Background: an optimization exercise with open tools, aiming at small area. Do not read the settings as production practice.
Where RTL was checked, it was by simulation tests only, not by an equivalence proof against the original.
Some runs may be left out. An edit can pass the tests and still lose a function that they never use.
For run 6, only the layout was checked, not whether the RTL still works. The flow treats the clock pin as an ideal source, which a real chip does not have.

==> run_1/wires.png <==
Drawn at 1 px/um.
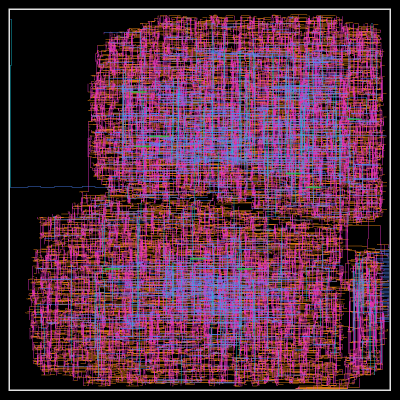
==> run_1/placement.png <==
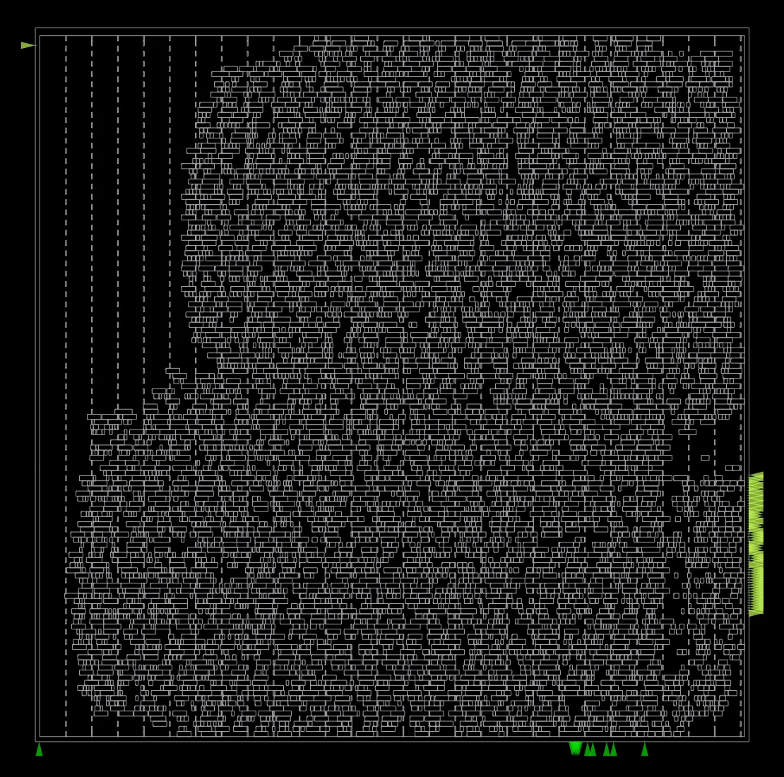
==> run_1/sizes.png <==
Drawn at 2 px/um.
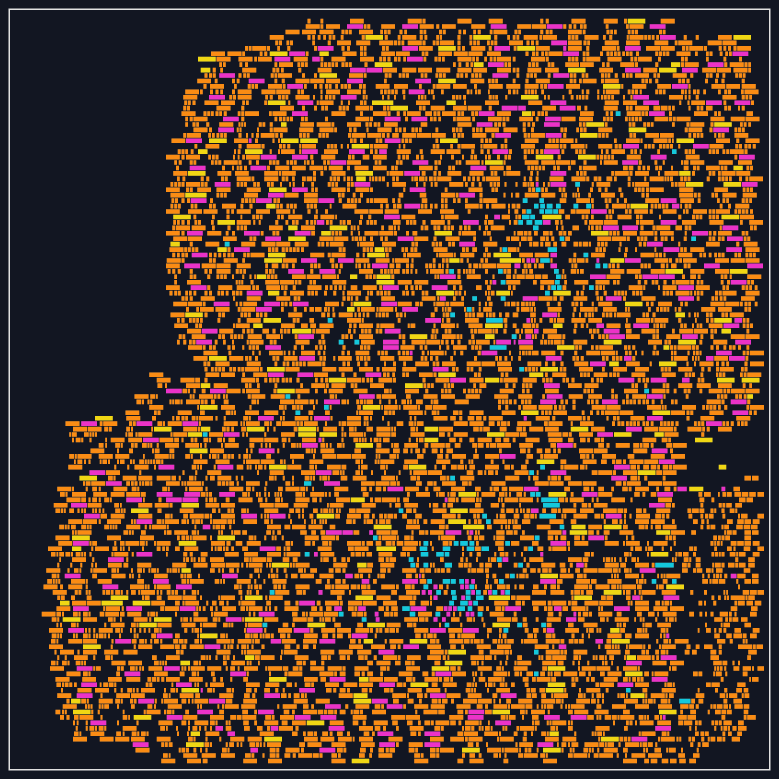
==> run_1/congestion.png <==
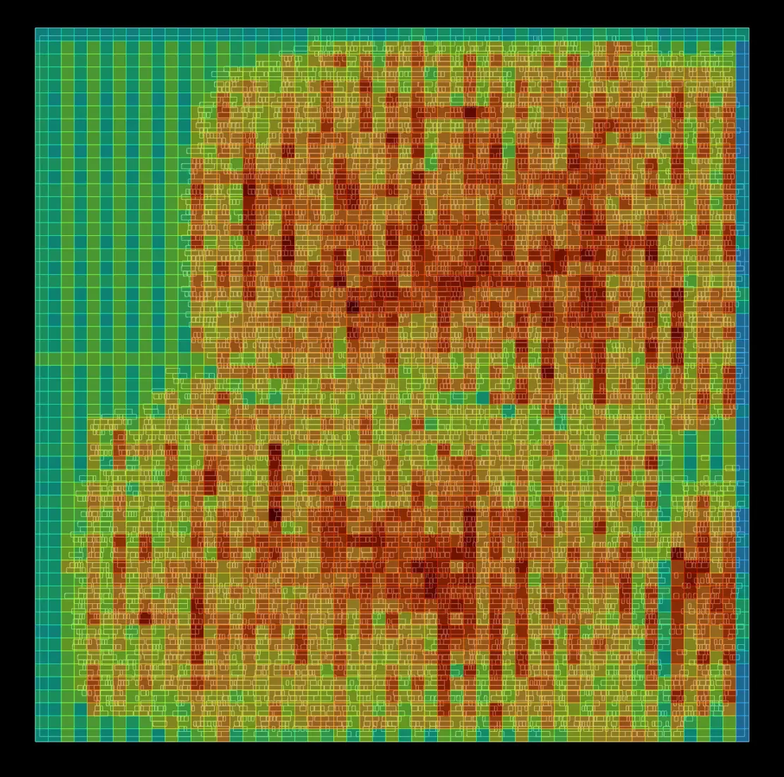
--- flow/design.v ---
module mkGreyscale(CLK,
		   RST_N,
		   rgb_in,
		   gry_out);
  input  CLK;
  input  RST_N;
  input  [23 : 0] rgb_in;
  output [7 : 0] gry_out;
  wire [7 : 0] gry_out;
  wire [8 : 0] _0_CONCAT_rgb_in_BITS_15_TO_8_PLUS_0_CONCAT_rgb_ETC__q1,
	       b51_PLUS_0_CONCAT_rgb_in_BITS_23_TO_16__q2,
	       b__h751;
  assign gry_out = b51_PLUS_0_CONCAT_rgb_in_BITS_23_TO_16__q2[8:1] ;
  assign _0_CONCAT_rgb_in_BITS_15_TO_8_PLUS_0_CONCAT_rgb_ETC__q1 =
	     { 1'd0, rgb_in[15:8] } + { 1'd0, rgb_in[7:0] } ;
  assign b51_PLUS_0_CONCAT_rgb_in_BITS_23_TO_16__q2 =
	     b__h751 + { 1'd0, rgb_in[23:16] } ;
  assign b__h751 =
	     { 1'd0,
	       _0_CONCAT_rgb_in_BITS_15_TO_8_PLUS_0_CONCAT_rgb_ETC__q1[8:1] } ;
endmodule   
module mkThreshold(CLK,
		   RST_N,
		   gry_in,
		   threshold,
		   bin_out);
  input  CLK;
  input  RST_N;
  input  [7 : 0] gry_in;
  input  [7 : 0] threshold;
  output bin_out;
  wire bin_out;
  assign bin_out = gry_in >= threshold ;
endmodule   
module mkBlur(CLK,
	      RST_N,
	      bin_in,
	      gry_out,
	      hsync,
	      vde);
  input  CLK;
  input  RST_N;
  input  bin_in;
  output [7 : 0] gry_out;
  input  hsync;
  input  vde;
  wire [7 : 0] gry_out;
  wire [3 : 0] blurred__wget;
  wire blurred__whas;
  reg [1 : 0] lastPxl;
  wire [1 : 0] lastPxl__D_IN;
  wire lastPxl__EN;
  reg [639 : 0] lastRow;
  wire [639 : 0] lastRow__D_IN;
  wire lastRow__EN;
  reg ready;
  wire ready__D_IN, ready__EN;
  reg working;
  wire working__D_IN, working__EN;
  reg [10 : 0] x;
  wire [10 : 0] x__D_IN;
  wire x__EN;
  wire WILL_FIRE_RL_blur_pixel, WILL_FIRE_RL_new_pixel;
  wire [10 : 0] MUX_x__write_1__VAL_1;
  wire [3 : 0] MUX_blurred__wset_1__VAL_1, MUX_blurred__wset_1__VAL_2;
  wire [639 : 0] x__h734, y__h782;
  wire [10 : 0] x__h645;
  assign gry_out = blurred__whas ? {2{blurred__wget}} : 8'd0 ;
  assign WILL_FIRE_RL_blur_pixel = ready && working ;
  assign WILL_FIRE_RL_new_pixel = !hsync && ready ;
  assign MUX_blurred__wset_1__VAL_1 =
	     { (x__h645[9:0] < 10'd640) && lastRow[x__h645[9:0]], lastPxl, bin_in } ;
  assign MUX_blurred__wset_1__VAL_2 = {4{bin_in}} ;
  assign MUX_x__write_1__VAL_1 = x + 11'd1 ;
  assign blurred__wget =
	     WILL_FIRE_RL_blur_pixel ?
	       MUX_blurred__wset_1__VAL_1 :
	       MUX_blurred__wset_1__VAL_2 ;
  assign blurred__whas = WILL_FIRE_RL_blur_pixel || ready && !working ;
  assign lastPxl__D_IN = { bin_in, lastPxl[1] } ;
  assign lastPxl__EN = WILL_FIRE_RL_blur_pixel ;
  assign lastRow__D_IN = bin_in ? lastRow | x__h734 : lastRow & y__h782 ;
  assign lastRow__EN = WILL_FIRE_RL_blur_pixel ;
  assign ready__D_IN = 1'd1 ;
  assign ready__EN = hsync && !ready ;
  assign working__D_IN = x != 11'd960 ;
  assign working__EN = x == 11'd960 || x == 11'd320 ;
  assign x__D_IN = WILL_FIRE_RL_new_pixel ? MUX_x__write_1__VAL_1 : 11'd0 ;
  assign x__EN = WILL_FIRE_RL_new_pixel || hsync && x != 11'd0 && ready ;
  assign x__h645 = x - 11'd320 ;
  assign x__h734 = 640'd1 << x__h645 ;
  assign y__h782 = ~x__h734 ;
  always@(posedge CLK)
  begin
    if (!RST_N)
      begin
        lastPxl <=  2'd0;
	lastRow <=  640'd0;
	ready <=  1'd0;
	working <=  1'd0;
	x <=  11'd0;
      end
    else
      begin
        if (lastPxl__EN) lastPxl <=  lastPxl__D_IN;
	if (lastRow__EN) lastRow <=  lastRow__D_IN;
	if (ready__EN) ready <=  ready__D_IN;
	if (working__EN) working <=  working__D_IN;
	if (x__EN) x <=  x__D_IN;
      end
  end
endmodule   
module mkEdge(CLK,
	      RST_N,
	      bin_in,
	      bin_out,
	      hsync,
	      vde);
  input  CLK;
  input  RST_N;
  input  bin_in;
  output bin_out;
  input  hsync;
  input  vde;
  wire bin_out;
  wire filtered__wget, filtered__whas;
  reg [639 : 0] lastRow;
  wire [639 : 0] lastRow__D_IN;
  wire lastRow__EN;
  reg ready;
  wire ready__D_IN, ready__EN;
  reg working;
  wire working__D_IN, working__EN;
  reg [10 : 0] x;
  wire [10 : 0] x__D_IN;
  wire x__EN;
  wire WILL_FIRE_RL_new_pixel, WILL_FIRE_RL_no_filter;
  wire [10 : 0] MUX_x__write_1__VAL_1;
  wire MUX_filtered__wset_1__SEL_2, MUX_filtered__wset_1__VAL_2;
  wire [639 : 0] x__h672, y__h720;
  wire [10 : 0] x__h648;
  wire x__h613, y__h614;
  assign bin_out = filtered__whas && filtered__wget ;
  assign WILL_FIRE_RL_no_filter = ready && !working ;
  assign WILL_FIRE_RL_new_pixel = vde && !hsync && ready ;
  assign MUX_filtered__wset_1__SEL_2 = vde && ready && working ;
  assign MUX_filtered__wset_1__VAL_2 = x__h613 & y__h614 ;
  assign MUX_x__write_1__VAL_1 = x + 11'd1 ;
  assign filtered__wget =
	     WILL_FIRE_RL_no_filter ? bin_in : MUX_filtered__wset_1__VAL_2 ;
  assign filtered__whas = WILL_FIRE_RL_no_filter || vde && ready && working ;
  assign lastRow__D_IN = bin_in ? lastRow | x__h672 : lastRow & y__h720 ;
  assign lastRow__EN = MUX_filtered__wset_1__SEL_2 ;
  assign ready__D_IN = 1'd1 ;
  assign ready__EN = hsync && !ready ;
  assign working__D_IN = x != 11'd960 ;
  assign working__EN = x == 11'd960 || x == 11'd320 ;
  assign x__D_IN = WILL_FIRE_RL_new_pixel ? MUX_x__write_1__VAL_1 : 11'd0 ;
  assign x__EN = WILL_FIRE_RL_new_pixel || hsync && x != 11'd0 && ready ;
  assign x__h613 = (x__h648[9:0] < 10'd640) && lastRow[x__h648[9:0]] ;
  assign x__h648 = x - 11'd320 ;
  assign x__h672 = 640'd1 << x__h648 ;
  assign y__h614 = ~bin_in ;
  assign y__h720 = ~x__h672 ;
  always@(posedge CLK)
  begin
    if (!RST_N)
      begin
        lastRow <=  640'd0;
	ready <=  1'd0;
	working <=  1'd0;
	x <=  11'd0;
      end
    else
      begin
        if (lastRow__EN) lastRow <=  lastRow__D_IN;
	if (ready__EN) ready <=  ready__D_IN;
	if (working__EN) working <=  working__D_IN;
	if (x__EN) x <=  x__D_IN;
      end
  end
endmodule   
module mkMix(CLK,
	     RST_N,
	     bin_in,
	     rgb_in,
	     rgb_out);
  input  CLK;
  input  RST_N;
  input  bin_in;
  input  [23 : 0] rgb_in;
  output [23 : 0] rgb_out;
  wire [23 : 0] rgb_out;
  wire [7 : 0] blue__wget, green__wget, red__wget;
  assign rgb_out = { red__wget, green__wget, blue__wget } ;
  assign red__wget = bin_in ? 8'd255 : { 2'd0, rgb_in[23:18] } ;
  assign green__wget = bin_in ? 8'd255 : { 2'd0, rgb_in[15:10] } ;
  assign blue__wget = bin_in ? 8'd255 : { 2'd0, rgb_in[7:2] } ;
endmodule   
module filters
(
	CLK,
	RST,
	HSync,
	VDE,
	Display,
	RGBin,
	Threshold,
	ProcessOut,
	DisplayOut
);
input         CLK;
input         RST;
input         HSync;
input         VDE;
input  [ 5:0] Display;
input  [23:0] RGBin;
input  [ 7:0] Threshold;
output        ProcessOut;
output [23:0] DisplayOut;
	wire [ 7:0] greyOut;
	wire        thresh1Out;
	wire [ 7:0] blurOut;
	wire        thresh2Out;
	wire        edgeOut;
	wire [23:0] mixOut;
	reg hClk, hSyncLast, hSyncLast2;
	assign ProcessOut = Display[5] ? edgeOut    :
	                    Display[4] ? edgeOut    :
	                    Display[3] ? thresh2Out :
	                    Display[2] ? blurOut[7] :
	                    Display[1] ? thresh1Out :
	                    Display[0] ? greyOut[7] :
	                                 greyOut[7] ;
	assign DisplayOut = Display[5] ?     mixOut       :
	                    Display[4] ? {24{edgeOut}}    :
	                    Display[3] ? {24{thresh2Out}} :
	                    Display[2] ? { 3{blurOut}}    :
	                    Display[1] ? {24{thresh1Out}} :
	                    Display[0] ? { 3{greyOut}}    :
	                                     RGBin        ;
	always @(posedge CLK)
	begin
		hSyncLast <= VDE;
		hSyncLast2 <= hSyncLast;
		if (hSyncLast && !hSyncLast2) begin
			hClk <= 1'b1;
		end else begin
			hClk <= 1'b0;
		end
	end
	mkGreyscale Greyscale (
		.rgb_in     (RGBin),	
		.gry_out    (greyOut)
	);
	mkThreshold Threshold1 (
		.threshold  (Threshold),
		.gry_in     (greyOut),
		.bin_out    (thresh1Out)
	);
	mkBlur Blur (
		.CLK        (CLK),
		.RST_N      (RST),
		.hsync      (hClk),
		.vde        (VDE),
		.bin_in     (thresh1Out),
		.gry_out    (blurOut)
	);
	mkThreshold Threshold2 (
		.threshold  (8'hFF),
		.gry_in     (blurOut),
		.bin_out    (thresh2Out)
	);
	mkEdge Edge (
		.CLK        (CLK),
		.RST_N      (RST),
		.hsync      (hClk),
		.vde        (VDE),
		.bin_in     (thresh2Out),
		.bin_out    (edgeOut)
	);
	mkMix Mix (
		.bin_in     (edgeOut),
		.rgb_in     (RGBin),
		.rgb_out    (mixOut)
	);
endmodule
--- flow/run.sh ---
#!/bin/bash
# synth_recipe.tcl (not shown) runs the flow's synth.tcl, then flattens the netlist and writes it again
# the make line also repeats each setting of config.mk as NAME=value (left out here)
make -C /OpenROAD-flow-scripts/flow DESIGN_CONFIG=/design/flow/config.mk WORK_HOME=/design/flow/orfs CLKGATE_MAP_FILE= SYNTH_SCRIPT=/design/flow/synth_recipe.tcl finish
--- flow/config.mk ---
export PLATFORM = sky130hd
export DESIGN_NAME = filters
export DESIGN_NICKNAME = filters
export VERILOG_FILES = /design/flow/design.v
export SDC_FILE = /design/flow/constraint.sdc
export NUM_CORES = 4
export LEC_CHECK = 0
export CAP_MARGIN = 20
export CORE_MARGIN = 2
export CORE_UTILIZATION = 45
export PLACE_DENSITY = 0.6
export SLEW_MARGIN = 20
--- flow/constraint.sdc ---
create_clock -name core_clock -period 12.0 [get_ports {CLK}]
set_input_delay 2.4000 -clock core_clock [delete_from_list [all_inputs] [get_ports {CLK}]]
set_output_delay 2.4000 -clock core_clock [all_outputs]
set_load 0.01 [all_outputs]
==> out/summary.txt, run 1 <==
CP Max Fanout = 19
# fillers = 13,100
Placed Cells = 8,681
DRC = 0
Post-synth ARST share = 0
Worst path depth = 23
Ys Warns = 3
#FFs+latches synth = 1,311
met1 WL = 97,400 um
Worst-Skew Late Latency = 0.80 ns
final clock skew = 0.0335 ns
comb_multi_in = 5,276
inverters = 37
CTS resizes = 0
Top cell by count, worst path = o21ai_0
Finished Cell Area = 69,400 sq um
max-cap violations = 0
pin count of the biggest net entering global routing = 231
layout cell share with drive strength beyond 1 = 0.105
crit path launch type = input pin
Post-CTS Setup Inserts = 0
Hold EP = hSyncLast2
CP max stage delay = 0.53 ns
clk slew on worst S/H paths = 0.06 ns
most frequent cells in the layout = dfxtp_1 (1,301), a21oi_1 (1,015), nor2_1 (882), o21ai_0 (743), nand3_1 (685)
hold bufs inserted after CTS = 0
fraction of area in multi-input gates = 0.490
status = finished clean
critical path arrival = 8.49 ns
RSZ-0062 raised after global routing = false
clock buffers = 231
Clock Root Buffer = clkbuf_16
n_diodes = 2
final number of max-transition violations = 0
nets = 7,044
Syn Inst Count = 7,409
Crit Path Class = input pin to primary output
worst reg2reg setup slack = 4.38 ns
crit-path cells = clkdlybuf4s50_1, inv_1, fa_1, inv_1, a21oi_1, o21ai_0, a21oi_1, o21bai_1, xor2_1, ha_1, a21o_1, a31oi_1, nor2b_1, o21ai_0, nand2_1, ha_1, o21ai_0, o21ba_4, a311oi_4, mux2i_2, nand2b_1, o21ai_0, clkdlybuf4s50_1
Fin Hold WS = 0.349 ns
Crit. Startpoint = RGBin[1]
register area share after synthesis = 0.414
slowest CP cell = mux2i_2
cell taking the most area after synthesis = dfxtp_1
Synth Area in XOR/XNOR = 0.00359
Die ar. = 144,000 sq um
Back to the opening pictures, wires.png:
- metal 3: blue (wire length 24.0 mm)
- metal 5: green (wire length 128 um)
- metal 4: cyan (wire length 8,990 um)
- metal 2: magenta (wire length 96.1 mm)
- metal 1: orange (wire length 97.4 mm)
Via Count: 58,300
WL per Instance: 25.3 um

Back to the opening pictures, placement.png:
num sequential: 1,311
n_taps: 1,876
Core Util, Final: 0.497
Seq/total area: 0.379

Back to the opening pictures, sizes.png:
- _6 and larger: yellow (cells 220; share 3.1%; most used clkbuf_16)
- _0 and _1 cells: orange (cells 6,327; share 89%; most used dfxtp_1)
- _3 and _4 cells: cyan (cells 133; share 1.9%; most used buf_4)
- _2 cells: magenta (cells 390; share 5.5%; most used mux4_2)
area grow syn2layout: 9.29%
Setup WS post-layout: 1.11 ns

Back to the opening pictures, congestion.png:
met3 GRT Util: 0.0709
met2 Track Usage GR: 0.439
M1 GR Usage: 0.436
GRT Util Overall: 0.303
GR peak layer: met2

==> run_1/detail.png <==
Region (82, 82) to (107, 107) um. Cells in gray, sequential cells in the stronger gray; small squares are vias.
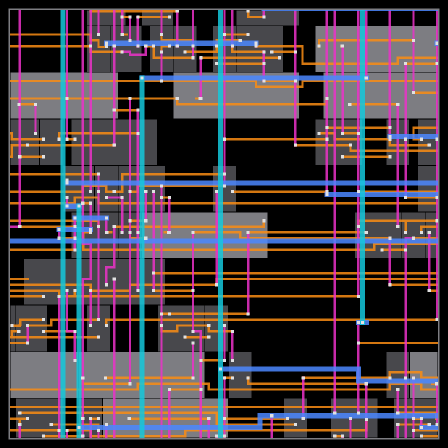

--- run 2 (changed files replaced; the others as in run 1) ---
==> flow/design.v <==
module mkGreyscale(CLK,
		   RST_N,
		   rgb_in,
		   gry_out);
  input  CLK;
  input  RST_N;
  input  [23 : 0] rgb_in;
  output [7 : 0] gry_out;
  wire [7 : 0] gry_out;
  wire [8 : 0] _0_CONCAT_rgb_in_BITS_15_TO_8_PLUS_0_CONCAT_rgb_ETC__q1,
	       b51_PLUS_0_CONCAT_rgb_in_BITS_23_TO_16__q2,
	       b__h751;
  assign gry_out = b51_PLUS_0_CONCAT_rgb_in_BITS_23_TO_16__q2[8:1] ;
  assign _0_CONCAT_rgb_in_BITS_15_TO_8_PLUS_0_CONCAT_rgb_ETC__q1 =
	     { 1'd0, rgb_in[15:8] } + { 1'd0, rgb_in[7:0] } ;
  assign b51_PLUS_0_CONCAT_rgb_in_BITS_23_TO_16__q2 =
	     b__h751 + { 1'd0, rgb_in[23:16] } ;
  assign b__h751 =
	     { 1'd0,
	       _0_CONCAT_rgb_in_BITS_15_TO_8_PLUS_0_CONCAT_rgb_ETC__q1[8:1] } ;
endmodule   
module mkThreshold(CLK,
		   RST_N,
		   gry_in,
		   threshold,
		   bin_out);
  input  CLK;
  input  RST_N;
  input  [7 : 0] gry_in;
  input  [7 : 0] threshold;
  output bin_out;
  wire bin_out;
  assign bin_out = gry_in >= threshold ;
endmodule   
module mkBlur(CLK, RST_N, ready, seen, working, sh, sh_n, phase, bin_in, blur_out);
  input  CLK;
  input  RST_N;
  input  ready;
  input  seen;
  input  working;
  input  sh;
  input  sh_n;
  input  phase;
  input  bin_in;
  output [3 : 0] blur_out;
  reg [638 : 0] lastRow;
  reg [1 : 0]   lastPxl;
  wire row_bit = sh && seen && (lastRow[638] ^ phase);
  assign blur_out = working ? { row_bit, lastPxl, bin_in } :
                    ready   ? {4{bin_in}} : 4'd0;
  always @(posedge CLK)
  begin
    lastRow <= ~((lastRow | {639{sh}}) &
                 ({lastRow[637 : 0], bin_in ^ phase} | {639{sh_n}}));
    if (!RST_N)
      lastPxl <= 2'd0;
    else if (working)
      lastPxl <= { bin_in, lastPxl[1] };
  end
endmodule
module mkEdge(CLK, ready, seen, working, sh, sh_n, phase, vde, bin_in, bin_out);
  input  CLK;
  input  ready;
  input  seen;
  input  working;
  input  sh;
  input  sh_n;
  input  phase;
  input  vde;
  input  bin_in;
  output bin_out;
  reg [638 : 0] lastRow;
  wire row_bit = sh && seen && (lastRow[638] ^ phase);
  assign bin_out = ready && (working ? (vde && row_bit && !bin_in) : bin_in);
  always @(posedge CLK)
    lastRow <= ~((lastRow | {639{sh}}) &
                 ({lastRow[637 : 0], bin_in ^ phase} | {639{sh_n}}));
endmodule
module mkMix(CLK,
	     RST_N,
	     bin_in,
	     rgb_in,
	     rgb_out);
  input  CLK;
  input  RST_N;
  input  bin_in;
  input  [23 : 0] rgb_in;
  output [23 : 0] rgb_out;
  wire [23 : 0] rgb_out;
  wire [7 : 0] blue__wget, green__wget, red__wget;
  assign rgb_out = { red__wget, green__wget, blue__wget } ;
  assign red__wget = bin_in ? 8'd255 : { 2'd0, rgb_in[23:18] } ;
  assign green__wget = bin_in ? 8'd255 : { 2'd0, rgb_in[15:10] } ;
  assign blue__wget = bin_in ? 8'd255 : { 2'd0, rgb_in[7:2] } ;
endmodule   
module filters
(
	CLK,
	RST,
	HSync,
	VDE,
	Display,
	RGBin,
	Threshold,
	ProcessOut,
	DisplayOut
);
input         CLK;
input         RST;
input         HSync;
input         VDE;
input  [ 5:0] Display;
input  [23:0] RGBin;
input  [ 7:0] Threshold;
output        ProcessOut;
output [23:0] DisplayOut;
	wire [ 7:0] greyOut;
	wire        thresh1Out;
	wire [ 3:0] blur4;
	wire [ 7:0] blurOut = {2{blur4}};
	wire        thresh2Out = &blur4;
	wire        edgeOut;
	wire [23:0] mixOut;
	reg hSyncLast, hSyncLast2, hClk;
	always @(posedge CLK)
	begin
		hSyncLast  <= VDE;
		hSyncLast2 <= hSyncLast;
		hClk       <= hSyncLast && !hSyncLast2;
	end
	reg        ready, seen, working, sh, sh_n, phase;
	reg  [9:0] x;
	wire       inc       = VDE && !hClk && ready && x != 10'd961;
	wire [9:0] x_next    = inc ? x + 10'd1 : (hClk && ready) ? 10'd0 : x;
	wire       work_next = (x == 10'd960) ? 1'b0 : (x == 10'd320) ? 1'b1 : working;
	wire       sh_next   = work_next && x_next != 10'd960;
	always @(posedge CLK)
	begin
		if (!RST) begin
			ready   <= 1'b0;
			seen    <= 1'b0;
			working <= 1'b0;
			sh      <= 1'b0;
			sh_n    <= 1'b1;
			phase   <= 1'b0;
			x       <= 10'd0;
		end else begin
			if (hClk) ready <= 1'b1;
			if (hClk && ready) seen <= 1'b1;
			working <= work_next;
			sh      <= sh_next;
			sh_n    <= !sh_next;
			phase   <= !phase;
			x       <= x_next;
		end
	end
	assign ProcessOut = Display[5] ? edgeOut    :
	                    Display[4] ? edgeOut    :
	                    Display[3] ? thresh2Out :
	                    Display[2] ? blurOut[7] :
	                    Display[1] ? thresh1Out :
	                                 greyOut[7] ;
	assign DisplayOut = Display[5] ?     mixOut       :
	                    Display[4] ? {24{edgeOut}}    :
	                    Display[3] ? {24{thresh2Out}} :
	                    Display[2] ? { 3{blurOut}}    :
	                    Display[1] ? {24{thresh1Out}} :
	                    Display[0] ? { 3{greyOut}}    :
	                                     RGBin        ;
	mkGreyscale Greyscale (
		.rgb_in     (RGBin),
		.gry_out    (greyOut)
	);
	mkThreshold Threshold1 (
		.threshold  (Threshold),
		.gry_in     (greyOut),
		.bin_out    (thresh1Out)
	);
	mkBlur Blur (
		.CLK        (CLK),
		.RST_N      (RST),
		.ready      (ready),
		.seen       (seen),
		.working    (working),
		.sh         (sh),
		.sh_n       (sh_n),
		.phase      (phase),
		.bin_in     (thresh1Out),
		.blur_out   (blur4)
	);
	mkEdge Edge (
		.CLK        (CLK),
		.ready      (ready),
		.seen       (seen),
		.working    (working),
		.sh         (sh),
		.sh_n       (sh_n),
		.phase      (phase),
		.vde        (VDE),
		.bin_in     (thresh2Out),
		.bin_out    (edgeOut)
	);
	mkMix Mix (
		.bin_in     (edgeOut),
		.rgb_in     (RGBin),
		.rgb_out    (mixOut)
	);
endmodule
==> flow/config.mk <==
export PLATFORM = sky130hd
export DESIGN_NAME = filters
export DESIGN_NICKNAME = filters
export VERILOG_FILES = /design/flow/design.v
export SDC_FILE = /design/flow/constraint.sdc
export NUM_CORES = 4
export LEC_CHECK = 0
export CAP_MARGIN = 20
export CORE_MARGIN = 2
export CORE_UTILIZATION = 45
export CTS_BUF_LIST = sky130_fd_sc_hd__clkbuf_8
export CTS_CLUSTER_DIAMETER = 60
export CTS_CLUSTER_SIZE = 20
export PLACE_DENSITY = 0.6
export SLEW_MARGIN = 20
==> run_2/detail.png <==
Region (61, 61) to (86, 86) um. Cells in gray, sequential cells in the stronger gray; small squares are vias.
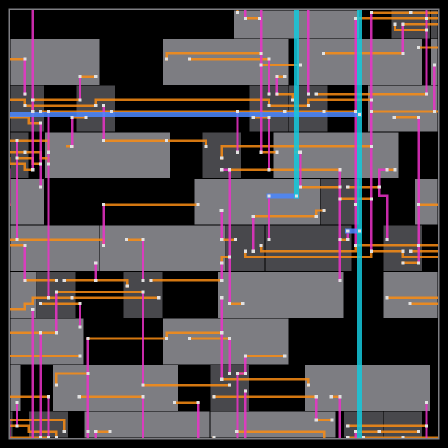
- metal 2: magenta
- metal 4: cyan
- metal 1: orange
- metal 3: blue
- most frequent: dfxtp_1 (17), o22ai_1 (15), clkbuf_8 (1)
- cells with their middle in the window: 33
- sequential cells in the window: 17
- netlist names of flops here include: `Edge.lastRow` (11), `Blur.lastRow` (6)

==> run_2/flops_by_reg.png <==
Drawn at 1.5 px/um.
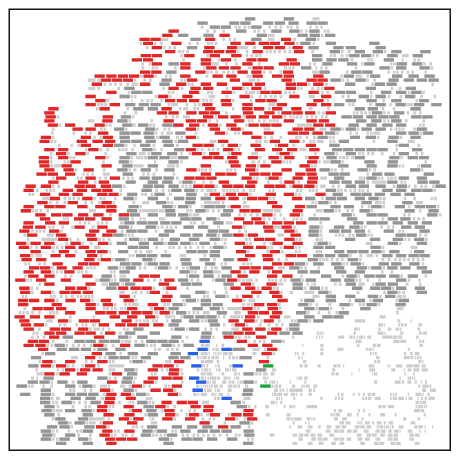
- `x`: blue (placed flops 10; where bottom middle)
- `Blur.lastRow`: red (placed flops 639)
- `Blur.lastPxl`: green (placed flops 2)

==> out/summary.txt, run 2 <==
status = finished clean
Signal buf overhead = 0.0225
critical path arrival = 8.35 ns
ANT nets after route = 0
Max Root-Sink Buffers = 3
final clock skew = 0.0599 ns
remaining global-route overflow = 0
Top Ports = 67
comb_multi_in = 1,605
layout cell share with drive strength beyond 1 = 0.0511
max-cap violations = 0
Final period util = 0.895
inverters = 28
hold bufs inserted after CTS = 0
Synth Area in XOR/XNOR = 0.00326
register area share after synthesis = 0.692
die height = 293 um
Fin Hold WS = 0.351 ns
M1 GR Usage = 0.193
pin count of the biggest net entering global routing = 297
Core Util, Final = 0.490
delay-heaviest family, CP = compound AO/OA/AOI/OAI gates
Die ar. = 85,800 sq um
Worst Reg-to-Reg Cells = 5
Via Count = 23,400
Crit. Startpoint = RGBin[10]
worst flop-to-flop path endpoint = Blur.lastRow[258]
Crit Path Class = input pin to primary output
Hold EP = hSyncLast2
GRT Util Overall = 0.138
crit-path cells = clkdlybuf4s50_1, ha_1, nor2b_1, o21ai_0, nand2b_1, a21o_1, a21oi_1, xnor2_1, ha_1, nand2_1, o21ba_2, or3_1, and2_1, ha_1, a21oi_1, o21ai_0, a21oi_2, a21oi_1, o21ai_0, o221ai_1, clkdlybuf4s50_1
adder-cell share of the synthesized area = 0.0101
nets = 3,174
RSZ-0062 raised after global routing = false
area grow syn2layout = 7.47%
Worst path depth = 21
Synth Area in Simple Gates = 0.0158
WL per Instance = 14.2 um
GR peak layer = met2
WL met3 = 1620 um
Placed Cells = 4,084
first drt pass iteration count = 5
core area = 82,400 sq um
Mapped Area = 37,600 sq um
Non-Filler Instances = 4,220
n_taps = 1,070
library cells used by synthesis = 64
largest class = flip-flops and latches
most frequent cells in the layout = dfxtp_1 (1,297), o22ai_1 (1,278), clkbuf_8 (89), clkdlybuf4s50_1 (65), nand2_1 (36)
worst reg2reg setup slack = 7.88 ns
DRC = 0
Period minus WS final = 10.75 ns
Avg Vias per Cell = 5.54
slowest CP cell = o21ai_0
Clock Root Buffer = clkbuf_8
CP Data Required Time = 9.60 ns
#FFs+latches synth = 1,299
Seq/total area = 0.644
initial antenna violation count = 1
met1 WL = 31,300 um
CTS resizes = 0
cell taking the most area after synthesis = dfxtp_1
n_diodes = 2
leading cell type in the layout, fill and taps excluded = dfxtp_1
crit path launch type = input pin
CP max stage delay = 0.75 ns
met2 Track Usage GR = 0.220
fraction of area in multi-input gates = 0.255
num sequential = 1,299
routability cong. = 0.828
syn nets = 3,308
Worst-Skew Late Latency = 0.72 ns
Ys Warns = 3
area share of the largest cell type after synthesis = 0.692
CP Max Fanout = 16
Finished Cell Area = 40,400 sq um
Rows = 105
clk slew on worst S/H paths = 0.11 ns
clock buffers = 89
final number of max-transition violations = 0
Post-CTS Setup Inserts = 0
Syn Inst Count = 3,237
Post-synth ARST share = 0
# fillers = 7,181
mux cell area share after synthesis = 0.00160
Setup WS post-layout = 1.25 ns
met3 GRT Util = 0.0231
==> run_2/congestion.png <==
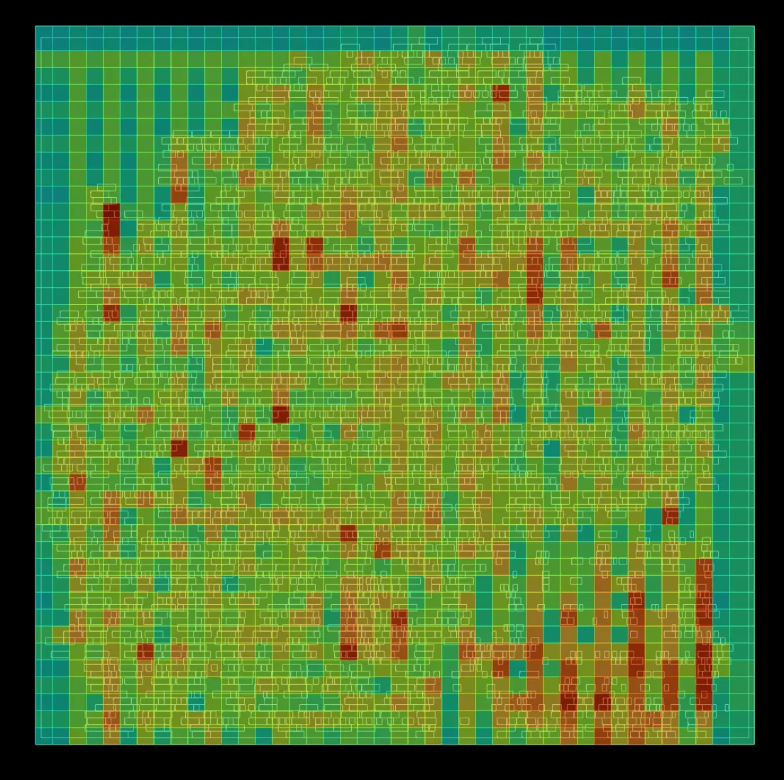

--- run 3 (diff from run 2) ---
--- a/flow/config.mk
+++ b/flow/config.mk
@@ -8,8 +8,5 @@
 export CAP_MARGIN = 20
 export CORE_MARGIN = 2
 export CORE_UTILIZATION = 45
-export CTS_BUF_LIST = sky130_fd_sc_hd__clkbuf_8
-export CTS_CLUSTER_DIAMETER = 60
-export CTS_CLUSTER_SIZE = 20
 export PLACE_DENSITY = 0.6
 export SLEW_MARGIN = 20
==> run_3/congestion.png <==
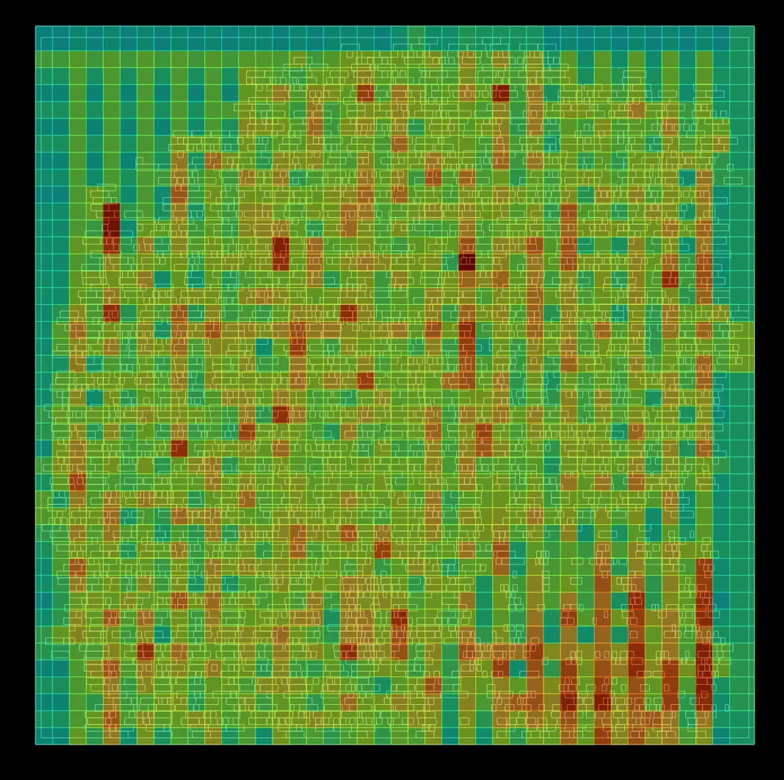
GRT Util Overall: 0.141
met3 GRT Util: 0.0257
Core Util, Final: 0.518
M1 GR Usage: 0.192

==> out/summary.txt, run 3 <==
crit-path cells = clkdlybuf4s50_1, ha_1, nor2b_1, o21ai_0, nand2b_1, a21o_1, a21oi_1, xnor2_1, ha_1, nand2_1, o21ba_2, or3_1, and2_1, ha_1, a21oi_1, o21ai_0, a21oi_2, a21oi_1, o21ai_0, o221ai_1, clkdlybuf4s50_1
status = finished clean
Rows = 105
Setup WS post-layout = 1.28 ns
Top Ports = 67
inverters = 28
worst reg2reg setup slack = 7.87 ns
cell taking the most area after synthesis = dfxtp_1
DRC = 0
initial antenna violation count = 0
pin count of the biggest net entering global routing = 297
# fillers = 7,004
final clock skew = 0.0268 ns
critical path arrival = 8.32 ns
Placed Cells = 4,084
Avg Vias per Cell = 5.49
core area = 82,400 sq um
ANT nets after route = 0
clk slew on worst S/H paths = 0.06 ns
remaining global-route overflow = 0
Die ar. = 85,800 sq um
n_diodes = 0
Period minus WS final = 10.72 ns
syn nets = 3,308
area grow syn2layout = 13.6%
worst flop-to-flop path endpoint = Edge.lastRow[269]
CP max stage delay = 0.70 ns
Worst path depth = 21
RSZ-0062 raised after global routing = false
max-cap violations = 0
final number of max-transition violations = 0
Crit Path Class = input pin to primary output
Worst-Skew Late Latency = 0.67 ns
largest class = flip-flops and latches
delay-heaviest family, CP = compound AO/OA/AOI/OAI gates
WL per Instance = 14.2 um
Clock Root Buffer = clkbuf_16
#FFs+latches synth = 1,299
Synth Area in Simple Gates = 0.0158
Hold EP = hSyncLast2
Mapped Area = 37,600 sq um
layout cell share with drive strength beyond 1 = 0.0698
Syn Inst Count = 3,237
n_taps = 1,070
Ys Warns = 3
GR peak layer = met2
adder-cell share of the synthesized area = 0.0101
register area share after synthesis = 0.692
CP Max Fanout = 16
met2 Track Usage GR = 0.225
met1 WL = 31,300 um
comb_multi_in = 1,605
num sequential = 1,299
mux cell area share after synthesis = 0.00160
Finished Cell Area = 42,700 sq um
Fin Hold WS = 0.343 ns
Max Root-Sink Buffers = 3
Crit. Startpoint = RGBin[10]
Post-CTS Setup Inserts = 0
hold bufs inserted after CTS = 0
Non-Filler Instances = 4,306
clock buffers = 178
Post-synth ARST share = 0
Via Count = 23,600
==> run_3/flops_by_reg.png <==
Drawn at 1.5 px/um.
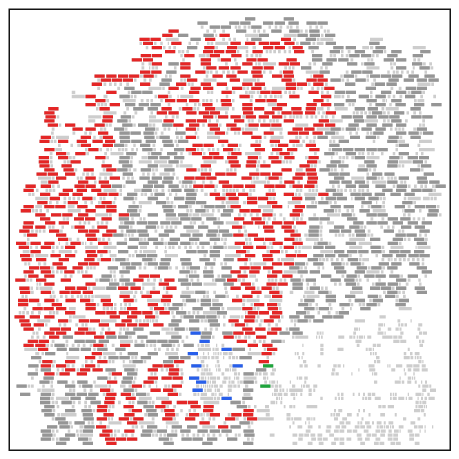
- `Blur.lastPxl`: green (placed flops 2)
- `Blur.lastRow`: red (placed flops 639)
- `x`: blue (placed flops 10; where bottom middle)
- not colored: 648
Reg area: 26,000 sq um
Seq/total area: 0.610

==> run_3/placement.png <==
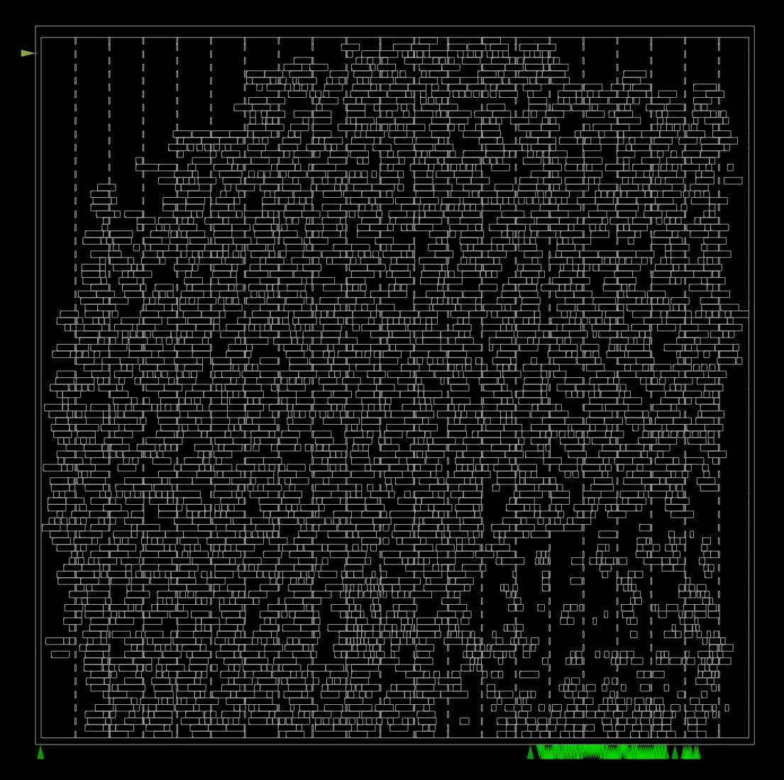

--- run 4 (diff from run 3) ---
--- a/flow/config.mk
+++ b/flow/config.mk
@@ -8,5 +8,8 @@
 export CAP_MARGIN = 20
 export CORE_MARGIN = 2
 export CORE_UTILIZATION = 45
+export CTS_BUF_LIST = sky130_fd_sc_hd__clkbuf_16
+export CTS_CLUSTER_DIAMETER = 80
+export CTS_CLUSTER_SIZE = 30
 export PLACE_DENSITY = 0.6
 export SLEW_MARGIN = 20
==> run_4/placement.png <==
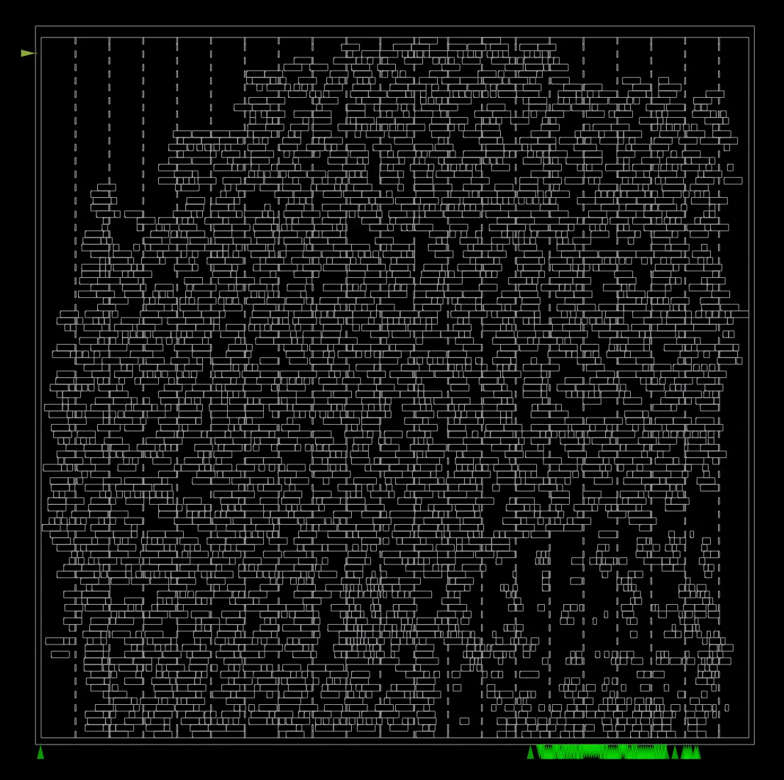
Rows: 105
Core Util, Final: 0.488

==> run_4/flops_by_reg.png <==
Drawn at 1.5 px/um.
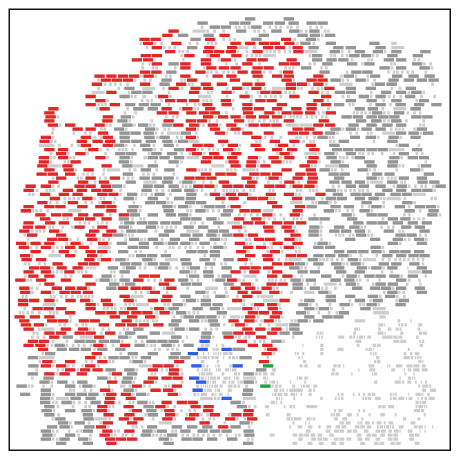
- `Blur.lastPxl`: green (placed flops 2)
- `x`: blue (placed flops 10; where bottom middle)
- `Blur.lastRow`: red (placed flops 639)

==> out/summary.txt, run 4 <==
status = finished clean
Seq/total area = 0.647
WL met3 = 1490 um
inverters = 28
Max Root-Sink Buffers = 3
n_diodes = 1
delay-heaviest family, CP = compound AO/OA/AOI/OAI gates
largest class = flip-flops and latches
leading cell type in the layout, fill and taps excluded = dfxtp_1
met1 WL = 31,000 um
core area = 82,400 sq um
comb_multi_in = 1,605
critical path arrival = 8.37 ns
mux cell area share after synthesis = 0.00160
Synth Area in XOR/XNOR = 0.00326
max-cap violations = 0
clk slew on worst S/H paths = 0.10 ns
Fin Hold WS = 0.350 ns
routability cong. = 0.828
Period minus WS final = 10.77 ns
nets = 3,141
worst reg2reg setup slack = 7.87 ns
Finished Cell Area = 40,200 sq um
crit path launch type = input pin
num sequential = 1,299
# fillers = 7,163
Synth Area in Simple Gates = 0.0158
met3 GRT Util = 0.0199
Ys Warns = 3
crit-path cells = clkdlybuf4s50_1, ha_1, nor2b_1, o21ai_0, nand2b_1, a21o_1, a21oi_1, xnor2_1, ha_1, nand2_1, o21ba_2, or3_1, and2_1, ha_1, a21oi_1, o21ai_0, a21oi_2, a21oi_1, o21ai_0, o221ai_1, clkdlybuf4s50_1
library cells used by synthesis = 64
Avg Vias per Cell = 5.58
area grow syn2layout = 6.95%
cell taking the most area after synthesis = dfxtp_1
Non-Filler Instances = 4,151
CTS resizes = 0
Die ar. = 85,800 sq um
Hold EP = hSyncLast2
Signal buf overhead = 0.0226
worst flop-to-flop path endpoint = Blur.lastRow[256]
Worst-Skew Late Latency = 0.64 ns
==> run_4/detail.png <==
Region (61, 61) to (86, 86) um. Cells in gray, sequential cells in the stronger gray; small squares are vias.
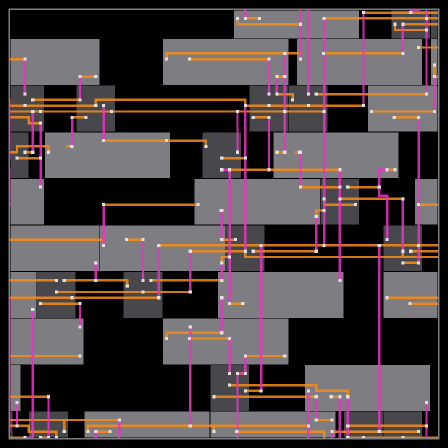

--- run 5 (diff from run 4) ---
--- a/flow/config.mk
+++ b/flow/config.mk
@@ -7,9 +7,9 @@
 export LEC_CHECK = 0
 export CAP_MARGIN = 20
 export CORE_MARGIN = 2
-export CORE_UTILIZATION = 45
+export CORE_UTILIZATION = 70
 export CTS_BUF_LIST = sky130_fd_sc_hd__clkbuf_16
 export CTS_CLUSTER_DIAMETER = 80
 export CTS_CLUSTER_SIZE = 30
-export PLACE_DENSITY = 0.6
+export PLACE_DENSITY = 0.8
 export SLEW_MARGIN = 20
==> run_5/detail.png <==
Region (46, 46) to (71, 71) um. Cells in gray, sequential cells in the stronger gray; small squares are vias.
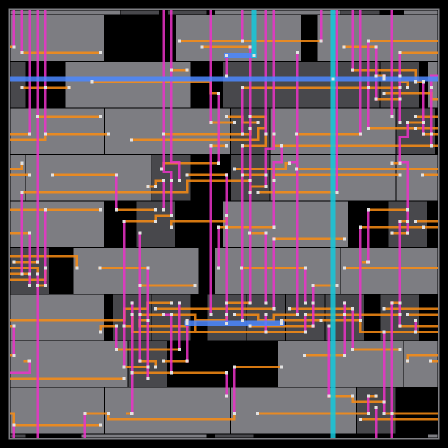
- metal 3: blue
- metal 4: cyan
- metal 1: orange
- metal 2: magenta
- sequential cells in the window: 20
- cells with their middle in the window: 38
- netlist names of flops here include: `Edge.lastRow` (20)
- most frequent: dfxtp_1 (20), o22ai_1 (17), clkbuf_16 (1)

==> run_5/congestion.png <==
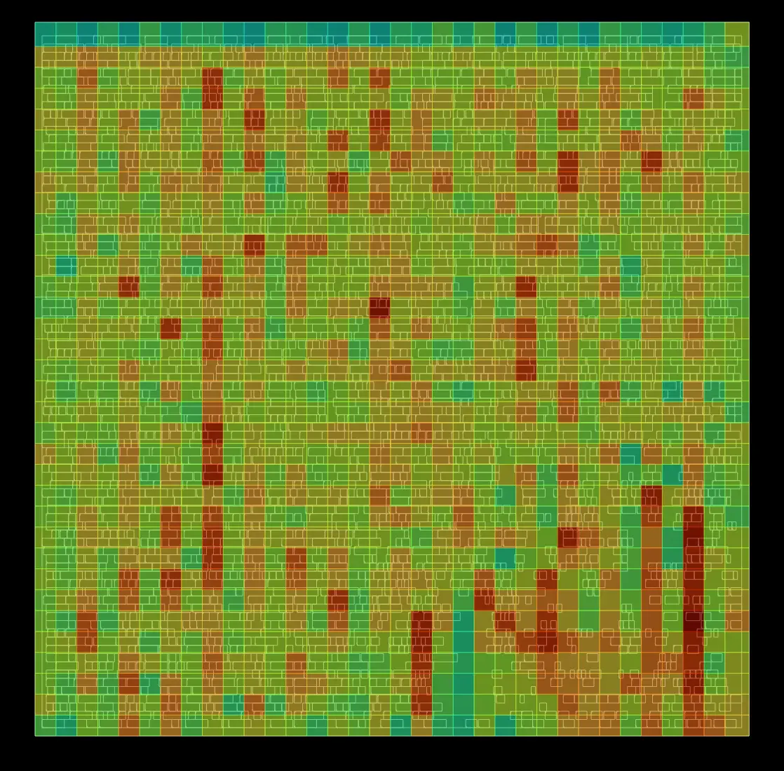
GRT Util Overall: 0.216
met2 Track Usage GR: 0.343

==> out/summary.txt, run 5 <==
delay-heaviest family, CP = compound AO/OA/AOI/OAI gates
Period minus WS final = 10.85 ns
# fillers = 3,354
#FFs+latches synth = 1,299
crit path launch type = input pin
worst reg2reg setup slack = 8.02 ns
Placed Cells = 3,701
Syn Inst Count = 3,237
Hold EP = hSyncLast2
Max Root-Sink Buffers = 3
Fin Hold WS = 0.358 ns
max-cap violations = 0
met3 GRT Util = 0.0260
library cells used by synthesis = 64
Post-CTS Setup Inserts = 0
CTS resizes = 0
nets = 3,138
GR peak layer = met2
clk slew on worst S/H paths = 0.09 ns
Mapped Area = 37,600 sq um
RSZ-0062 raised after global routing = false
num sequential = 1,299
initial antenna violation count = 0
remaining global-route overflow = 0
syn nets = 3,308
DRC = 0
leading cell type in the layout, fill and taps excluded = dfxtp_1
Multi-input gate area = 10,300 sq um
ANT nets after route = 0
comb_multi_in = 1,605
clock buffers = 52
CP Max Fanout = 16
n_taps = 688
WL met3 = 1500 um
Non-Filler Instances = 3,760
Post-synth ARST share = 0
critical path arrival = 8.45 ns
inverters = 28
Signal buf overhead = 0.0225
layout cell share with drive strength beyond 1 = 0.0293
Worst path depth = 21
met1 WL = 30,800 um
Reg area = 26,000 sq um
Avg Vias per Cell = 6.24
Via Count = 23,500
slowest CP cell = o21ai_0
area grow syn2layout = 5.27%
Final period util = 0.904
status = finished clean
core area = 52,800 sq um
die height = 236 um
WL per Instance = 16.4 um
Setup WS post-layout = 1.15 ns
worst flop-to-flop path endpoint = Blur.lastRow[566]
Crit. Startpoint = RGBin[10]
cell taking the most area after synthesis = dfxtp_1
area share of the largest cell type after synthesis = 0.692
Finished Cell Area = 39,600 sq um
Seq/total area = 0.658
first drt pass iteration count = 5
final clock skew = 0.0380 ns
Crit Path Class = input pin to primary output
n_diodes = 0
Core Util, Final = 0.750
Worst-Skew Late Latency = 0.64 ns
Clock Root Buffer = clkbuf_16
Ys Warns = 3
most frequent cells in the layout = dfxtp_1 (1,297), o22ai_1 (1,278), clkdlybuf4s50_1 (65), clkbuf_16 (52), nand2_1 (36)
Synth Area in Simple Gates = 0.0158
CP max stage delay = 0.76 ns
Rows = 84
crit-path cells = clkdlybuf4s50_1, ha_1, nor2b_1, o21ai_0, nand2b_1, a21o_1, a21oi_1, xnor2_1, ha_1, nand2_1, o21ba_2, or3_1, and2_1, ha_1, a21oi_1, o21ai_0, a21oi_2, a21oi_1, o21ai_0, o221ai_1, clkdlybuf4s50_1
Die ar. = 55,500 sq um
mux cell area share after synthesis = 0.00160
largest class = flip-flops and latches
pin count of the biggest net entering global routing = 305
routability cong. = 0.866
==> run_5/wires.png <==
Drawn at 1.5 px/um.
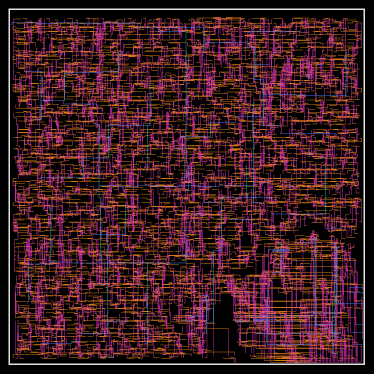

--- run 6 (diff from run 5) ---
--- a/flow/design.v
+++ b/flow/design.v
@@ -128,12 +128,19 @@
 		hSyncLast2 <= hSyncLast;
 		hClk       <= hSyncLast && !hSyncLast2;
 	end
+	localparam [9:0] X0   = 10'b0000000001;
+	localparam [9:0] X320 = 10'b1001100000;
+	localparam [9:0] X959 = 10'b0000111000;
+	localparam [9:0] X960 = 10'b0001110000;
+	localparam [9:0] X961 = 10'b0011100001;
 	reg        ready, seen, working, sh, sh_n, phase;
 	reg  [9:0] x;
-	wire       inc       = VDE && !hClk && ready && x != 10'd961;
-	wire [9:0] x_next    = inc ? x + 10'd1 : (hClk && ready) ? 10'd0 : x;
-	wire       work_next = (x == 10'd960) ? 1'b0 : (x == 10'd320) ? 1'b1 : working;
-	wire       sh_next   = work_next && x_next != 10'd960;
+	wire       at320  = x == X320;
+	wire       at959  = x == X959;
+	wire       at960  = x == X960;
+	wire       inc    = VDE && !hClk && ready && x != X961;
+	wire [9:0] x_next = inc ? {x[8:0], x[9] ^ x[6]} : (hClk && ready) ? X0 : x;
+	wire       sh_next = at320 || (sh && !(at959 && inc));
 	always @(posedge CLK)
 	begin
 		if (!RST) begin
@@ -143,30 +150,29 @@
 			sh      <= 1'b0;
 			sh_n    <= 1'b1;
 			phase   <= 1'b0;
-			x       <= 10'd0;
+			x       <= X0;
 		end else begin
 			if (hClk) ready <= 1'b1;
 			if (hClk && ready) seen <= 1'b1;
-			working <= work_next;
+			if (at960) working <= 1'b0;
+			else if (at320) working <= 1'b1;
 			sh      <= sh_next;
 			sh_n    <= !sh_next;
 			phase   <= !phase;
 			x       <= x_next;
 		end
 	end
-	assign ProcessOut = Display[5] ? edgeOut    :
-	                    Display[4] ? edgeOut    :
-	                    Display[3] ? thresh2Out :
-	                    Display[2] ? blurOut[7] :
-	                    Display[1] ? thresh1Out :
-	                                 greyOut[7] ;
-	assign DisplayOut = Display[5] ?     mixOut       :
-	                    Display[4] ? {24{edgeOut}}    :
-	                    Display[3] ? {24{thresh2Out}} :
-	                    Display[2] ? { 3{blurOut}}    :
-	                    Display[1] ? {24{thresh1Out}} :
-	                    Display[0] ? { 3{greyOut}}    :
-	                                     RGBin        ;
+	wire s54   = Display[5] | Display[4];
+	wire s3    = !s54 && Display[3];
+	wire s2    = !s54 && !Display[3] && Display[2];
+	wire s1    = !s54 && !Display[3] && !Display[2] && Display[1];
+	wire s0    = !s54 && !Display[3] && !Display[2] && !Display[1] && Display[0];
+	wire snone = !s54 && !Display[3] && !Display[2] && !Display[1] && !Display[0];
+	wire       common = (s54 && edgeOut) || (s3 && thresh2Out) || (s1 && thresh1Out);
+	wire [7:0] chan   = {8{common}} | ({8{s2}} & blurOut) | ({8{s0}} & greyOut);
+	assign ProcessOut = chan[7] || (snone && greyOut[7]);
+	assign DisplayOut = {3{chan}} | ({24{snone}} & RGBin) |
+	                    ({24{Display[5]}} & {2'b00, RGBin[23:18], 2'b00, RGBin[15:10], 2'b00, RGBin[7:2]});
 	mkGreyscale Greyscale (
 		.rgb_in     (RGBin),
 		.gry_out    (greyOut)
==> run_6/wires.png <==
Drawn at 1.5 px/um.
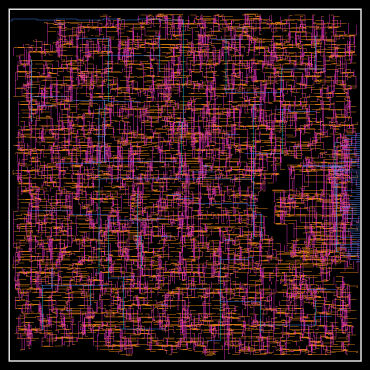
- metal 3: blue (wire length 1,610 um)
- metal 2: magenta (wire length 25.8 mm)
- metal 1: orange (wire length 28.1 mm)
- metal 4: cyan (wire length 922 um)

==> out/summary.txt, run 6 <==
status = finished clean
Placed Cells = 3,592
clk slew on worst S/H paths = 0.10 ns
first drt pass iteration count = 5
Synth Flop Type = dfxtp_1
n_diodes = 0
CP max stage delay = 0.53 ns
Setup WS post-layout = 1.69 ns
CP Max Fanout = 4
core area = 52,300 sq um
clock buffers = 49
Fin Hold WS = 0.349 ns
remaining global-route overflow = 0
area share of the largest cell type after synthesis = 0.706
WL met3 = 1610 um
Seq/total area = 0.671
Core Util, Final = 0.740
fraction of area in multi-input gates = 0.249
Synth Area in Simple Gates = 0.0119
Worst path depth = 21
Worst-Skew Late Latency = 0.63 ns
leading cell type in the layout, fill and taps excluded = dfxtp_1
nets = 3,024
Ys Warns = 3
Hold EP = hSyncLast2
Post-synth ARST share = 0
slowest CP cell = clkdlybuf4s50_1
pin count of the biggest net entering global routing = 283
Crit. Startpoint = RGBin[1]
routability cong. = 0.864
Synth Area in XOR/XNOR = 0.00404
final number of max-transition violations = 0
Die ar. = 54,500 sq um
Non-Filler Instances = 3,648
final clock skew = 0.0280 ns
Top Ports = 67
mux cell area share after synthesis = 0
CP Data Required Time = 9.60 ns
initial antenna violation count = 0
Finished Cell Area = 38,800 sq um
Period minus WS final = 10.31 ns
die height = 233 um
library cells used by synthesis = 56
DRC = 0
Signal buf overhead = 0.0224
Clock Root Buffer = clkbuf_16
Syn Inst Count = 3,113
GR peak layer = met2
syn nets = 3,181
Reg area = 26,000 sq um
Top cell by count, worst path = inv_1
layout cell share with drive strength beyond 1 = 0.0274
Worst Reg-to-Reg Cells = 4
largest class = flip-flops and latches
adder-cell share of the synthesized area = 0.00924
worst reg2reg setup slack = 7.98 ns
ANT nets after route = 0
Sinks on Clock Net = 1,299
max-cap violations = 0
crit path launch type = input pin
RSZ-0062 raised after global routing = false
hold bufs inserted after CTS = 0
Final period util = 0.859
register area share after synthesis = 0.706
most frequent cells in the layout = dfxtp_1 (1,297), o22ai_1 (1,279), clkdlybuf4s50_1 (65), clkbuf_16 (49)
Buffers & Inverters on Critical Path = 5
critical path arrival = 7.91 ns
Avg Vias per Cell = 6.17
comb_multi_in = 1,500
Post-CTS Setup Inserts = 0
Crit Path Class = input pin to primary output
Multi-input gate area = 9650 sq um
met1 WL = 28,100 um
delay-heaviest family, CP = compound AO/OA/AOI/OAI gates
#FFs+latches synth = 1,299
cell taking the most area after synthesis = dfxtp_1
WL per Instance = 15.5 um
==> run_6/congestion.png <==
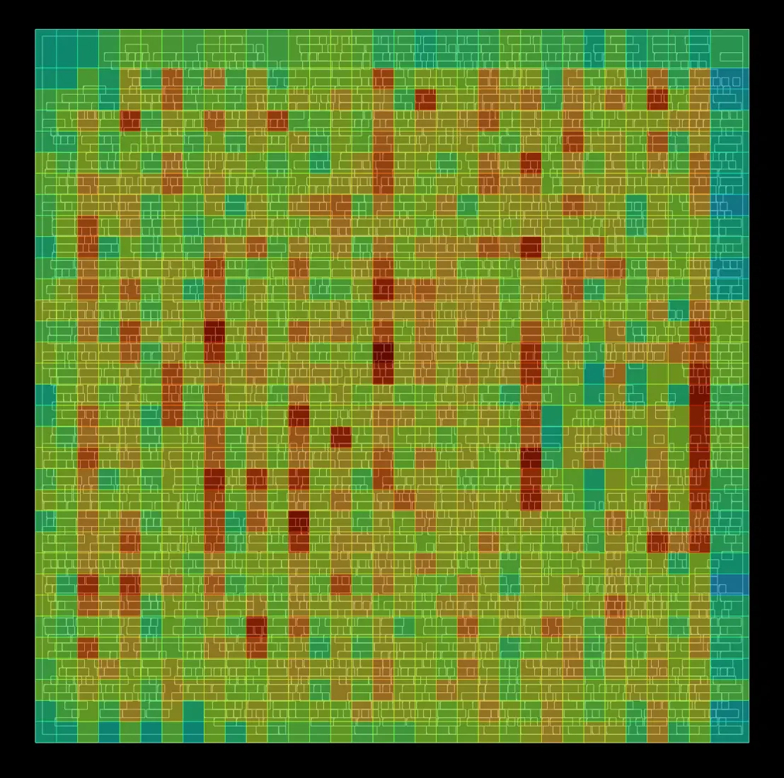
met3 GRT Util: 0.0247
met2 Track Usage GR: 0.349
M1 GR Usage: 0.268
GRT Util Overall: 0.201

==> run_6/logic_types.png <==
Drawn at 1.5 px/um.
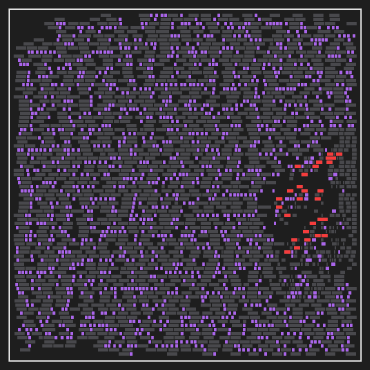

--- run 7 (diff from run 6) ---
--- a/flow/design.v
+++ b/flow/design.v
@@ -1,37 +1,41 @@
-module mkGreyscale(CLK,
-		   RST_N,
-		   rgb_in,
-		   gry_out);
-  input  CLK;
-  input  RST_N;
+module mkGreyscale(rgb_in, gry_out);
   input  [23 : 0] rgb_in;
   output [7 : 0] gry_out;
-  wire [7 : 0] gry_out;
-  wire [8 : 0] _0_CONCAT_rgb_in_BITS_15_TO_8_PLUS_0_CONCAT_rgb_ETC__q1,
-	       b51_PLUS_0_CONCAT_rgb_in_BITS_23_TO_16__q2,
-	       b__h751;
-  assign gry_out = b51_PLUS_0_CONCAT_rgb_in_BITS_23_TO_16__q2[8:1] ;
-  assign _0_CONCAT_rgb_in_BITS_15_TO_8_PLUS_0_CONCAT_rgb_ETC__q1 =
-	     { 1'd0, rgb_in[15:8] } + { 1'd0, rgb_in[7:0] } ;
-  assign b51_PLUS_0_CONCAT_rgb_in_BITS_23_TO_16__q2 =
-	     b__h751 + { 1'd0, rgb_in[23:16] } ;
-  assign b__h751 =
-	     { 1'd0,
-	       _0_CONCAT_rgb_in_BITS_15_TO_8_PLUS_0_CONCAT_rgb_ETC__q1[8:1] } ;
-endmodule   
-module mkThreshold(CLK,
-		   RST_N,
-		   gry_in,
-		   threshold,
-		   bin_out);
-  input  CLK;
-  input  RST_N;
+  wire [7 : 0] r = rgb_in[23:16], g = rgb_in[15:8], b = rgb_in[7:0];
+  wire [8 : 0] c1, c2;
+  wire [7 : 0] s1, s2;
+  assign c1[1] = g[0] & b[0];
+  genvar i;
+  generate
+    for (i = 1; i < 8; i = i + 1) begin : add1
+      assign s1[i]   = g[i] ^ b[i] ^ c1[i];
+      assign c1[i+1] = (g[i] & b[i]) | (c1[i] & (g[i] ^ b[i]));
+    end
+  endgenerate
+  wire [7 : 0] h = {c1[8], s1[7:1]};
+  assign c2[1] = h[0] & r[0];
+  generate
+    for (i = 1; i < 8; i = i + 1) begin : add2
+      assign s2[i]   = h[i] ^ r[i] ^ c2[i];
+      assign c2[i+1] = (h[i] & r[i]) | (c2[i] & (h[i] ^ r[i]));
+    end
+  endgenerate
+  assign gry_out = {c2[8], s2[7:1]};
+endmodule
+module mkThreshold(gry_in, threshold, bin_out);
   input  [7 : 0] gry_in;
   input  [7 : 0] threshold;
   output bin_out;
-  wire bin_out;
-  assign bin_out = gry_in >= threshold ;
-endmodule   
+  wire [8 : 0] c;
+  assign c[0] = 1'b1;
+  genvar i;
+  generate
+    for (i = 0; i < 8; i = i + 1) begin : cmp
+      assign c[i+1] = (gry_in[i] & ~threshold[i]) | (c[i] & (gry_in[i] | ~threshold[i]));
+    end
+  endgenerate
+  assign bin_out = c[8];
+endmodule
 module mkBlur(CLK, RST_N, ready, seen, working, sh, sh_n, phase, bin_in, blur_out);
   input  CLK;
   input  RST_N;
--- a/flow/config.mk
+++ b/flow/config.mk
@@ -5,6 +5,7 @@
 export SDC_FILE = /design/flow/constraint.sdc
 export NUM_CORES = 4
 export LEC_CHECK = 0
+export ABC_AREA = 1
 export CAP_MARGIN = 20
 export CORE_MARGIN = 2
 export CORE_UTILIZATION = 70
==> run_7/logic_types.png <==
Drawn at 1.5 px/um.
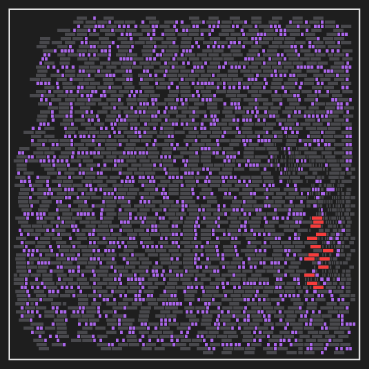
- aoi and oai cells: purple (cells 1,322; most used o22ai_1; where all over the die)
- fa/ha/maj cells: red (cells 14; most used fa_1)

==> run_7/wires.png <==
Drawn at 1.5 px/um.
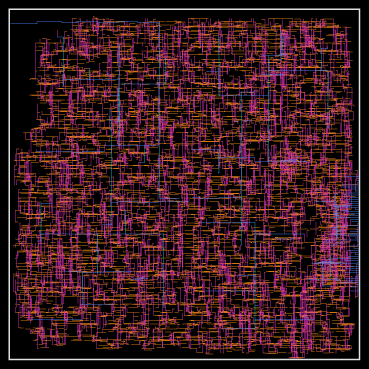
- metal 2: magenta (wire length 26.0 mm)
- metal 3: blue (wire length 1,580 um)
- metal 1: orange (wire length 27.0 mm)
- metal 4: cyan (wire length 936 um)
WL per Instance: 15.2 um
wirelength, routed: 55,500 um
GRT Util Overall: 0.200
Via Count: 22,400

==> out/summary.txt, run 7 <==
status = finished clean
Mapped Area = 36,600 sq um
CP Max Fanout = 25
crit path launch type = input pin
library cells used by synthesis = 30
Worst Reg-to-Reg Cells = 5
Die ar. = 54,100 sq um
remaining global-route overflow = 0
nets = 3,024
Top Ports = 67
Avg Vias per Cell = 6.14
Seq/total area = 0.676
initial antenna violation count = 0
hold bufs inserted after CTS = 0
Clock Root Buffer = clkbuf_16
met3 GRT Util = 0.0246
Fin Hold WS = 0.373 ns
Period minus WS final = 11.41 ns
Crit. Startpoint = RGBin[1]
comb_multi_in = 1,477
Synth Area in XOR/XNOR = 0.000719
M1 GR Usage = 0.262
worst reg2reg setup slack = 7.87 ns
final clock skew = 0.0408 ns
worst flop-to-flop path endpoint = Blur.lastRow[158]
final number of max-transition violations = 0
pin count of the biggest net entering global routing = 288
DRC = 0
Buffers & Inverters on Critical Path = 5
Post-CTS Setup Inserts = 0
CTS resizes = 0
Rows = 83
largest class = flip-flops and latches
syn nets = 3,181
# fillers = 3,344
n_diodes = 0
Final period util = 0.951
ANT nets after route = 0
Hold EP = hSyncLast2
delay-heaviest family, CP = adder cells
Signal buf overhead = 0.0226
Post-synth ARST share = 0
Synth Area in Simple Gates = 0.0170
WL met3 = 1580 um
crit-path cells = clkdlybuf4s50_1, inv_1, fa_1, fa_1, fa_1, fa_1, fa_1, fa_1, fa_1, fa_1, fa_1, inv_1, o21ai_0, inv_1, nand2_2, nand2_2, nand4_2, o21ai_2, nand2_2, nand2_2, nand2_2, a21oi_4, nand4_1, clkdlybuf4s50_1
Syn Inst Count = 3,125
Finished Cell Area = 38,500 sq um
fraction of area in multi-input gates = 0.240
n_taps = 680
GR peak layer = met2
most frequent cells in the layout = dfxtp_1 (1,297), o22ai_1 (1,278), nand2_1 (72), clkdlybuf4s50_1 (65), inv_1 (56)
Setup WS post-layout = 0.591 ns
met1 WL = 27,000 um
first drt pass iteration count = 4
area grow syn2layout = 5.30%
Crit Path Class = input pin to primary output
cell taking the most area after synthesis = dfxtp_1
critical path arrival = 9.01 ns
CP Data Required Time = 9.60 ns
max-cap violations = 0
Placed Cells = 3,596
Max Root-Sink Buffers = 3
clock buffers = 51
mux cell area share after synthesis = 0
num sequential = 1,299
met2 Track Usage GR = 0.351
==> run_7/congestion.png <==
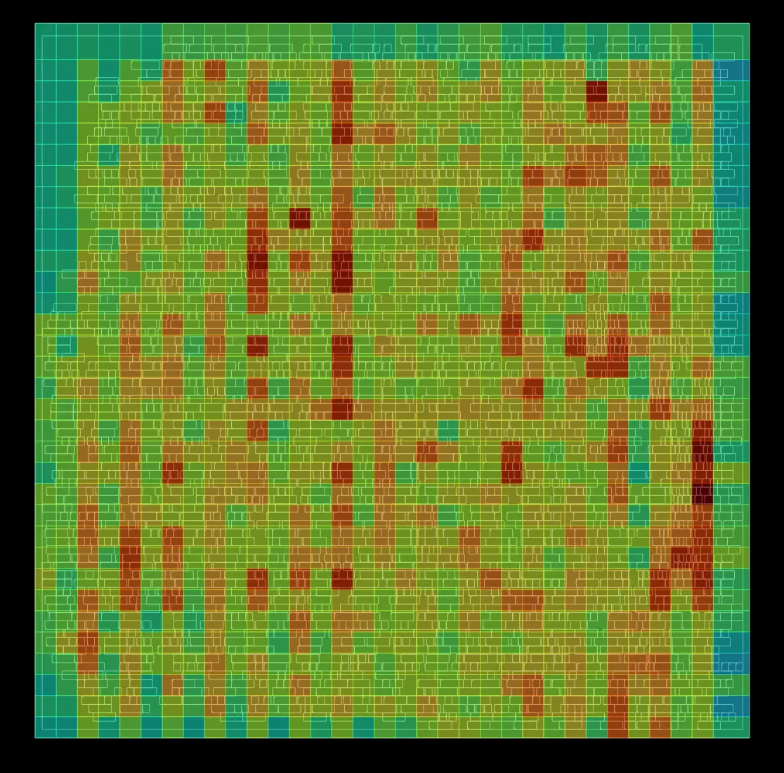

--- run 8 (diff from run 7) ---
--- a/flow/config.mk
+++ b/flow/config.mk
@@ -5,7 +5,6 @@
 export SDC_FILE = /design/flow/constraint.sdc
 export NUM_CORES = 4
 export LEC_CHECK = 0
-export ABC_AREA = 1
 export CAP_MARGIN = 20
 export CORE_MARGIN = 2
 export CORE_UTILIZATION = 70
==> run_8/congestion.png <==
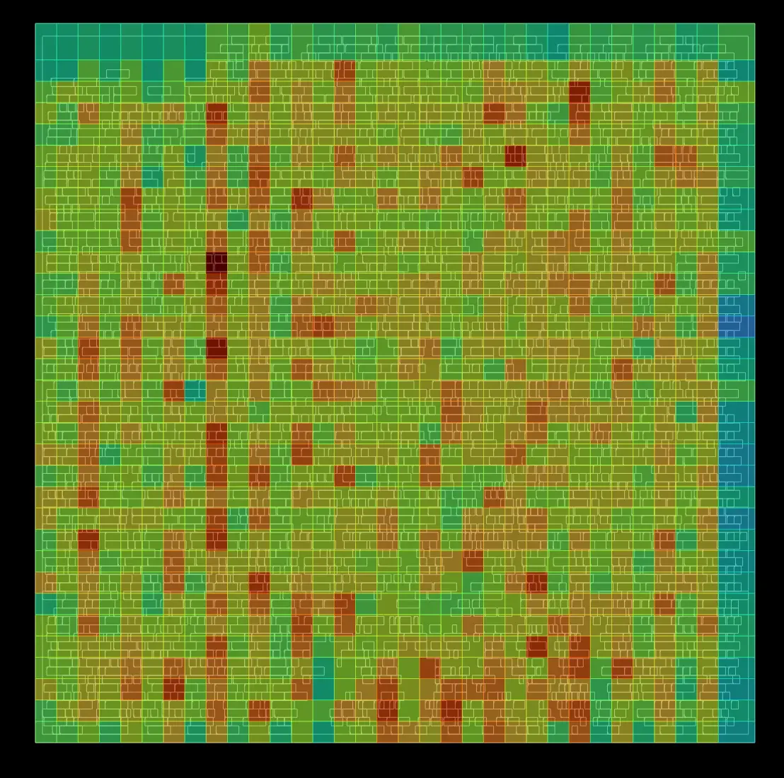
WL per Instance: 15.6 um
GRT Util Overall: 0.203
M1 GR Usage: 0.291
met3 GRT Util: 0.0248
met2 Track Usage GR: 0.332

==> run_8/placement.png <==
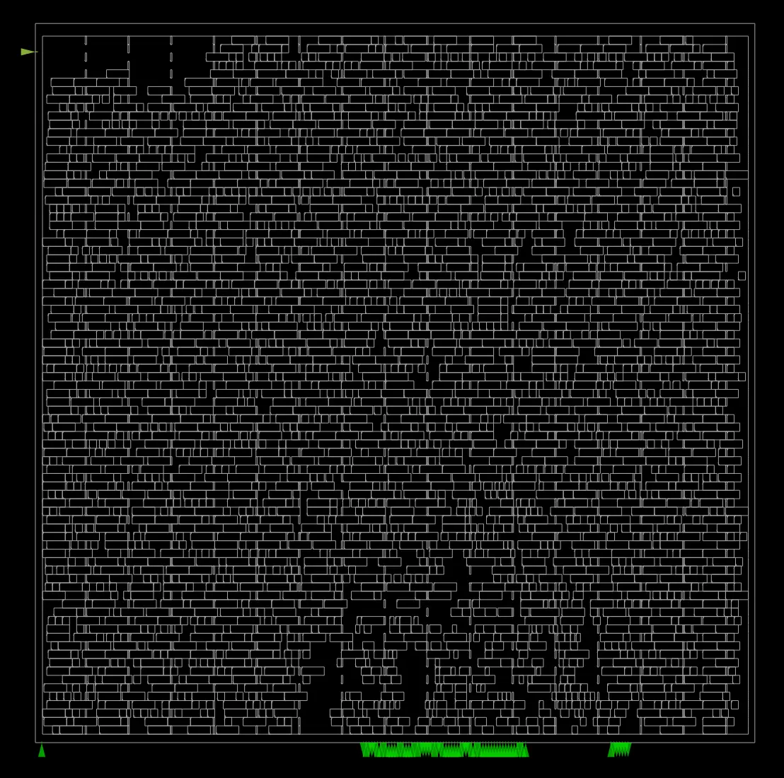
Seq/total area: 0.676
Non-Filler Instances: 3,598

==> out/summary.txt, run 8 <==
num sequential = 1,299
most frequent cells in the layout = dfxtp_1 (1,297), o22ai_1 (1,283), clkdlybuf4s50_1 (65), clkbuf_16 (51), nand2_1 (38)
Post-CTS Setup Inserts = 0
final number of max-transition violations = 0
Clock Root Buffer = clkbuf_16
Die ar. = 54,100 sq um
Fin Hold WS = 0.356 ns
crit path launch type = input pin
Worst path depth = 17
hold bufs inserted after CTS = 0
Top Ports = 67
max-cap violations = 0
area share of the largest cell type after synthesis = 0.711
mux cell area share after synthesis = 0.000547
leading cell type in the layout, fill and taps excluded = dfxtp_1
Signal buf overhead = 0.0220
Crit. Startpoint = RGBin[1]
first drt pass iteration count = 5
remaining global-route overflow = 0
worst flop-to-flop path endpoint = Edge.lastRow[88]
Sinks on Clock Net = 1,299
GR peak layer = met2
Via Count = 22,100
ANT nets after route = 0
Worst Reg-to-Reg Cells = 5
Max Root-Sink Buffers = 3
Placed Cells = 3,542
initial antenna violation count = 0
Mapped Area = 36,600 sq um
WL met3 = 1100 um
Post-synth ARST share = 0
# fillers = 3,405
Avg Vias per Cell = 6.15
status = finished clean
Multi-input gate area = 9350 sq um
core area = 51,500 sq um
clk slew on worst S/H paths = 0.11 ns
fraction of area in multi-input gates = 0.243
RSZ-0062 raised after global routing = false
CTS resizes = 0
#FFs+latches synth = 1,299
area grow syn2layout = 5.21%
CP Max Fanout = 19
Synth Area in XOR/XNOR = 0.00120
Top cell by count, worst path = fa_1
routability cong. = 0.795
largest class = flip-flops and latches
Crit Path Class = input pin to primary output
cell taking the most area after synthesis = dfxtp_1
register area share after synthesis = 0.711
Worst-Skew Late Latency = 0.62 ns
Setup WS post-layout = 0.458 ns
crit-path cells = clkdlybuf4s50_1, inv_1, fa_1, fa_1, fa_1, fa_1, fa_1, fa_1, fa_1, fa_1, fa_1, a222oi_1, o211a_1, o21a_4, a2bb2oi_4, o221ai_1, clkdlybuf4s50_1
nets = 2,969
==> run_8/wires.png <==
Drawn at 1.5 px/um.
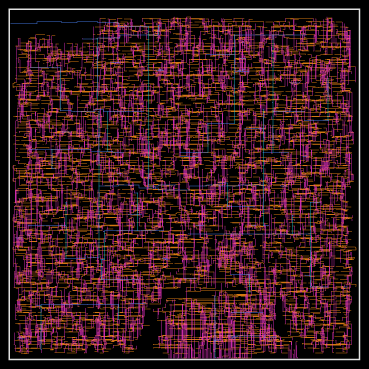

--- run 9 (diff from run 8) ---
--- a/flow/config.mk
+++ b/flow/config.mk
@@ -5,11 +5,11 @@
 export SDC_FILE = /design/flow/constraint.sdc
 export NUM_CORES = 4
 export LEC_CHECK = 0
-export CAP_MARGIN = 20
+export CAP_MARGIN = 0
 export CORE_MARGIN = 2
 export CORE_UTILIZATION = 70
 export CTS_BUF_LIST = sky130_fd_sc_hd__clkbuf_16
 export CTS_CLUSTER_DIAMETER = 80
 export CTS_CLUSTER_SIZE = 30
 export PLACE_DENSITY = 0.8
-export SLEW_MARGIN = 20
+export SLEW_MARGIN = 0
==> run_9/wires.png <==
Drawn at 1.5 px/um.
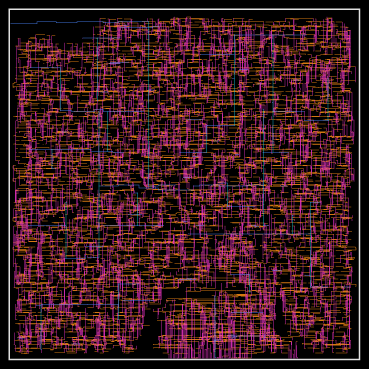
- metal 2: magenta (wire length 26.0 mm)
- metal 3: blue (wire length 1,130 um)
- metal 4: cyan (wire length 827 um)
- metal 1: orange (wire length 28.1 mm)
WL per Instance: 15.6 um
Via Count: 22,100
wirelength, routed: 56,100 um

==> run_9/flops_by_reg.png <==
Drawn at 2 px/um.
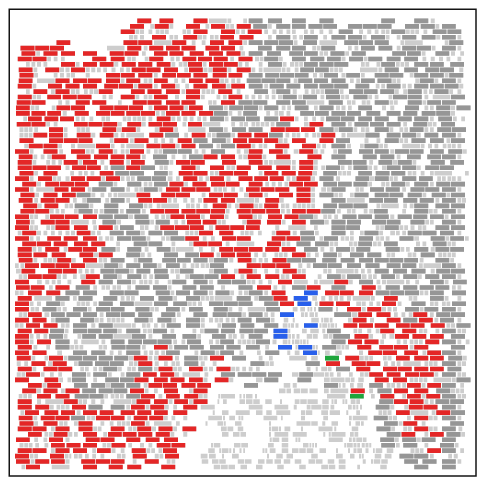
- `x`: blue (placed flops 10)
- `Blur.lastRow`: red (placed flops 639; where all over the die)
- `Blur.lastPxl`: green (placed flops 2)
- not colored: 648

==> out/summary.txt, run 9 <==
Mapped Area = 36,600 sq um
Hold EP = hSyncLast2
Finished Cell Area = 38,400 sq um
status = finished clean
n_taps = 680
syn nets = 3,128
WL met3 = 1130 um
Synth Flop Type = dfxtp_1
Crit. Startpoint = RGBin[1]
slowest CP cell = fa_1
GR peak layer = met2
largest class = flip-flops and latches
area share of the largest cell type after synthesis = 0.711
Post-synth ARST share = 0
Synth Area in Simple Gates = 0.0116
Non-Filler Instances = 3,598
Syn Inst Count = 3,072
n_diodes = 0
Max Root-Sink Buffers = 3
die height = 233 um
adder-cell share of the synthesized area = 0.00766
Setup WS post-layout = 0.453 ns
Worst path depth = 17
ANT nets after route = 0
routability cong. = 0.795
Buffers & Inverters on Critical Path = 3
crit-path cells = clkdlybuf4s50_1, inv_1, fa_1, fa_1, fa_1, fa_1, fa_1, fa_1, fa_1, fa_1, fa_1, a222oi_1, o211a_1, o21a_4, a2bb2oi_4, o221ai_1, clkdlybuf4s50_1
layout cell share with drive strength beyond 1 = 0.0288
initial antenna violation count = 0
library cells used by synthesis = 48
inverters = 26
Synth Area in XOR/XNOR = 0.00120
fraction of area in multi-input gates = 0.243
final number of max-transition violations = 0
met2 Track Usage GR = 0.332
M1 GR Usage = 0.291
delay-heaviest family, CP = adder cells
clock buffers = 51
Ys Warns = 3
num sequential = 1,299
worst reg2reg setup slack = 6.68 ns
Crit Path Class = input pin to primary output
hold bufs inserted after CTS = 0
Post-CTS Setup Inserts = 0
DRC = 0
leading cell type in the layout, fill and taps excluded = dfxtp_1
# fillers = 3,411
Reg area = 26,000 sq um
core area = 51,500 sq um
register area share after synthesis = 0.711
CP Max Fanout = 19
remaining global-route overflow = 0
pin count of the biggest net entering global routing = 242
Final period util = 0.962
most frequent cells in the layout = dfxtp_1 (1,297), o22ai_1 (1,283), clkdlybuf4s50_1 (65), clkbuf_16 (51), nand2_1 (38)
final clock skew = 0.0220 ns
Avg Vias per Cell = 6.15
nets = 2,969
Signal buf overhead = 0.0211
==> run_9/congestion.png <==
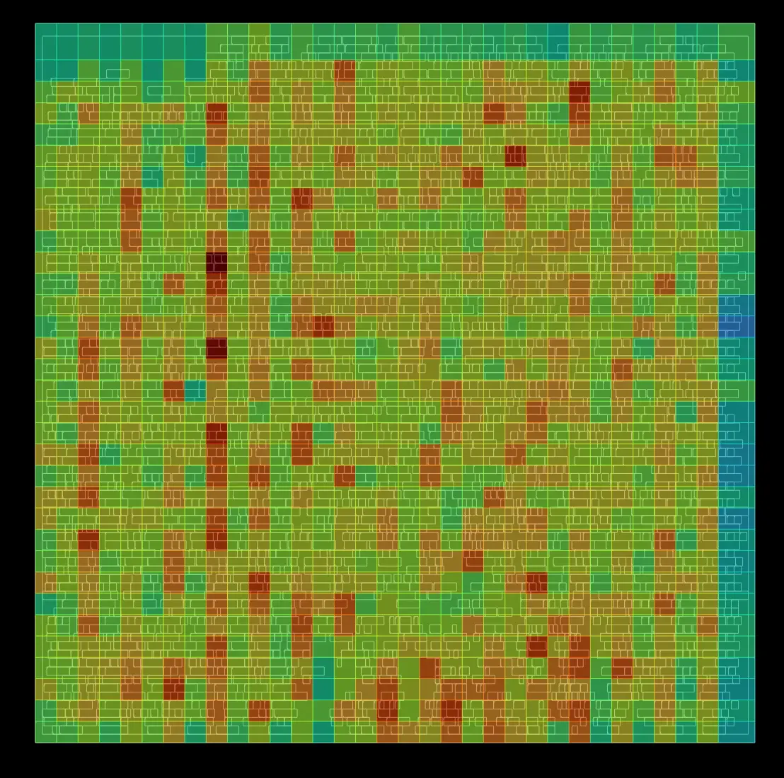

--- run 10 (diff from run 9) ---
==> flow/flow/run.sh (new file) <==
#!/bin/bash
# The standard layout, with the ports buffered by the smallest buffer cell
# instead of the one buffer_ports picks by default.
set -euo pipefail
export BUFFER_PORTS_ARGS="-buffer_cell sky130_fd_sc_hd__buf_1"
bash standard.sh > standard.log 2>&1
==> flow/standard.sh (new file) <==
#!/bin/bash
# synth_recipe.tcl (not shown) runs the flow's synth.tcl, then flattens the netlist and writes it again
# the make line also repeats each setting of config.mk as NAME=value (left out here)
make -C /OpenROAD-flow-scripts/flow DESIGN_CONFIG=/design/flow/config.mk WORK_HOME=/design/flow/orfs CLKGATE_MAP_FILE= SYNTH_SCRIPT=/design/flow/synth_recipe.tcl "${@:-finish}"
--- a/flow/config.mk
+++ b/flow/config.mk
@@ -5,11 +5,11 @@
 export SDC_FILE = /design/flow/constraint.sdc
 export NUM_CORES = 4
 export LEC_CHECK = 0
-export CAP_MARGIN = 0
+export CAP_MARGIN = 20
 export CORE_MARGIN = 2
 export CORE_UTILIZATION = 70
 export CTS_BUF_LIST = sky130_fd_sc_hd__clkbuf_16
 export CTS_CLUSTER_DIAMETER = 80
 export CTS_CLUSTER_SIZE = 30
 export PLACE_DENSITY = 0.8
-export SLEW_MARGIN = 0
+export SLEW_MARGIN = 20
removed: flow/run.sh
==> run_10/congestion.png <==
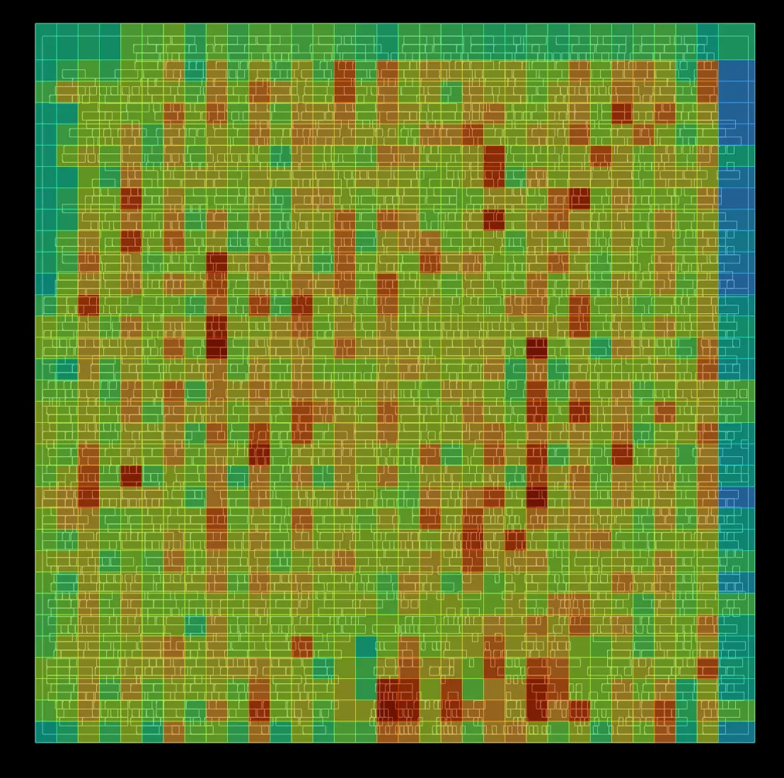
M1 GR Usage: 0.283
Core Util, Final: 0.739
met2 Track Usage GR: 0.338
WL per Instance: 15.5 um

==> out/summary.txt, run 10 <==
most frequent cells in the layout = dfxtp_1 (1,297), o22ai_1 (1,283), buf_1 (65), clkbuf_16 (49), nand2_1 (38)
cell taking the most area after synthesis = dfxtp_1
leading cell type in the layout, fill and taps excluded = dfxtp_1
DRC = 0
Buffers & Inverters on Critical Path = 3
worst flop-to-flop path endpoint = Blur.lastRow[184]
Rows = 83
fraction of area in multi-input gates = 0.246
area grow syn2layout = 4.09%
initial antenna violation count = 0
inverters = 26
num sequential = 1,299
delay-heaviest family, CP = adder cells
Multi-input gate area = 9350 sq um
die height = 233 um
Signal buf overhead = 0.0131
WL met3 = 1140 um
Clock Root Buffer = clkbuf_16
Synth Area in XOR/XNOR = 0.00120
Max Root-Sink Buffers = 3
mux cell area share after synthesis = 0.000547
CTS resizes = 0
Avg Vias per Cell = 6.19
Worst path depth = 17
critical path arrival = 8.39 ns
Worst Reg-to-Reg Cells = 6
Ys Warns = 3
crit path launch type = input pin
Synth Flop Type = dfxtp_1
status = finished clean
Period minus WS final = 10.79 ns
Reg area = 26,000 sq um
final number of max-transition violations = 0
Crit. Startpoint = RGBin[1]
Top Ports = 67
Top cell by count, worst path = fa_1
Die ar. = 54,100 sq um
==> run_10/wires.png <==
Drawn at 1.5 px/um.
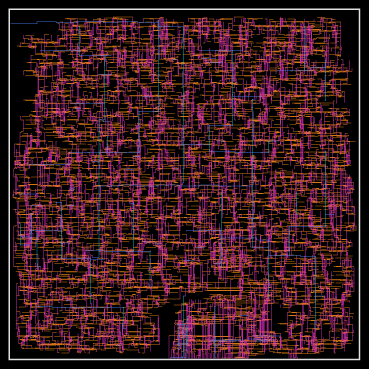
- metal 4: cyan (wire length 1,130 um)
- metal 1: orange (wire length 27.8 mm)
- metal 2: magenta (wire length 25.6 mm)
- metal 3: blue (wire length 1,140 um)
wirelength, routed: 55,700 um
Via Count: 22,200
GRT Util Overall: 0.203

==> run_10/placement.png <==
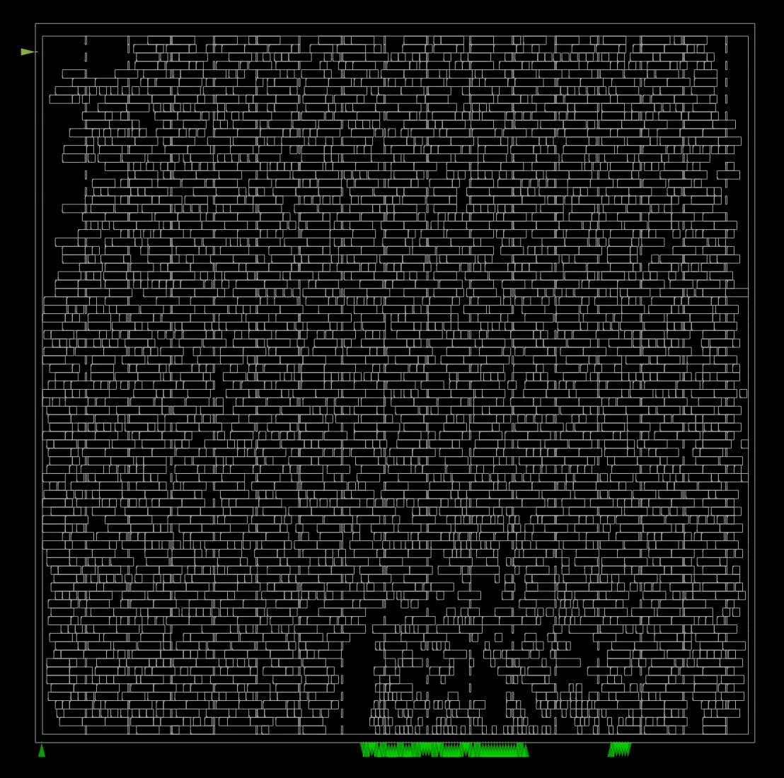

--- run 11 (diff from run 10) ---
==> flow/flow/run.sh (replaced) <==
#!/bin/bash
set -euo pipefail
export BUFFER_PORTS_ARGS="-buffer_cell sky130_fd_sc_hd__buf_1"
export CTS_ARGS="-sink_clustering_enable -repair_clock_nets -buf_list sky130_fd_sc_hd__clkbuf_16 -sink_clustering_size 30 -sink_clustering_max_diameter 80 -dont_use_dummy_load"
bash standard.sh > standard.log 2>&1
--- a/flow/config.mk
+++ b/flow/config.mk
@@ -8,8 +8,5 @@
 export CAP_MARGIN = 20
 export CORE_MARGIN = 2
 export CORE_UTILIZATION = 70
-export CTS_BUF_LIST = sky130_fd_sc_hd__clkbuf_16
-export CTS_CLUSTER_DIAMETER = 80
-export CTS_CLUSTER_SIZE = 30
 export PLACE_DENSITY = 0.8
 export SLEW_MARGIN = 20
==> run_11/placement.png <==
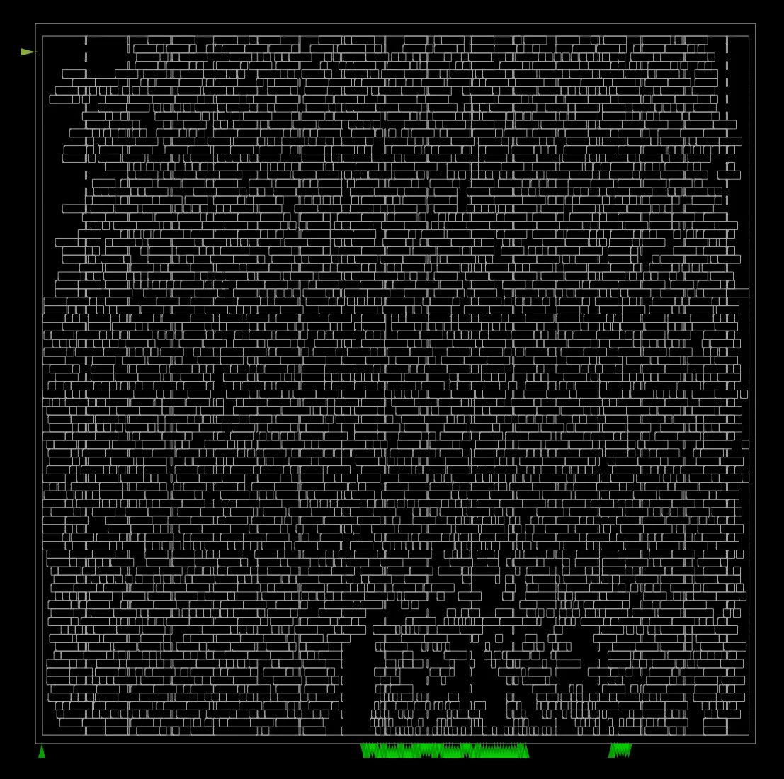
Non-Filler Instances: 3,592
core area: 51,500 sq um

==> run_11/wires.png <==
Drawn at 1.5 px/um.
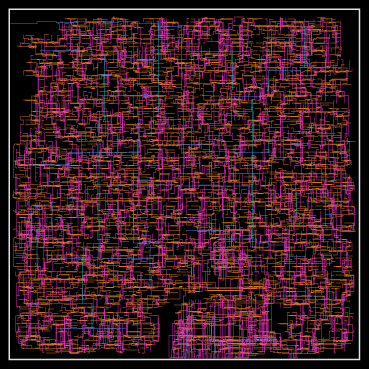
- metal 4: cyan (wire length 1,080 um)
- metal 3: blue (wire length 1,160 um)
- metal 1: orange (wire length 27.7 mm)
- metal 2: magenta (wire length 25.8 mm)
GRT Util Overall: 0.204
WL per Instance: 15.5 um
wirelength, routed: 55,700 um
Via Count: 22,200

==> out/summary.txt, run 11 <==
Reg area = 26,000 sq um
Crit. Startpoint = RGBin[1]
max-cap violations = 0
Post-CTS Setup Inserts = 0
cts bufs inserted = 49
nets = 2,970
pin count of the biggest net entering global routing = 295
Finished Cell Area = 38,000 sq um
Multi-input gate area = 9350 sq um
Clock Root Buffer = clkbuf_16
Buffers & Inverters on Critical Path = 3
DRC = 0
worst min-delay path class = register to register
Hold EP = hSyncLast2
# fillers = 3,434
Core Util, Final = 0.738
area share of the largest cell type after synthesis = 0.711
Signal buf overhead = 0.0132
adder-cell share of the synthesized area = 0.00766
area grow syn2layout = 4.01%
Period minus WS final = 10.81 ns
starting density of the core = 0.710
Rows = 83
n_diodes = 0
Worst Reg-to-Reg Cells = 6
syn nets = 3,128
Worst-Skew Late Latency = 0.61 ns
Setup WS post-layout = 1.19 ns
Die ar. = 54,100 sq um
met3 GRT Util = 0.0250
first drt pass iteration count = 4
GR peak layer = met2
slowest CP cell = fa_1
remaining global-route overflow = 0
dpl cell area = 36,700 sq um
worst flop-to-flop path endpoint = Blur.lastRow[218]
critical path arrival = 8.41 ns
Top cell by count, worst path = fa_1
hold bufs inserted after CTS = 0
WL met3 = 1160 um
Fin Hold WS = 0.351 ns
M1 GR Usage = 0.285
Ys Warns = 3
Worst path depth = 17
CTS resizes = 0
comb_multi_in = 1,454
Crit Reg-Reg Startpoint = sh
num sequential = 1,299
CP endpoint kind = primary output
die height = 233 um
status = finished clean
register area share after synthesis = 0.711
Placed Cells = 3,540
most frequent cells in the layout = dfxtp_1 (1,297), o22ai_1 (1,283), buf_1 (65), clkbuf_16 (49), nand2_1 (38)
Synth Area in Simple Gates = 0.0116
ANT nets after route = 0
number of H-tree levels = 2
clock buffers = 49
clk slew on worst S/H paths = 0.10 ns
crit path launch type = input pin
RSZ-0062 raised after global routing = false
leading cell type in the layout, fill and taps excluded = dfxtp_1
met2 Track Usage GR = 0.337
Mapped Area = 36,600 sq um
Seq/total area = 0.684
Final period util = 0.901
Max Root-Sink Buffers = 3
Sinks on Clock Net = 1,299
Crit Path Class = input pin to primary output
#FFs+latches synth = 1,299
Top Ports = 67
layout cell share with drive strength beyond 1 = 0.0278
Synth Area in XOR/XNOR = 0.00120
Post-synth ARST share = 0
initial antenna violation count = 0
inverters = 26
mux cell area share after synthesis = 0.000547
n_taps = 680
CP max stage delay = 0.56 ns
worst reg2reg setup slack = 6.51 ns
CP Data Required Time = 9.60 ns
largest class = flip-flops and latches
fmax = 92.5 MHz
Avg Vias per Cell = 6.18
final clock skew = 0.0405 ns
met1 WL = 27,700 um
Area contributors post-synth = dfxtp_1 (71%), o22ai_1 (22%), clkbuf_1 (2.6%)
final number of max-transition violations = 0
Synth Flop Type = dfxtp_1
Syn Inst Count = 3,072
routability cong. = 0.817
fraction of area in multi-input gates = 0.246
delay-heaviest family, CP = adder cells
crit-path cells = buf_1, inv_1, fa_1, fa_1, fa_1, fa_1, fa_1, fa_1, fa_1, fa_1, fa_1, a222oi_1, o211a_1, o21a_4, a2bb2oi_4, o221ai_1, buf_1
library cells used by synthesis = 48
cell taking the most area after synthesis = dfxtp_1
CP Max Fanout = 19
==> run_11/detail.png <==
Region (46, 46) to (71, 71) um. Cells in gray, sequential cells in the stronger gray; small squares are vias.
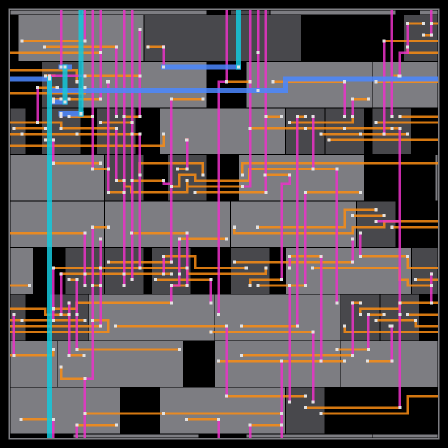

--- run 12 (diff from run 11) ---
==> flow/flow/run.sh (replaced) <==
#!/bin/bash
set -euo pipefail
export BUFFER_PORTS_ARGS="-buffer_cell sky130_fd_sc_hd__buf_1"
export CTS_ARGS="-sink_clustering_enable -repair_clock_nets -buf_list sky130_fd_sc_hd__clkbuf_16 -sink_clustering_size 36 -sink_clustering_max_diameter 60"
bash standard.sh > standard.log 2>&1
==> run_12/detail.png <==
Region (46, 46) to (71, 71) um. Cells in gray, sequential cells in the stronger gray; small squares are vias.
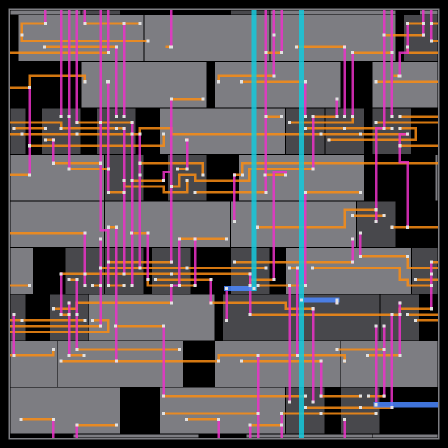
- metal 1: orange
- metal 2: magenta
- metal 4: cyan
- metal 3: blue
- most frequent: dfxtp_1 (19), o22ai_1 (18), clkbuf_16 (1)
- sequential cells in the window: 19
- netlist names of flops here include: `Blur.lastRow` (14), `Edge.lastRow` (5)
- cells with their middle in the window: 38

==> out/summary.txt, run 12 <==
Buffers & Inverters on Critical Path = 3
dpl cell area = 36,700 sq um
core area = 51,500 sq um
most frequent cells in the layout = dfxtp_1 (1,297), o22ai_1 (1,283), buf_1 (65), clkbuf_16 (52), nand2_1 (38)
n_taps = 680
fraction of area in multi-input gates = 0.242
Rows = 83
#FFs+latches synth = 1,299
nets = 2,972
initial antenna violation count = 0
CP Max Fanout = 19
area grow syn2layout = 5.56%
met3 GRT Util = 0.0267
layout cell share with drive strength beyond 1 = 0.0400
CP max stage delay = 0.56 ns
clk slew on worst S/H paths = 0.11 ns
Post-synth ARST share = 0
Die ar. = 54,100 sq um
starting density of the core = 0.710
delay-heaviest family, CP = adder cells
Worst Reg-to-Reg Cells = 6
slowest CP cell = fa_1
cts bufs inserted = 51
register area share after synthesis = 0.711
inverters = 26
Synth Area in XOR/XNOR = 0.00120
Placed Cells = 3,540
number of H-tree levels = 2
RSZ-0062 raised after global routing = false
CTS tree = yes
pin count of the biggest net entering global routing = 295
n_diodes = 0
clock buffers = 52
routability cong. = 0.817
Sinks on Clock Net = 1,299
Post-CTS Setup Inserts = 0
leading cell type in the layout, fill and taps excluded = dfxtp_1
ANT nets after route = 0
Top Ports = 67
Clock Root Buffer = clkbuf_16
mux cell area share after synthesis = 0.000547
worst min-delay path class = register to register
Fin Hold WS = 0.352 ns
fmax = 92.7 MHz
met1 WL = 28,000 um
# fillers = 3,333
Top cell by count, worst path = fa_1
Crit Reg-Reg Startpoint = sh
crit path launch type = input pin
worst flop-to-flop path endpoint = Blur.lastRow[177]
CP Data Required Time = 9.60 ns
Via Count = 22,300
Worst-Skew Late Latency = 0.65 ns
first drt pass iteration count = 5
largest class = flip-flops and latches
final clock skew = 0.0357 ns
GR peak layer = met2
Avg Vias per Cell = 6.13
library cells used by synthesis = 48
Crit Path Class = input pin to primary output
WL met3 = 1330 um
clock-cell share of area = 0.0462
hold bufs inserted after CTS = 0
crit-path cells = buf_1, inv_1, fa_1, fa_1, fa_1, fa_1, fa_1, fa_1, fa_1, fa_1, fa_1, a222oi_1, o211a_1, o21a_4, a2bb2oi_4, o221ai_1, buf_1
Worst path depth = 17
Finished Cell Area = 38,600 sq um
worst reg2reg setup slack = 6.41 ns
Area contributors post-synth = dfxtp_1 (71%), o22ai_1 (22%), clkbuf_1 (2.6%)
DRC = 0
WL per Instance = 15.5 um
Synth Area in Simple Gates = 0.0116
Critical Path End = ProcessOut
Crit. Startpoint = RGBin[1]
comb_multi_in = 1,454
M1 GR Usage = 0.294
Signal buf overhead = 0.0132
CTS resizes = 0
met2 Track Usage GR = 0.333
wirelength, routed = 56,400 um
Final period util = 0.899
Syn Inst Count = 3,072
cell taking the most area after synthesis = dfxtp_1
num sequential = 1,299
max-cap violations = 0
die height = 233 um
Setup WS post-layout = 1.21 ns
Synth Flop Type = dfxtp_1
CP endpoint kind = primary output
Reg area = 26,000 sq um
Ys Warns = 3
Hold EP = hSyncLast2
area share of the largest cell type after synthesis = 0.711
remaining global-route overflow = 0
Multi-input gate area = 9350 sq um
status = finished clean
critical path arrival = 8.39 ns
syn nets = 3,128
==> run_12/flops_by_reg.png <==
Drawn at 2 px/um.
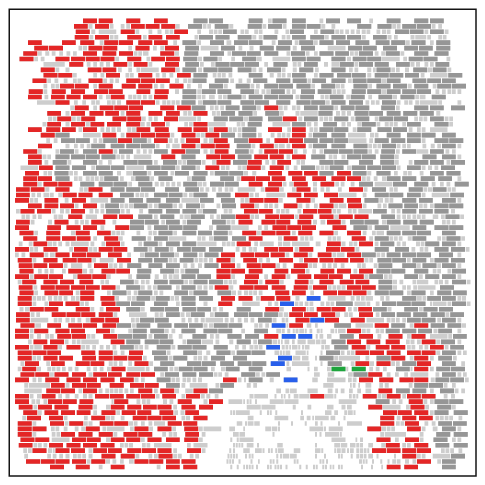
- `x`: blue (placed flops 10)
- `Blur.lastRow`: red (placed flops 639; where all over the die)
- `Blur.lastPxl`: green (placed flops 2)
- not colored: 648
Seq/total area: 0.674
Core Util, Final: 0.749

==> run_12/placement.png <==
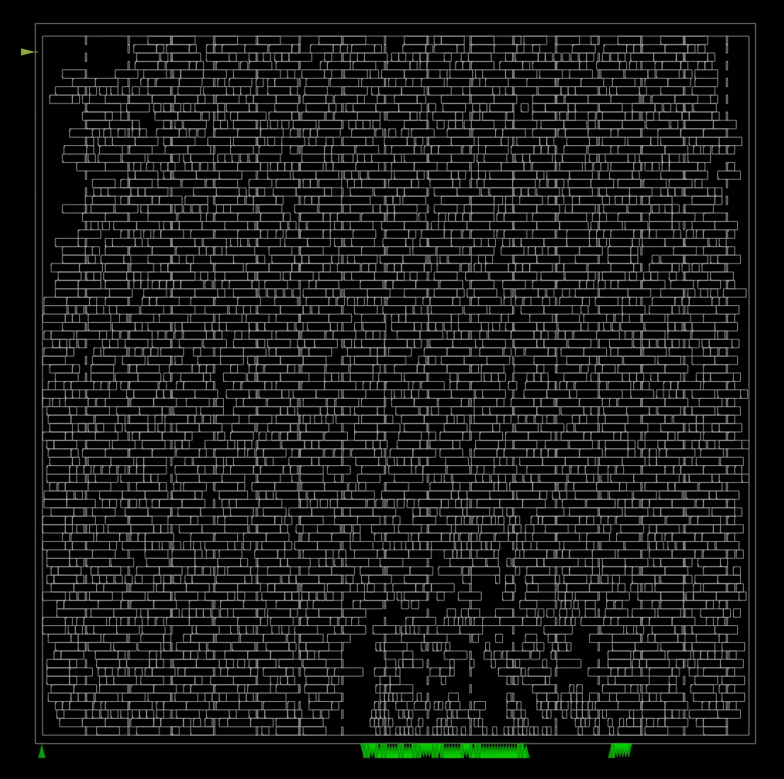

--- run 13 (diff from run 12) ---
==> flow/flow/run.sh (replaced) <==
#!/bin/bash
set -euo pipefail
export BUFFER_PORTS_ARGS="-buffer_cell sky130_fd_sc_hd__buf_1"
export CTS_ARGS="-sink_clustering_enable -repair_clock_nets -buf_list sky130_fd_sc_hd__clkbuf_16 -sink_clustering_size 40 -sink_clustering_max_diameter 50"
bash standard.sh > standard.log 2>&1
==> run_13/placement.png <==
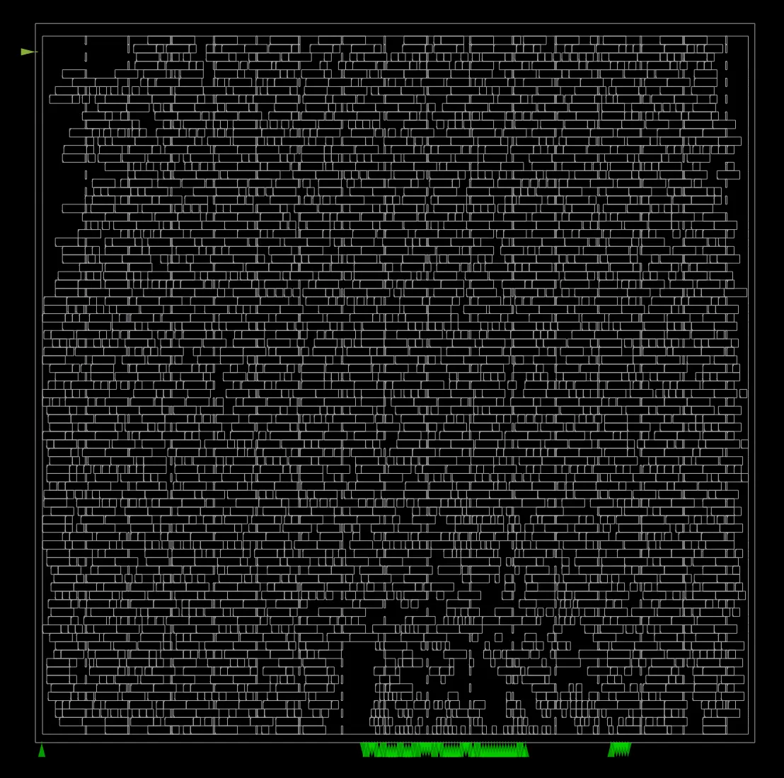
num sequential: 1,299
# fillers: 3,200
n_taps: 680

==> run_13/congestion.png <==
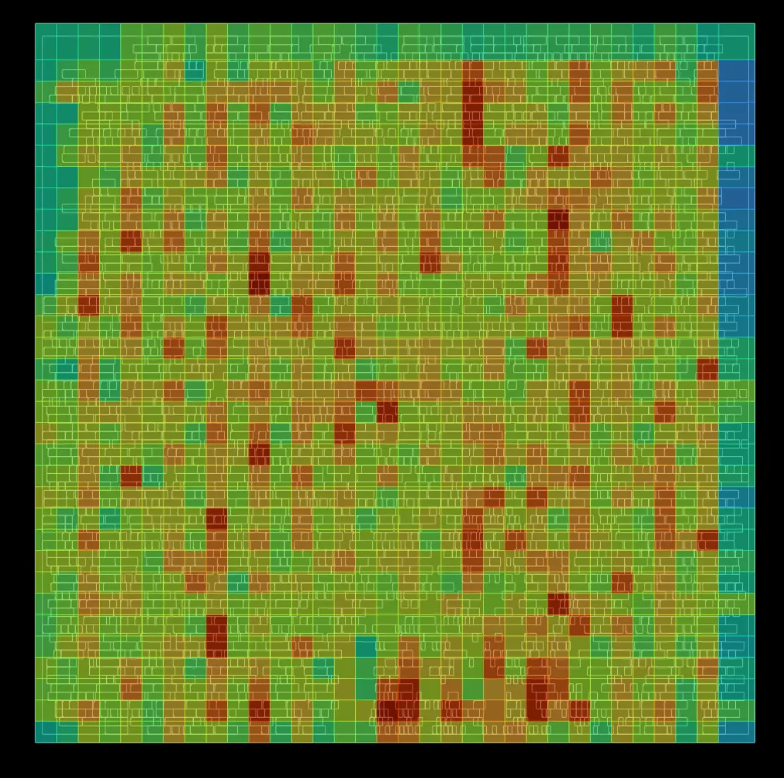
WL per Instance: 15.8 um
met3 GRT Util: 0.0295
Core Util, Final: 0.761

==> out/summary.txt, run 13 <==
Buffers & Inverters on Critical Path = 3
largest class = flip-flops and latches
cts bufs inserted = 69
crit-path cells = buf_1, inv_1, fa_1, fa_1, fa_1, fa_1, fa_1, fa_1, fa_1, fa_1, fa_1, a222oi_1, o211a_1, o21a_4, a2bb2oi_4, o221ai_1, buf_1
met2 Track Usage GR = 0.337
WL met3 = 1390 um
Fin Hold WS = 0.345 ns
Worst path depth = 17
Worst Reg-to-Reg Cells = 6
Crit Path Class = input pin to primary output
M1 GR Usage = 0.303
Finished Cell Area = 39,200 sq um
CTS tree = yes
met1 WL = 28,500 um
inverters = 26
Max Root-Sink Buffers = 3
Worst-Skew Late Latency = 0.63 ns
clk slew on worst S/H paths = 0.07 ns
final clock skew = 0.0197 ns
Reg area = 26,000 sq um
CTS resizes = 0
Top Ports = 67
dpl cell area = 36,700 sq um
number of H-tree levels = 3
die height = 233 um
area grow syn2layout = 7.15%
ANT nets after route = 0
Signal buf overhead = 0.0130
adder-cell share of the synthesized area = 0.00766
final number of max-transition violations = 0
Post-synth ARST share = 0
remaining global-route overflow = 0
Mapped Area = 36,600 sq um
Final period util = 0.899
crit path launch type = input pin
status = finished clean
layout cell share with drive strength beyond 1 = 0.0498
DRC = 0
==> run_13/logic_types.png <==
Drawn at 1.5 px/um.
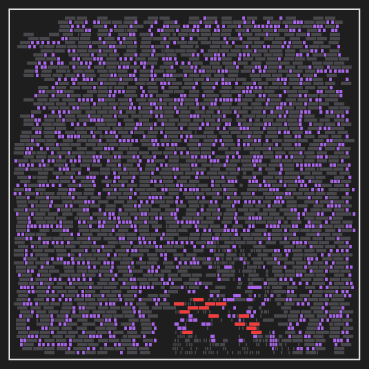

--- run 14 (diff from run 13) ---
--- a/flow/design.v
+++ b/flow/design.v
@@ -137,26 +137,24 @@
 	localparam [9:0] X959 = 10'b0000111000;
 	localparam [9:0] X960 = 10'b0001110000;
 	localparam [9:0] X961 = 10'b0011100001;
-	reg        ready, seen, working, sh, sh_n, phase;
+	reg        seen, working, sh, sh_n, phase;
 	reg  [9:0] x;
-	wire       at320  = x == X320;
-	wire       at959  = x == X959;
-	wire       at960  = x == X960;
-	wire       inc    = VDE && !hClk && ready && x != X961;
-	wire [9:0] x_next = inc ? {x[8:0], x[9] ^ x[6]} : (hClk && ready) ? X0 : x;
-	wire       sh_next = at320 || (sh && !(at959 && inc));
+	wire       ready   = |x;
+	wire       at320   = x == X320;
+	wire       at959   = x == X959;
+	wire       at960   = x == X960;
+	wire [9:0] x_next  = hClk ? X0 : (x == X961) ? x : {x[8:0], x[9] ^ x[6]};
+	wire       sh_next = at320 || (sh && !at959);
 	always @(posedge CLK)
 	begin
 		if (!RST) begin
-			ready   <= 1'b0;
 			seen    <= 1'b0;
 			working <= 1'b0;
 			sh      <= 1'b0;
 			sh_n    <= 1'b1;
 			phase   <= 1'b0;
-			x       <= X0;
+			x       <= 10'd0;
 		end else begin
-			if (hClk) ready <= 1'b1;
 			if (hClk && ready) seen <= 1'b1;
 			if (at960) working <= 1'b0;
 			else if (at320) working <= 1'b1;
==> flow/flow/run.sh (replaced) <==
#!/bin/bash
set -euo pipefail
export BUFFER_PORTS_ARGS="-buffer_cell sky130_fd_sc_hd__buf_1"
export CTS_ARGS="-sink_clustering_enable -repair_clock_nets -buf_list sky130_fd_sc_hd__clkbuf_16 -dont_use_dummy_load -sink_clustering_size 30 -sink_clustering_max_diameter 80"
bash standard.sh > standard.log 2>&1
--- a/flow/config.mk
+++ b/flow/config.mk
@@ -7,6 +7,6 @@
 export LEC_CHECK = 0
 export CAP_MARGIN = 20
 export CORE_MARGIN = 2
-export CORE_UTILIZATION = 70
-export PLACE_DENSITY = 0.8
+export CORE_UTILIZATION = 75
+export PLACE_DENSITY = 0.85
 export SLEW_MARGIN = 20
==> run_14/logic_types.png <==
Drawn at 1.5 px/um.
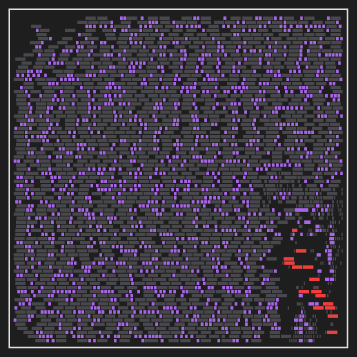
- fa/ha/maj cells: red (cells 15; most used fa_1; where bottom right)
- aoi and oai cells: purple (cells 1,331; most used o22ai_1; where all over the die)
leading cell type in the layout, fill and taps excluded: dfxtp_1
Non-Filler Instances: 3,524
fraction of area in multi-input gates: 0.244

==> out/summary.txt, run 14 <==
status = finished clean
Synth Area in XOR/XNOR = 0.00120
library cells used by synthesis = 44
remaining global-route overflow = 0
DR top layer = met4
Multi-input gate area = 9250 sq um
register area share after synthesis = 0.713
Worst path depth = 18
core area = 47,800 sq um
Crit Reg-Reg Startpoint = sh
initial antenna violation count = 0
GRT Util Overall = 0.228
clock-cell share of area = 0.0323
inverters = 28
Worst Reg-to-Reg Cells = 4
Post-CTS Setup Inserts = 0
mux cell area share after synthesis = 0.000549
Reg area = 26,000 sq um
ANT nets after route = 0
largest class = flip-flops and latches
final clock skew = 0.0488 ns
CP max stage delay = 0.55 ns
Synth Area in Simple Gates = 0.0123
Top cell by count, worst path = fa_1
Post-synth ARST share = 0
cell taking the most area after synthesis = dfxtp_1
Seq/total area = 0.685
Clock Root Buffer = clkbuf_16
Fin Hold WS = 0.353 ns
met3 GRT Util = 0.0298
Crit Path Class = input pin to primary output
final number of max-transition violations = 0
hold bufs inserted after CTS = 0
M1 GR Usage = 0.323
Buffers & Inverters on Critical Path = 2
Top Ports = 67
clock buffers = 49
Ys Warns = 3
routability cong. = 0.797
crit-path cells = buf_1, nand2_1, fa_1, fa_1, fa_1, fa_1, fa_1, fa_1, fa_1, fa_1, fa_1, a31oi_1, nor2_1, maj3_2, a211oi_2, a2bb2oi_4, nand2_1, buf_1
clk slew on worst S/H paths = 0.08 ns
Synth Flop Type = dfxtp_1
adder-cell share of the synthesized area = 0.00800
area share of the largest cell type after synthesis = 0.713
first drt pass iteration count = 5
delay-heaviest family, CP = adder cells
n_diodes = 0
CP Data Required Time = 9.60 ns
worst flop-to-flop path endpoint = Edge.lastRow[325]
Hold EP = hSyncLast2
layout cell share with drive strength beyond 1 = 0.0282
WL per Instance = 16.8 um
critical path arrival = 8.22 ns
Final period util = 0.885
Placed Cells = 3,469
pin count of the biggest net entering global routing = 315
Setup WS post-layout = 1.38 ns
Crit. Startpoint = RGBin[8]
slowest CP cell = fa_1
CP endpoint kind = primary output
DRC = 0
max-cap violations = 0
worst min-delay path class = register to register
met1 WL = 27,800 um
comb_multi_in = 1,449
Period minus WS final = 10.62 ns
CTS resizes = 0
Finished Cell Area = 37,900 sq um
GR peak layer = met2
Signal buf overhead = 0.0158
dpl cell area = 36,500 sq um
syn nets = 3,123
Via Count = 22,500
Mapped Area = 36,500 sq um
RSZ-0062 raised after global routing = false
Worst-Skew Late Latency = 0.63 ns
crit path launch type = input pin
most frequent cells in the layout = dfxtp_1 (1,296), o22ai_1 (1,280), buf_1 (65), clkbuf_16 (49), nand2_1 (32)
Largest regs = Blur.lastRow: 639 flops, Edge.lastRow: 639 flops, x: 10 flops
worst slack, placed = 1.34 ns
fmax = 94.2 MHz
CP Max Fanout = 19
DP HPWL = 32,300 um
wirelength, routed = 59,100 um
worst reg2reg setup slack = 8.74 ns
number of H-tree levels = 2
WL met3 = 1670 um
Sinks on Clock Net = 1,298
Die ar. = 50,400 sq um
nets = 2,967
Syn Inst Count = 3,067
met2 Track Usage GR = 0.374
Critical Path End = DisplayOut[19]
Area contributors post-synth = dfxtp_1 (71%), o22ai_1 (22%), clkbuf_1 (2.7%)
==> run_14/placement.png <==
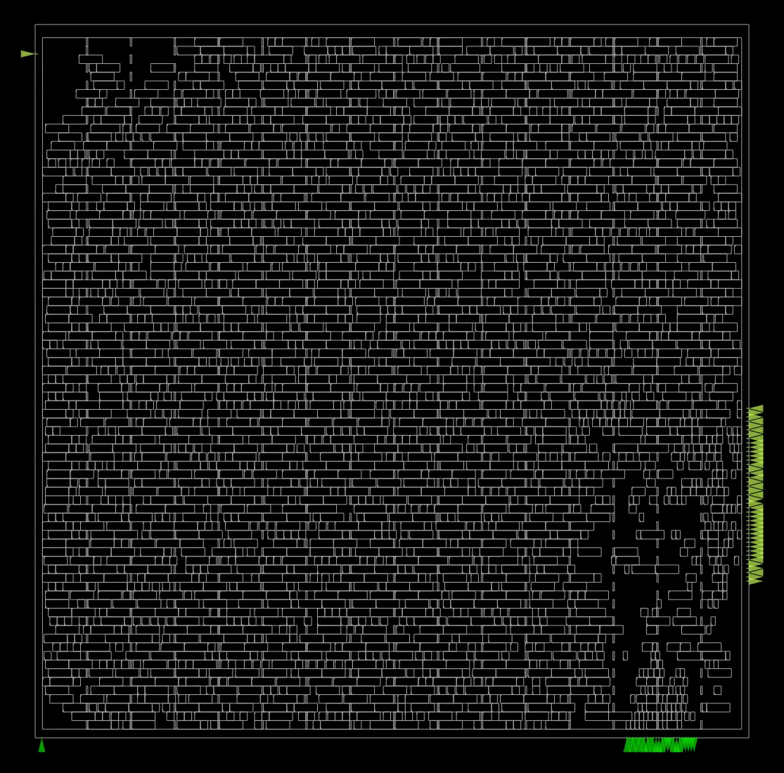
Rows: 80
num sequential: 1,298
Core Util, Final: 0.793
# fillers: 2,755
n_taps: 615

==> run_14/wires.png <==
Drawn at 1.5 px/um.
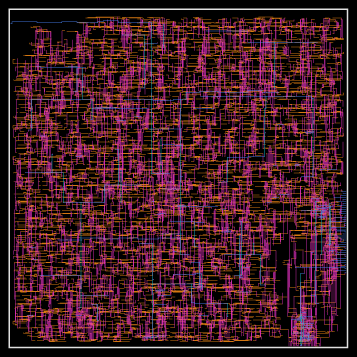

--- run 15 (diff from run 14) ---
--- a/flow/config.mk
+++ b/flow/config.mk
@@ -7,6 +7,6 @@
 export LEC_CHECK = 0
 export CAP_MARGIN = 20
 export CORE_MARGIN = 2
-export CORE_UTILIZATION = 75
-export PLACE_DENSITY = 0.85
+export CORE_UTILIZATION = 65
+export PLACE_DENSITY = 0.75
 export SLEW_MARGIN = 20
==> run_15/wires.png <==
Drawn at 1.5 px/um.
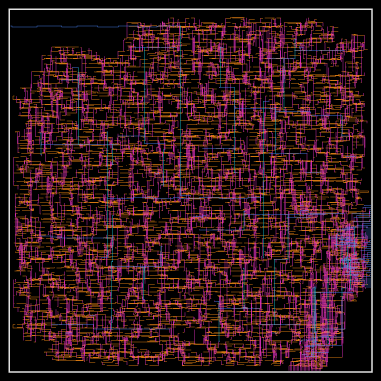
- metal 1: orange (wire length 27.0 mm)
- metal 2: magenta (wire length 23.7 mm)
- metal 4: cyan (wire length 1,190 um)
- metal 3: blue (wire length 1,550 um)

==> out/summary.txt, run 15 <==
Synth Flop Type = dfxtp_1
core area = 55,300 sq um
GR peak layer = met2
Seq/total area = 0.685
status = finished clean
first drt pass iteration count = 5
Core Util, Final = 0.686
Signal buf overhead = 0.0120
nets = 2,966
Max Root-Sink Buffers = 3
dpl cell area = 36,700 sq um
Avg Vias per Cell = 6.07
Crit. Startpoint = RGBin[1]
adder-cell share of the synthesized area = 0.00800
Period minus WS final = 10.67 ns
worst reg2reg setup slack = 8.08 ns
Die ar. = 58,000 sq um
n_taps = 748
clk slew on worst S/H paths = 0.09 ns
Ys Warns = 3
worst min-delay path class = register to register
Reg area = 26,000 sq um
critical path arrival = 8.27 ns
Worst-Skew Late Latency = 0.62 ns
fraction of area in multi-input gates = 0.244
CTS resizes = 0
starting density of the core = 0.659
largest class = flip-flops and latches
max-cap violations = 0
Syn Inst Count = 3,067
met2 Track Usage GR = 0.306
Post-synth ARST share = 0
Synth Area in XOR/XNOR = 0.00120
Final period util = 0.889
#FFs+latches synth = 1,298
Placed Cells = 3,606
n_diodes = 0
library cells used by synthesis = 44
Post-CTS Setup Inserts = 0
register area share after synthesis = 0.713
cell taking the most area after synthesis = dfxtp_1
die height = 241 um
most frequent cells in the layout = dfxtp_1 (1,296), o22ai_1 (1,280), buf_1 (65), clkbuf_16 (49), nand2_1 (32)
==> run_15/congestion.png <==
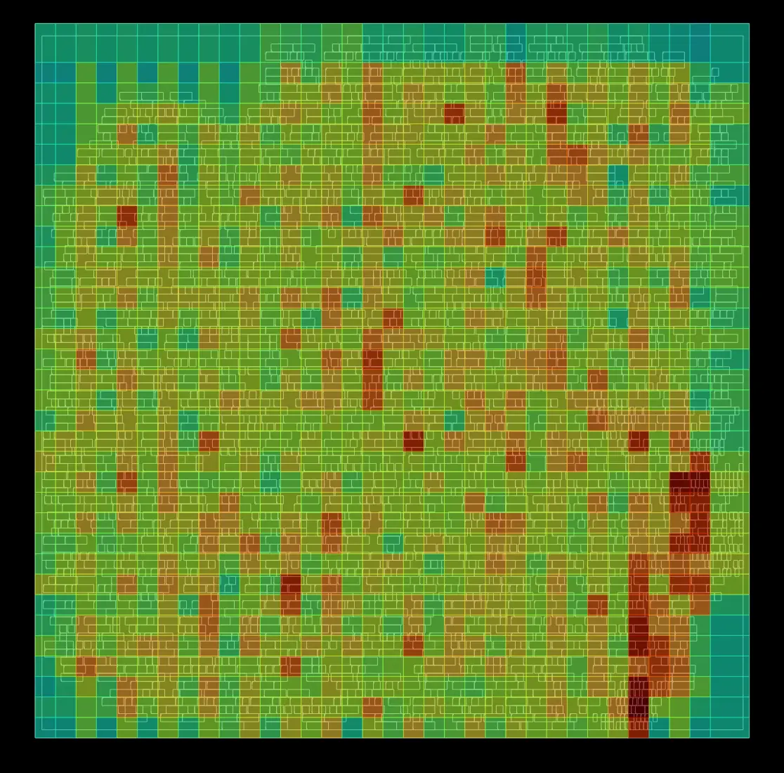
M1 GR Usage: 0.251
met3 GRT Util: 0.0252

==> run_15/detail.png <==
Region (48, 48) to (73, 73) um. Cells in gray, sequential cells in the stronger gray; small squares are vias.
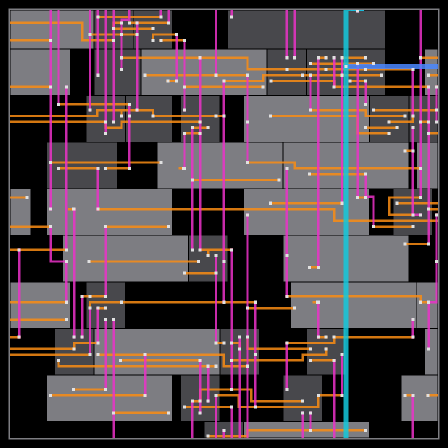

--- run 16 (diff from run 15) ---
==> flow/flow/run.sh (replaced) <==
#!/bin/bash
set -euo pipefail
export BUFFER_PORTS_ARGS="-buffer_cell sky130_fd_sc_hd__buf_1"
export CTS_ARGS="-sink_clustering_enable -repair_clock_nets -buf_list sky130_fd_sc_hd__clkbuf_16 -dont_use_dummy_load -sink_clustering_size 33 -sink_clustering_max_diameter 90"
bash standard.sh > standard.log 2>&1
--- a/flow/config.mk
+++ b/flow/config.mk
@@ -7,6 +7,6 @@
 export LEC_CHECK = 0
 export CAP_MARGIN = 20
 export CORE_MARGIN = 2
-export CORE_UTILIZATION = 65
-export PLACE_DENSITY = 0.75
+export CORE_UTILIZATION = 70
+export PLACE_DENSITY = 0.8
 export SLEW_MARGIN = 20
==> run_16/detail.png <==
Region (46, 46) to (71, 71) um. Cells in gray, sequential cells in the stronger gray; small squares are vias.
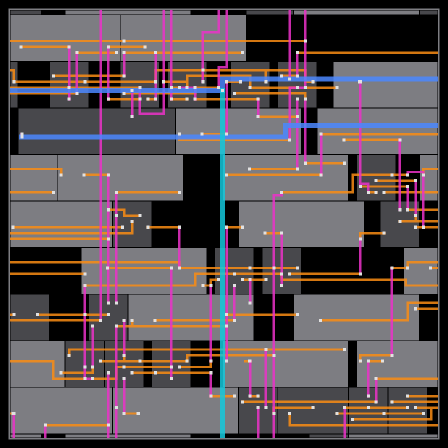
- metal 1: orange
- metal 3: blue
- metal 2: magenta
- metal 4: cyan
- netlist names of flops here include: `Blur.lastRow` (12), `Edge.lastRow` (4)
- cells with their middle in the window: 36
- sequential cells in the window: 16
- most frequent: o22ai_1 (17), dfxtp_1 (16), buf_6 (2)

==> run_16/congestion.png <==
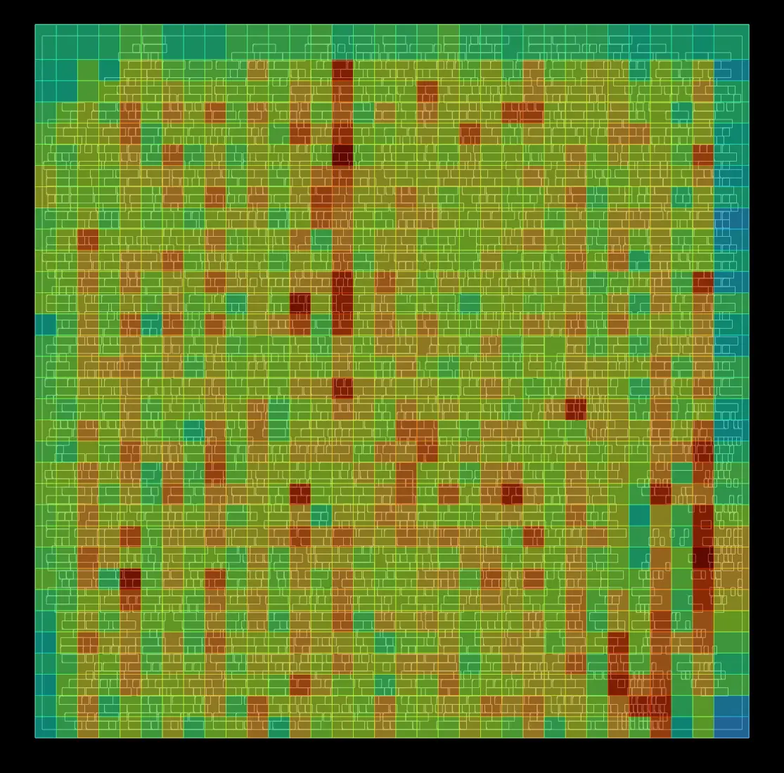
WL per Instance: 15.2 um
Core Util, Final: 0.735
met2 Track Usage GR: 0.342

==> out/summary.txt, run 16 <==
number of H-tree levels = 2
Avg Vias per Cell = 6.17
dpl cell area = 36,600 sq um
CP endpoint kind = primary output
n_diodes = 0
worst flop-to-flop path endpoint = Blur.lastRow[278]
crit path launch type = input pin
most frequent cells in the layout = dfxtp_1 (1,296), o22ai_1 (1,280), buf_1 (65), clkbuf_16 (45), nand2_1 (32)
nets = 2,962
Signal buf overhead = 0.0127
Max Root-Sink Buffers = 3
layout cell share with drive strength beyond 1 = 0.0269
WL met3 = 1500 um
core area = 51,400 sq um
Final period util = 0.886
Hold EP = hSyncLast2
delay-heaviest family, CP = adder cells
Fin Hold WS = 0.343 ns
Post-synth ARST share = 0
Crit Path Class = input pin to primary output
n_taps = 680
clock buffers = 45
max-cap violations = 0
Via Count = 22,100
first drt pass iteration count = 6
Crit Reg-Reg Startpoint = sh
final clock skew = 0.0516 ns
initial antenna violation count = 0
mux cell area share after synthesis = 0.000549
Area contributors post-synth = dfxtp_1 (71%), o22ai_1 (22%), clkbuf_1 (2.7%)
largest class = flip-flops and latches
clock-cell share of area = 0.0298
CTS resizes = 0
num sequential = 1,298
Worst Reg-to-Reg Cells = 5
starting density of the core = 0.709
area share of the largest cell type after synthesis = 0.713
Top Ports = 67
DRC = 0
leading cell type in the layout, fill and taps excluded = dfxtp_1
CTS tree = yes
CP Max Fanout = 19
worst slack, placed = 1.33 ns
routability cong. = 0.835
fmax = 94.1 MHz
GR peak layer = met2
GRT Util Overall = 0.199
CP Data Required Time = 9.60 ns
Buffers & Inverters on Critical Path = 2
Ys Warns = 3
Die ar. = 53,900 sq um
Post-CTS Setup Inserts = 0
# fillers = 3,460
adder-cell share of the synthesized area = 0.00800
worst reg2reg setup slack = 6.99 ns
DR top layer = met4
Sinks on Clock Net = 1,298
die height = 232 um
vias in the first global route = 20,700
inverters = 28
Synth Area in XOR/XNOR = 0.00120
ANT nets after route = 0
slowest CP cell = fa_1
remaining global-route overflow = 0
Mapped Area = 36,500 sq um
Placed Cells = 3,537
Setup WS post-layout = 1.37 ns
Syn Inst Count = 3,067
Rows = 83
Top cell by count, worst path = fa_1
wirelength, routed = 54,500 um
fraction of area in multi-input gates = 0.245
Worst path depth = 18
Multi-input gate area = 9250 sq um
pin count of the biggest net entering global routing = 295
#FFs+latches synth = 1,298
clk slew on worst S/H paths = 0.06 ns
Crit. Startpoint = RGBin[8]
status = finished clean
final number of max-transition violations = 0
Clock Root Buffer = clkbuf_16
M1 GR Usage = 0.267
Non-Filler Instances = 3,584
critical path arrival = 8.23 ns
Largest regs = Blur.lastRow: 639 flops, Edge.lastRow: 639 flops, x: 10 flops
CP max stage delay = 0.57 ns
area grow syn2layout = 3.71%
cell taking the most area after synthesis = dfxtp_1
syn nets = 3,123
met3 GRT Util = 0.0284
register area share after synthesis = 0.713

[separate check: timing with driven ports]
In the flow no input, the clock included, has a driving cell. The finished layouts below were timed again as built, in two steps. Step 1 sets driving cells, clkbuf_16 on the clock port and buf_2 on the other inputs (assumed; they add their load-dependent delay and slew). Step 2 times the ports against the registers' clock, not the clock port: input delays grow and output delays shrink by t, the midpoint of the rising clock arrivals with the driver on. a / b / c = ideal / step 1 / step 2; a / b = the first two.
run | t, ns | setup WS [ns] | latest minus earliest clock arrival (ns) | pins driven straight from the clock port
run 1 | 0.855 | 1.109 / 1.080 / 1.080 | 0.034 / 0.033 | 1
run 2 | 0.745 | 1.254 / 1.227 / 1.227 | 0.061 / 0.060 | 1
run 3 | 0.718 | 1.280 / 1.253 / 1.253 | 0.032 / 0.031 | 1
run 4 | 0.674 | 1.232 / 1.205 / 1.205 | 0.062 / 0.063 | 1
run 5 | 0.671 | 1.150 / 1.128 / 1.128 | 0.051 / 0.051 | 1
run 6 | 0.672 | 1.693 / 1.653 / 1.653 | 0.033 / 0.033 | 1
run 7 | 0.675 | 0.591 / 0.564 / 0.564 | 0.041 / 0.042 | 1
run 8 | 0.664 | 0.458 / 0.418 / 0.418 | 0.024 / 0.024 | 1
run 9 | 0.667 | 0.453 / 0.413 / 0.413 | 0.025 / 0.025 | 1
run 10 | 0.667 | 1.213 / 1.183 / 1.183 | 0.019 / 0.019 | 1
run 11 | 0.652 | 1.192 / 1.162 / 1.162 | 0.047 / 0.046 | 1
run 12 | 0.690 | 1.208 / 1.178 / 1.178 | 0.045 / 0.045 | 1
run 13 | 0.685 | 1.215 / 1.185 / 1.185 | 0.036 / 0.036 | 1
run 14 | 0.662 | 1.381 / 1.353 / 1.353 | 0.051 / 0.050 | 1
run 15 | 0.659 | 1.329 / 1.307 / 1.307 | 0.045 / 0.045 | 1
run 16 | 0.645 | 1.368 / 1.338 / 1.338 | 0.065 / 0.064 | 1
After both steps every run listed still meets setup and hold.
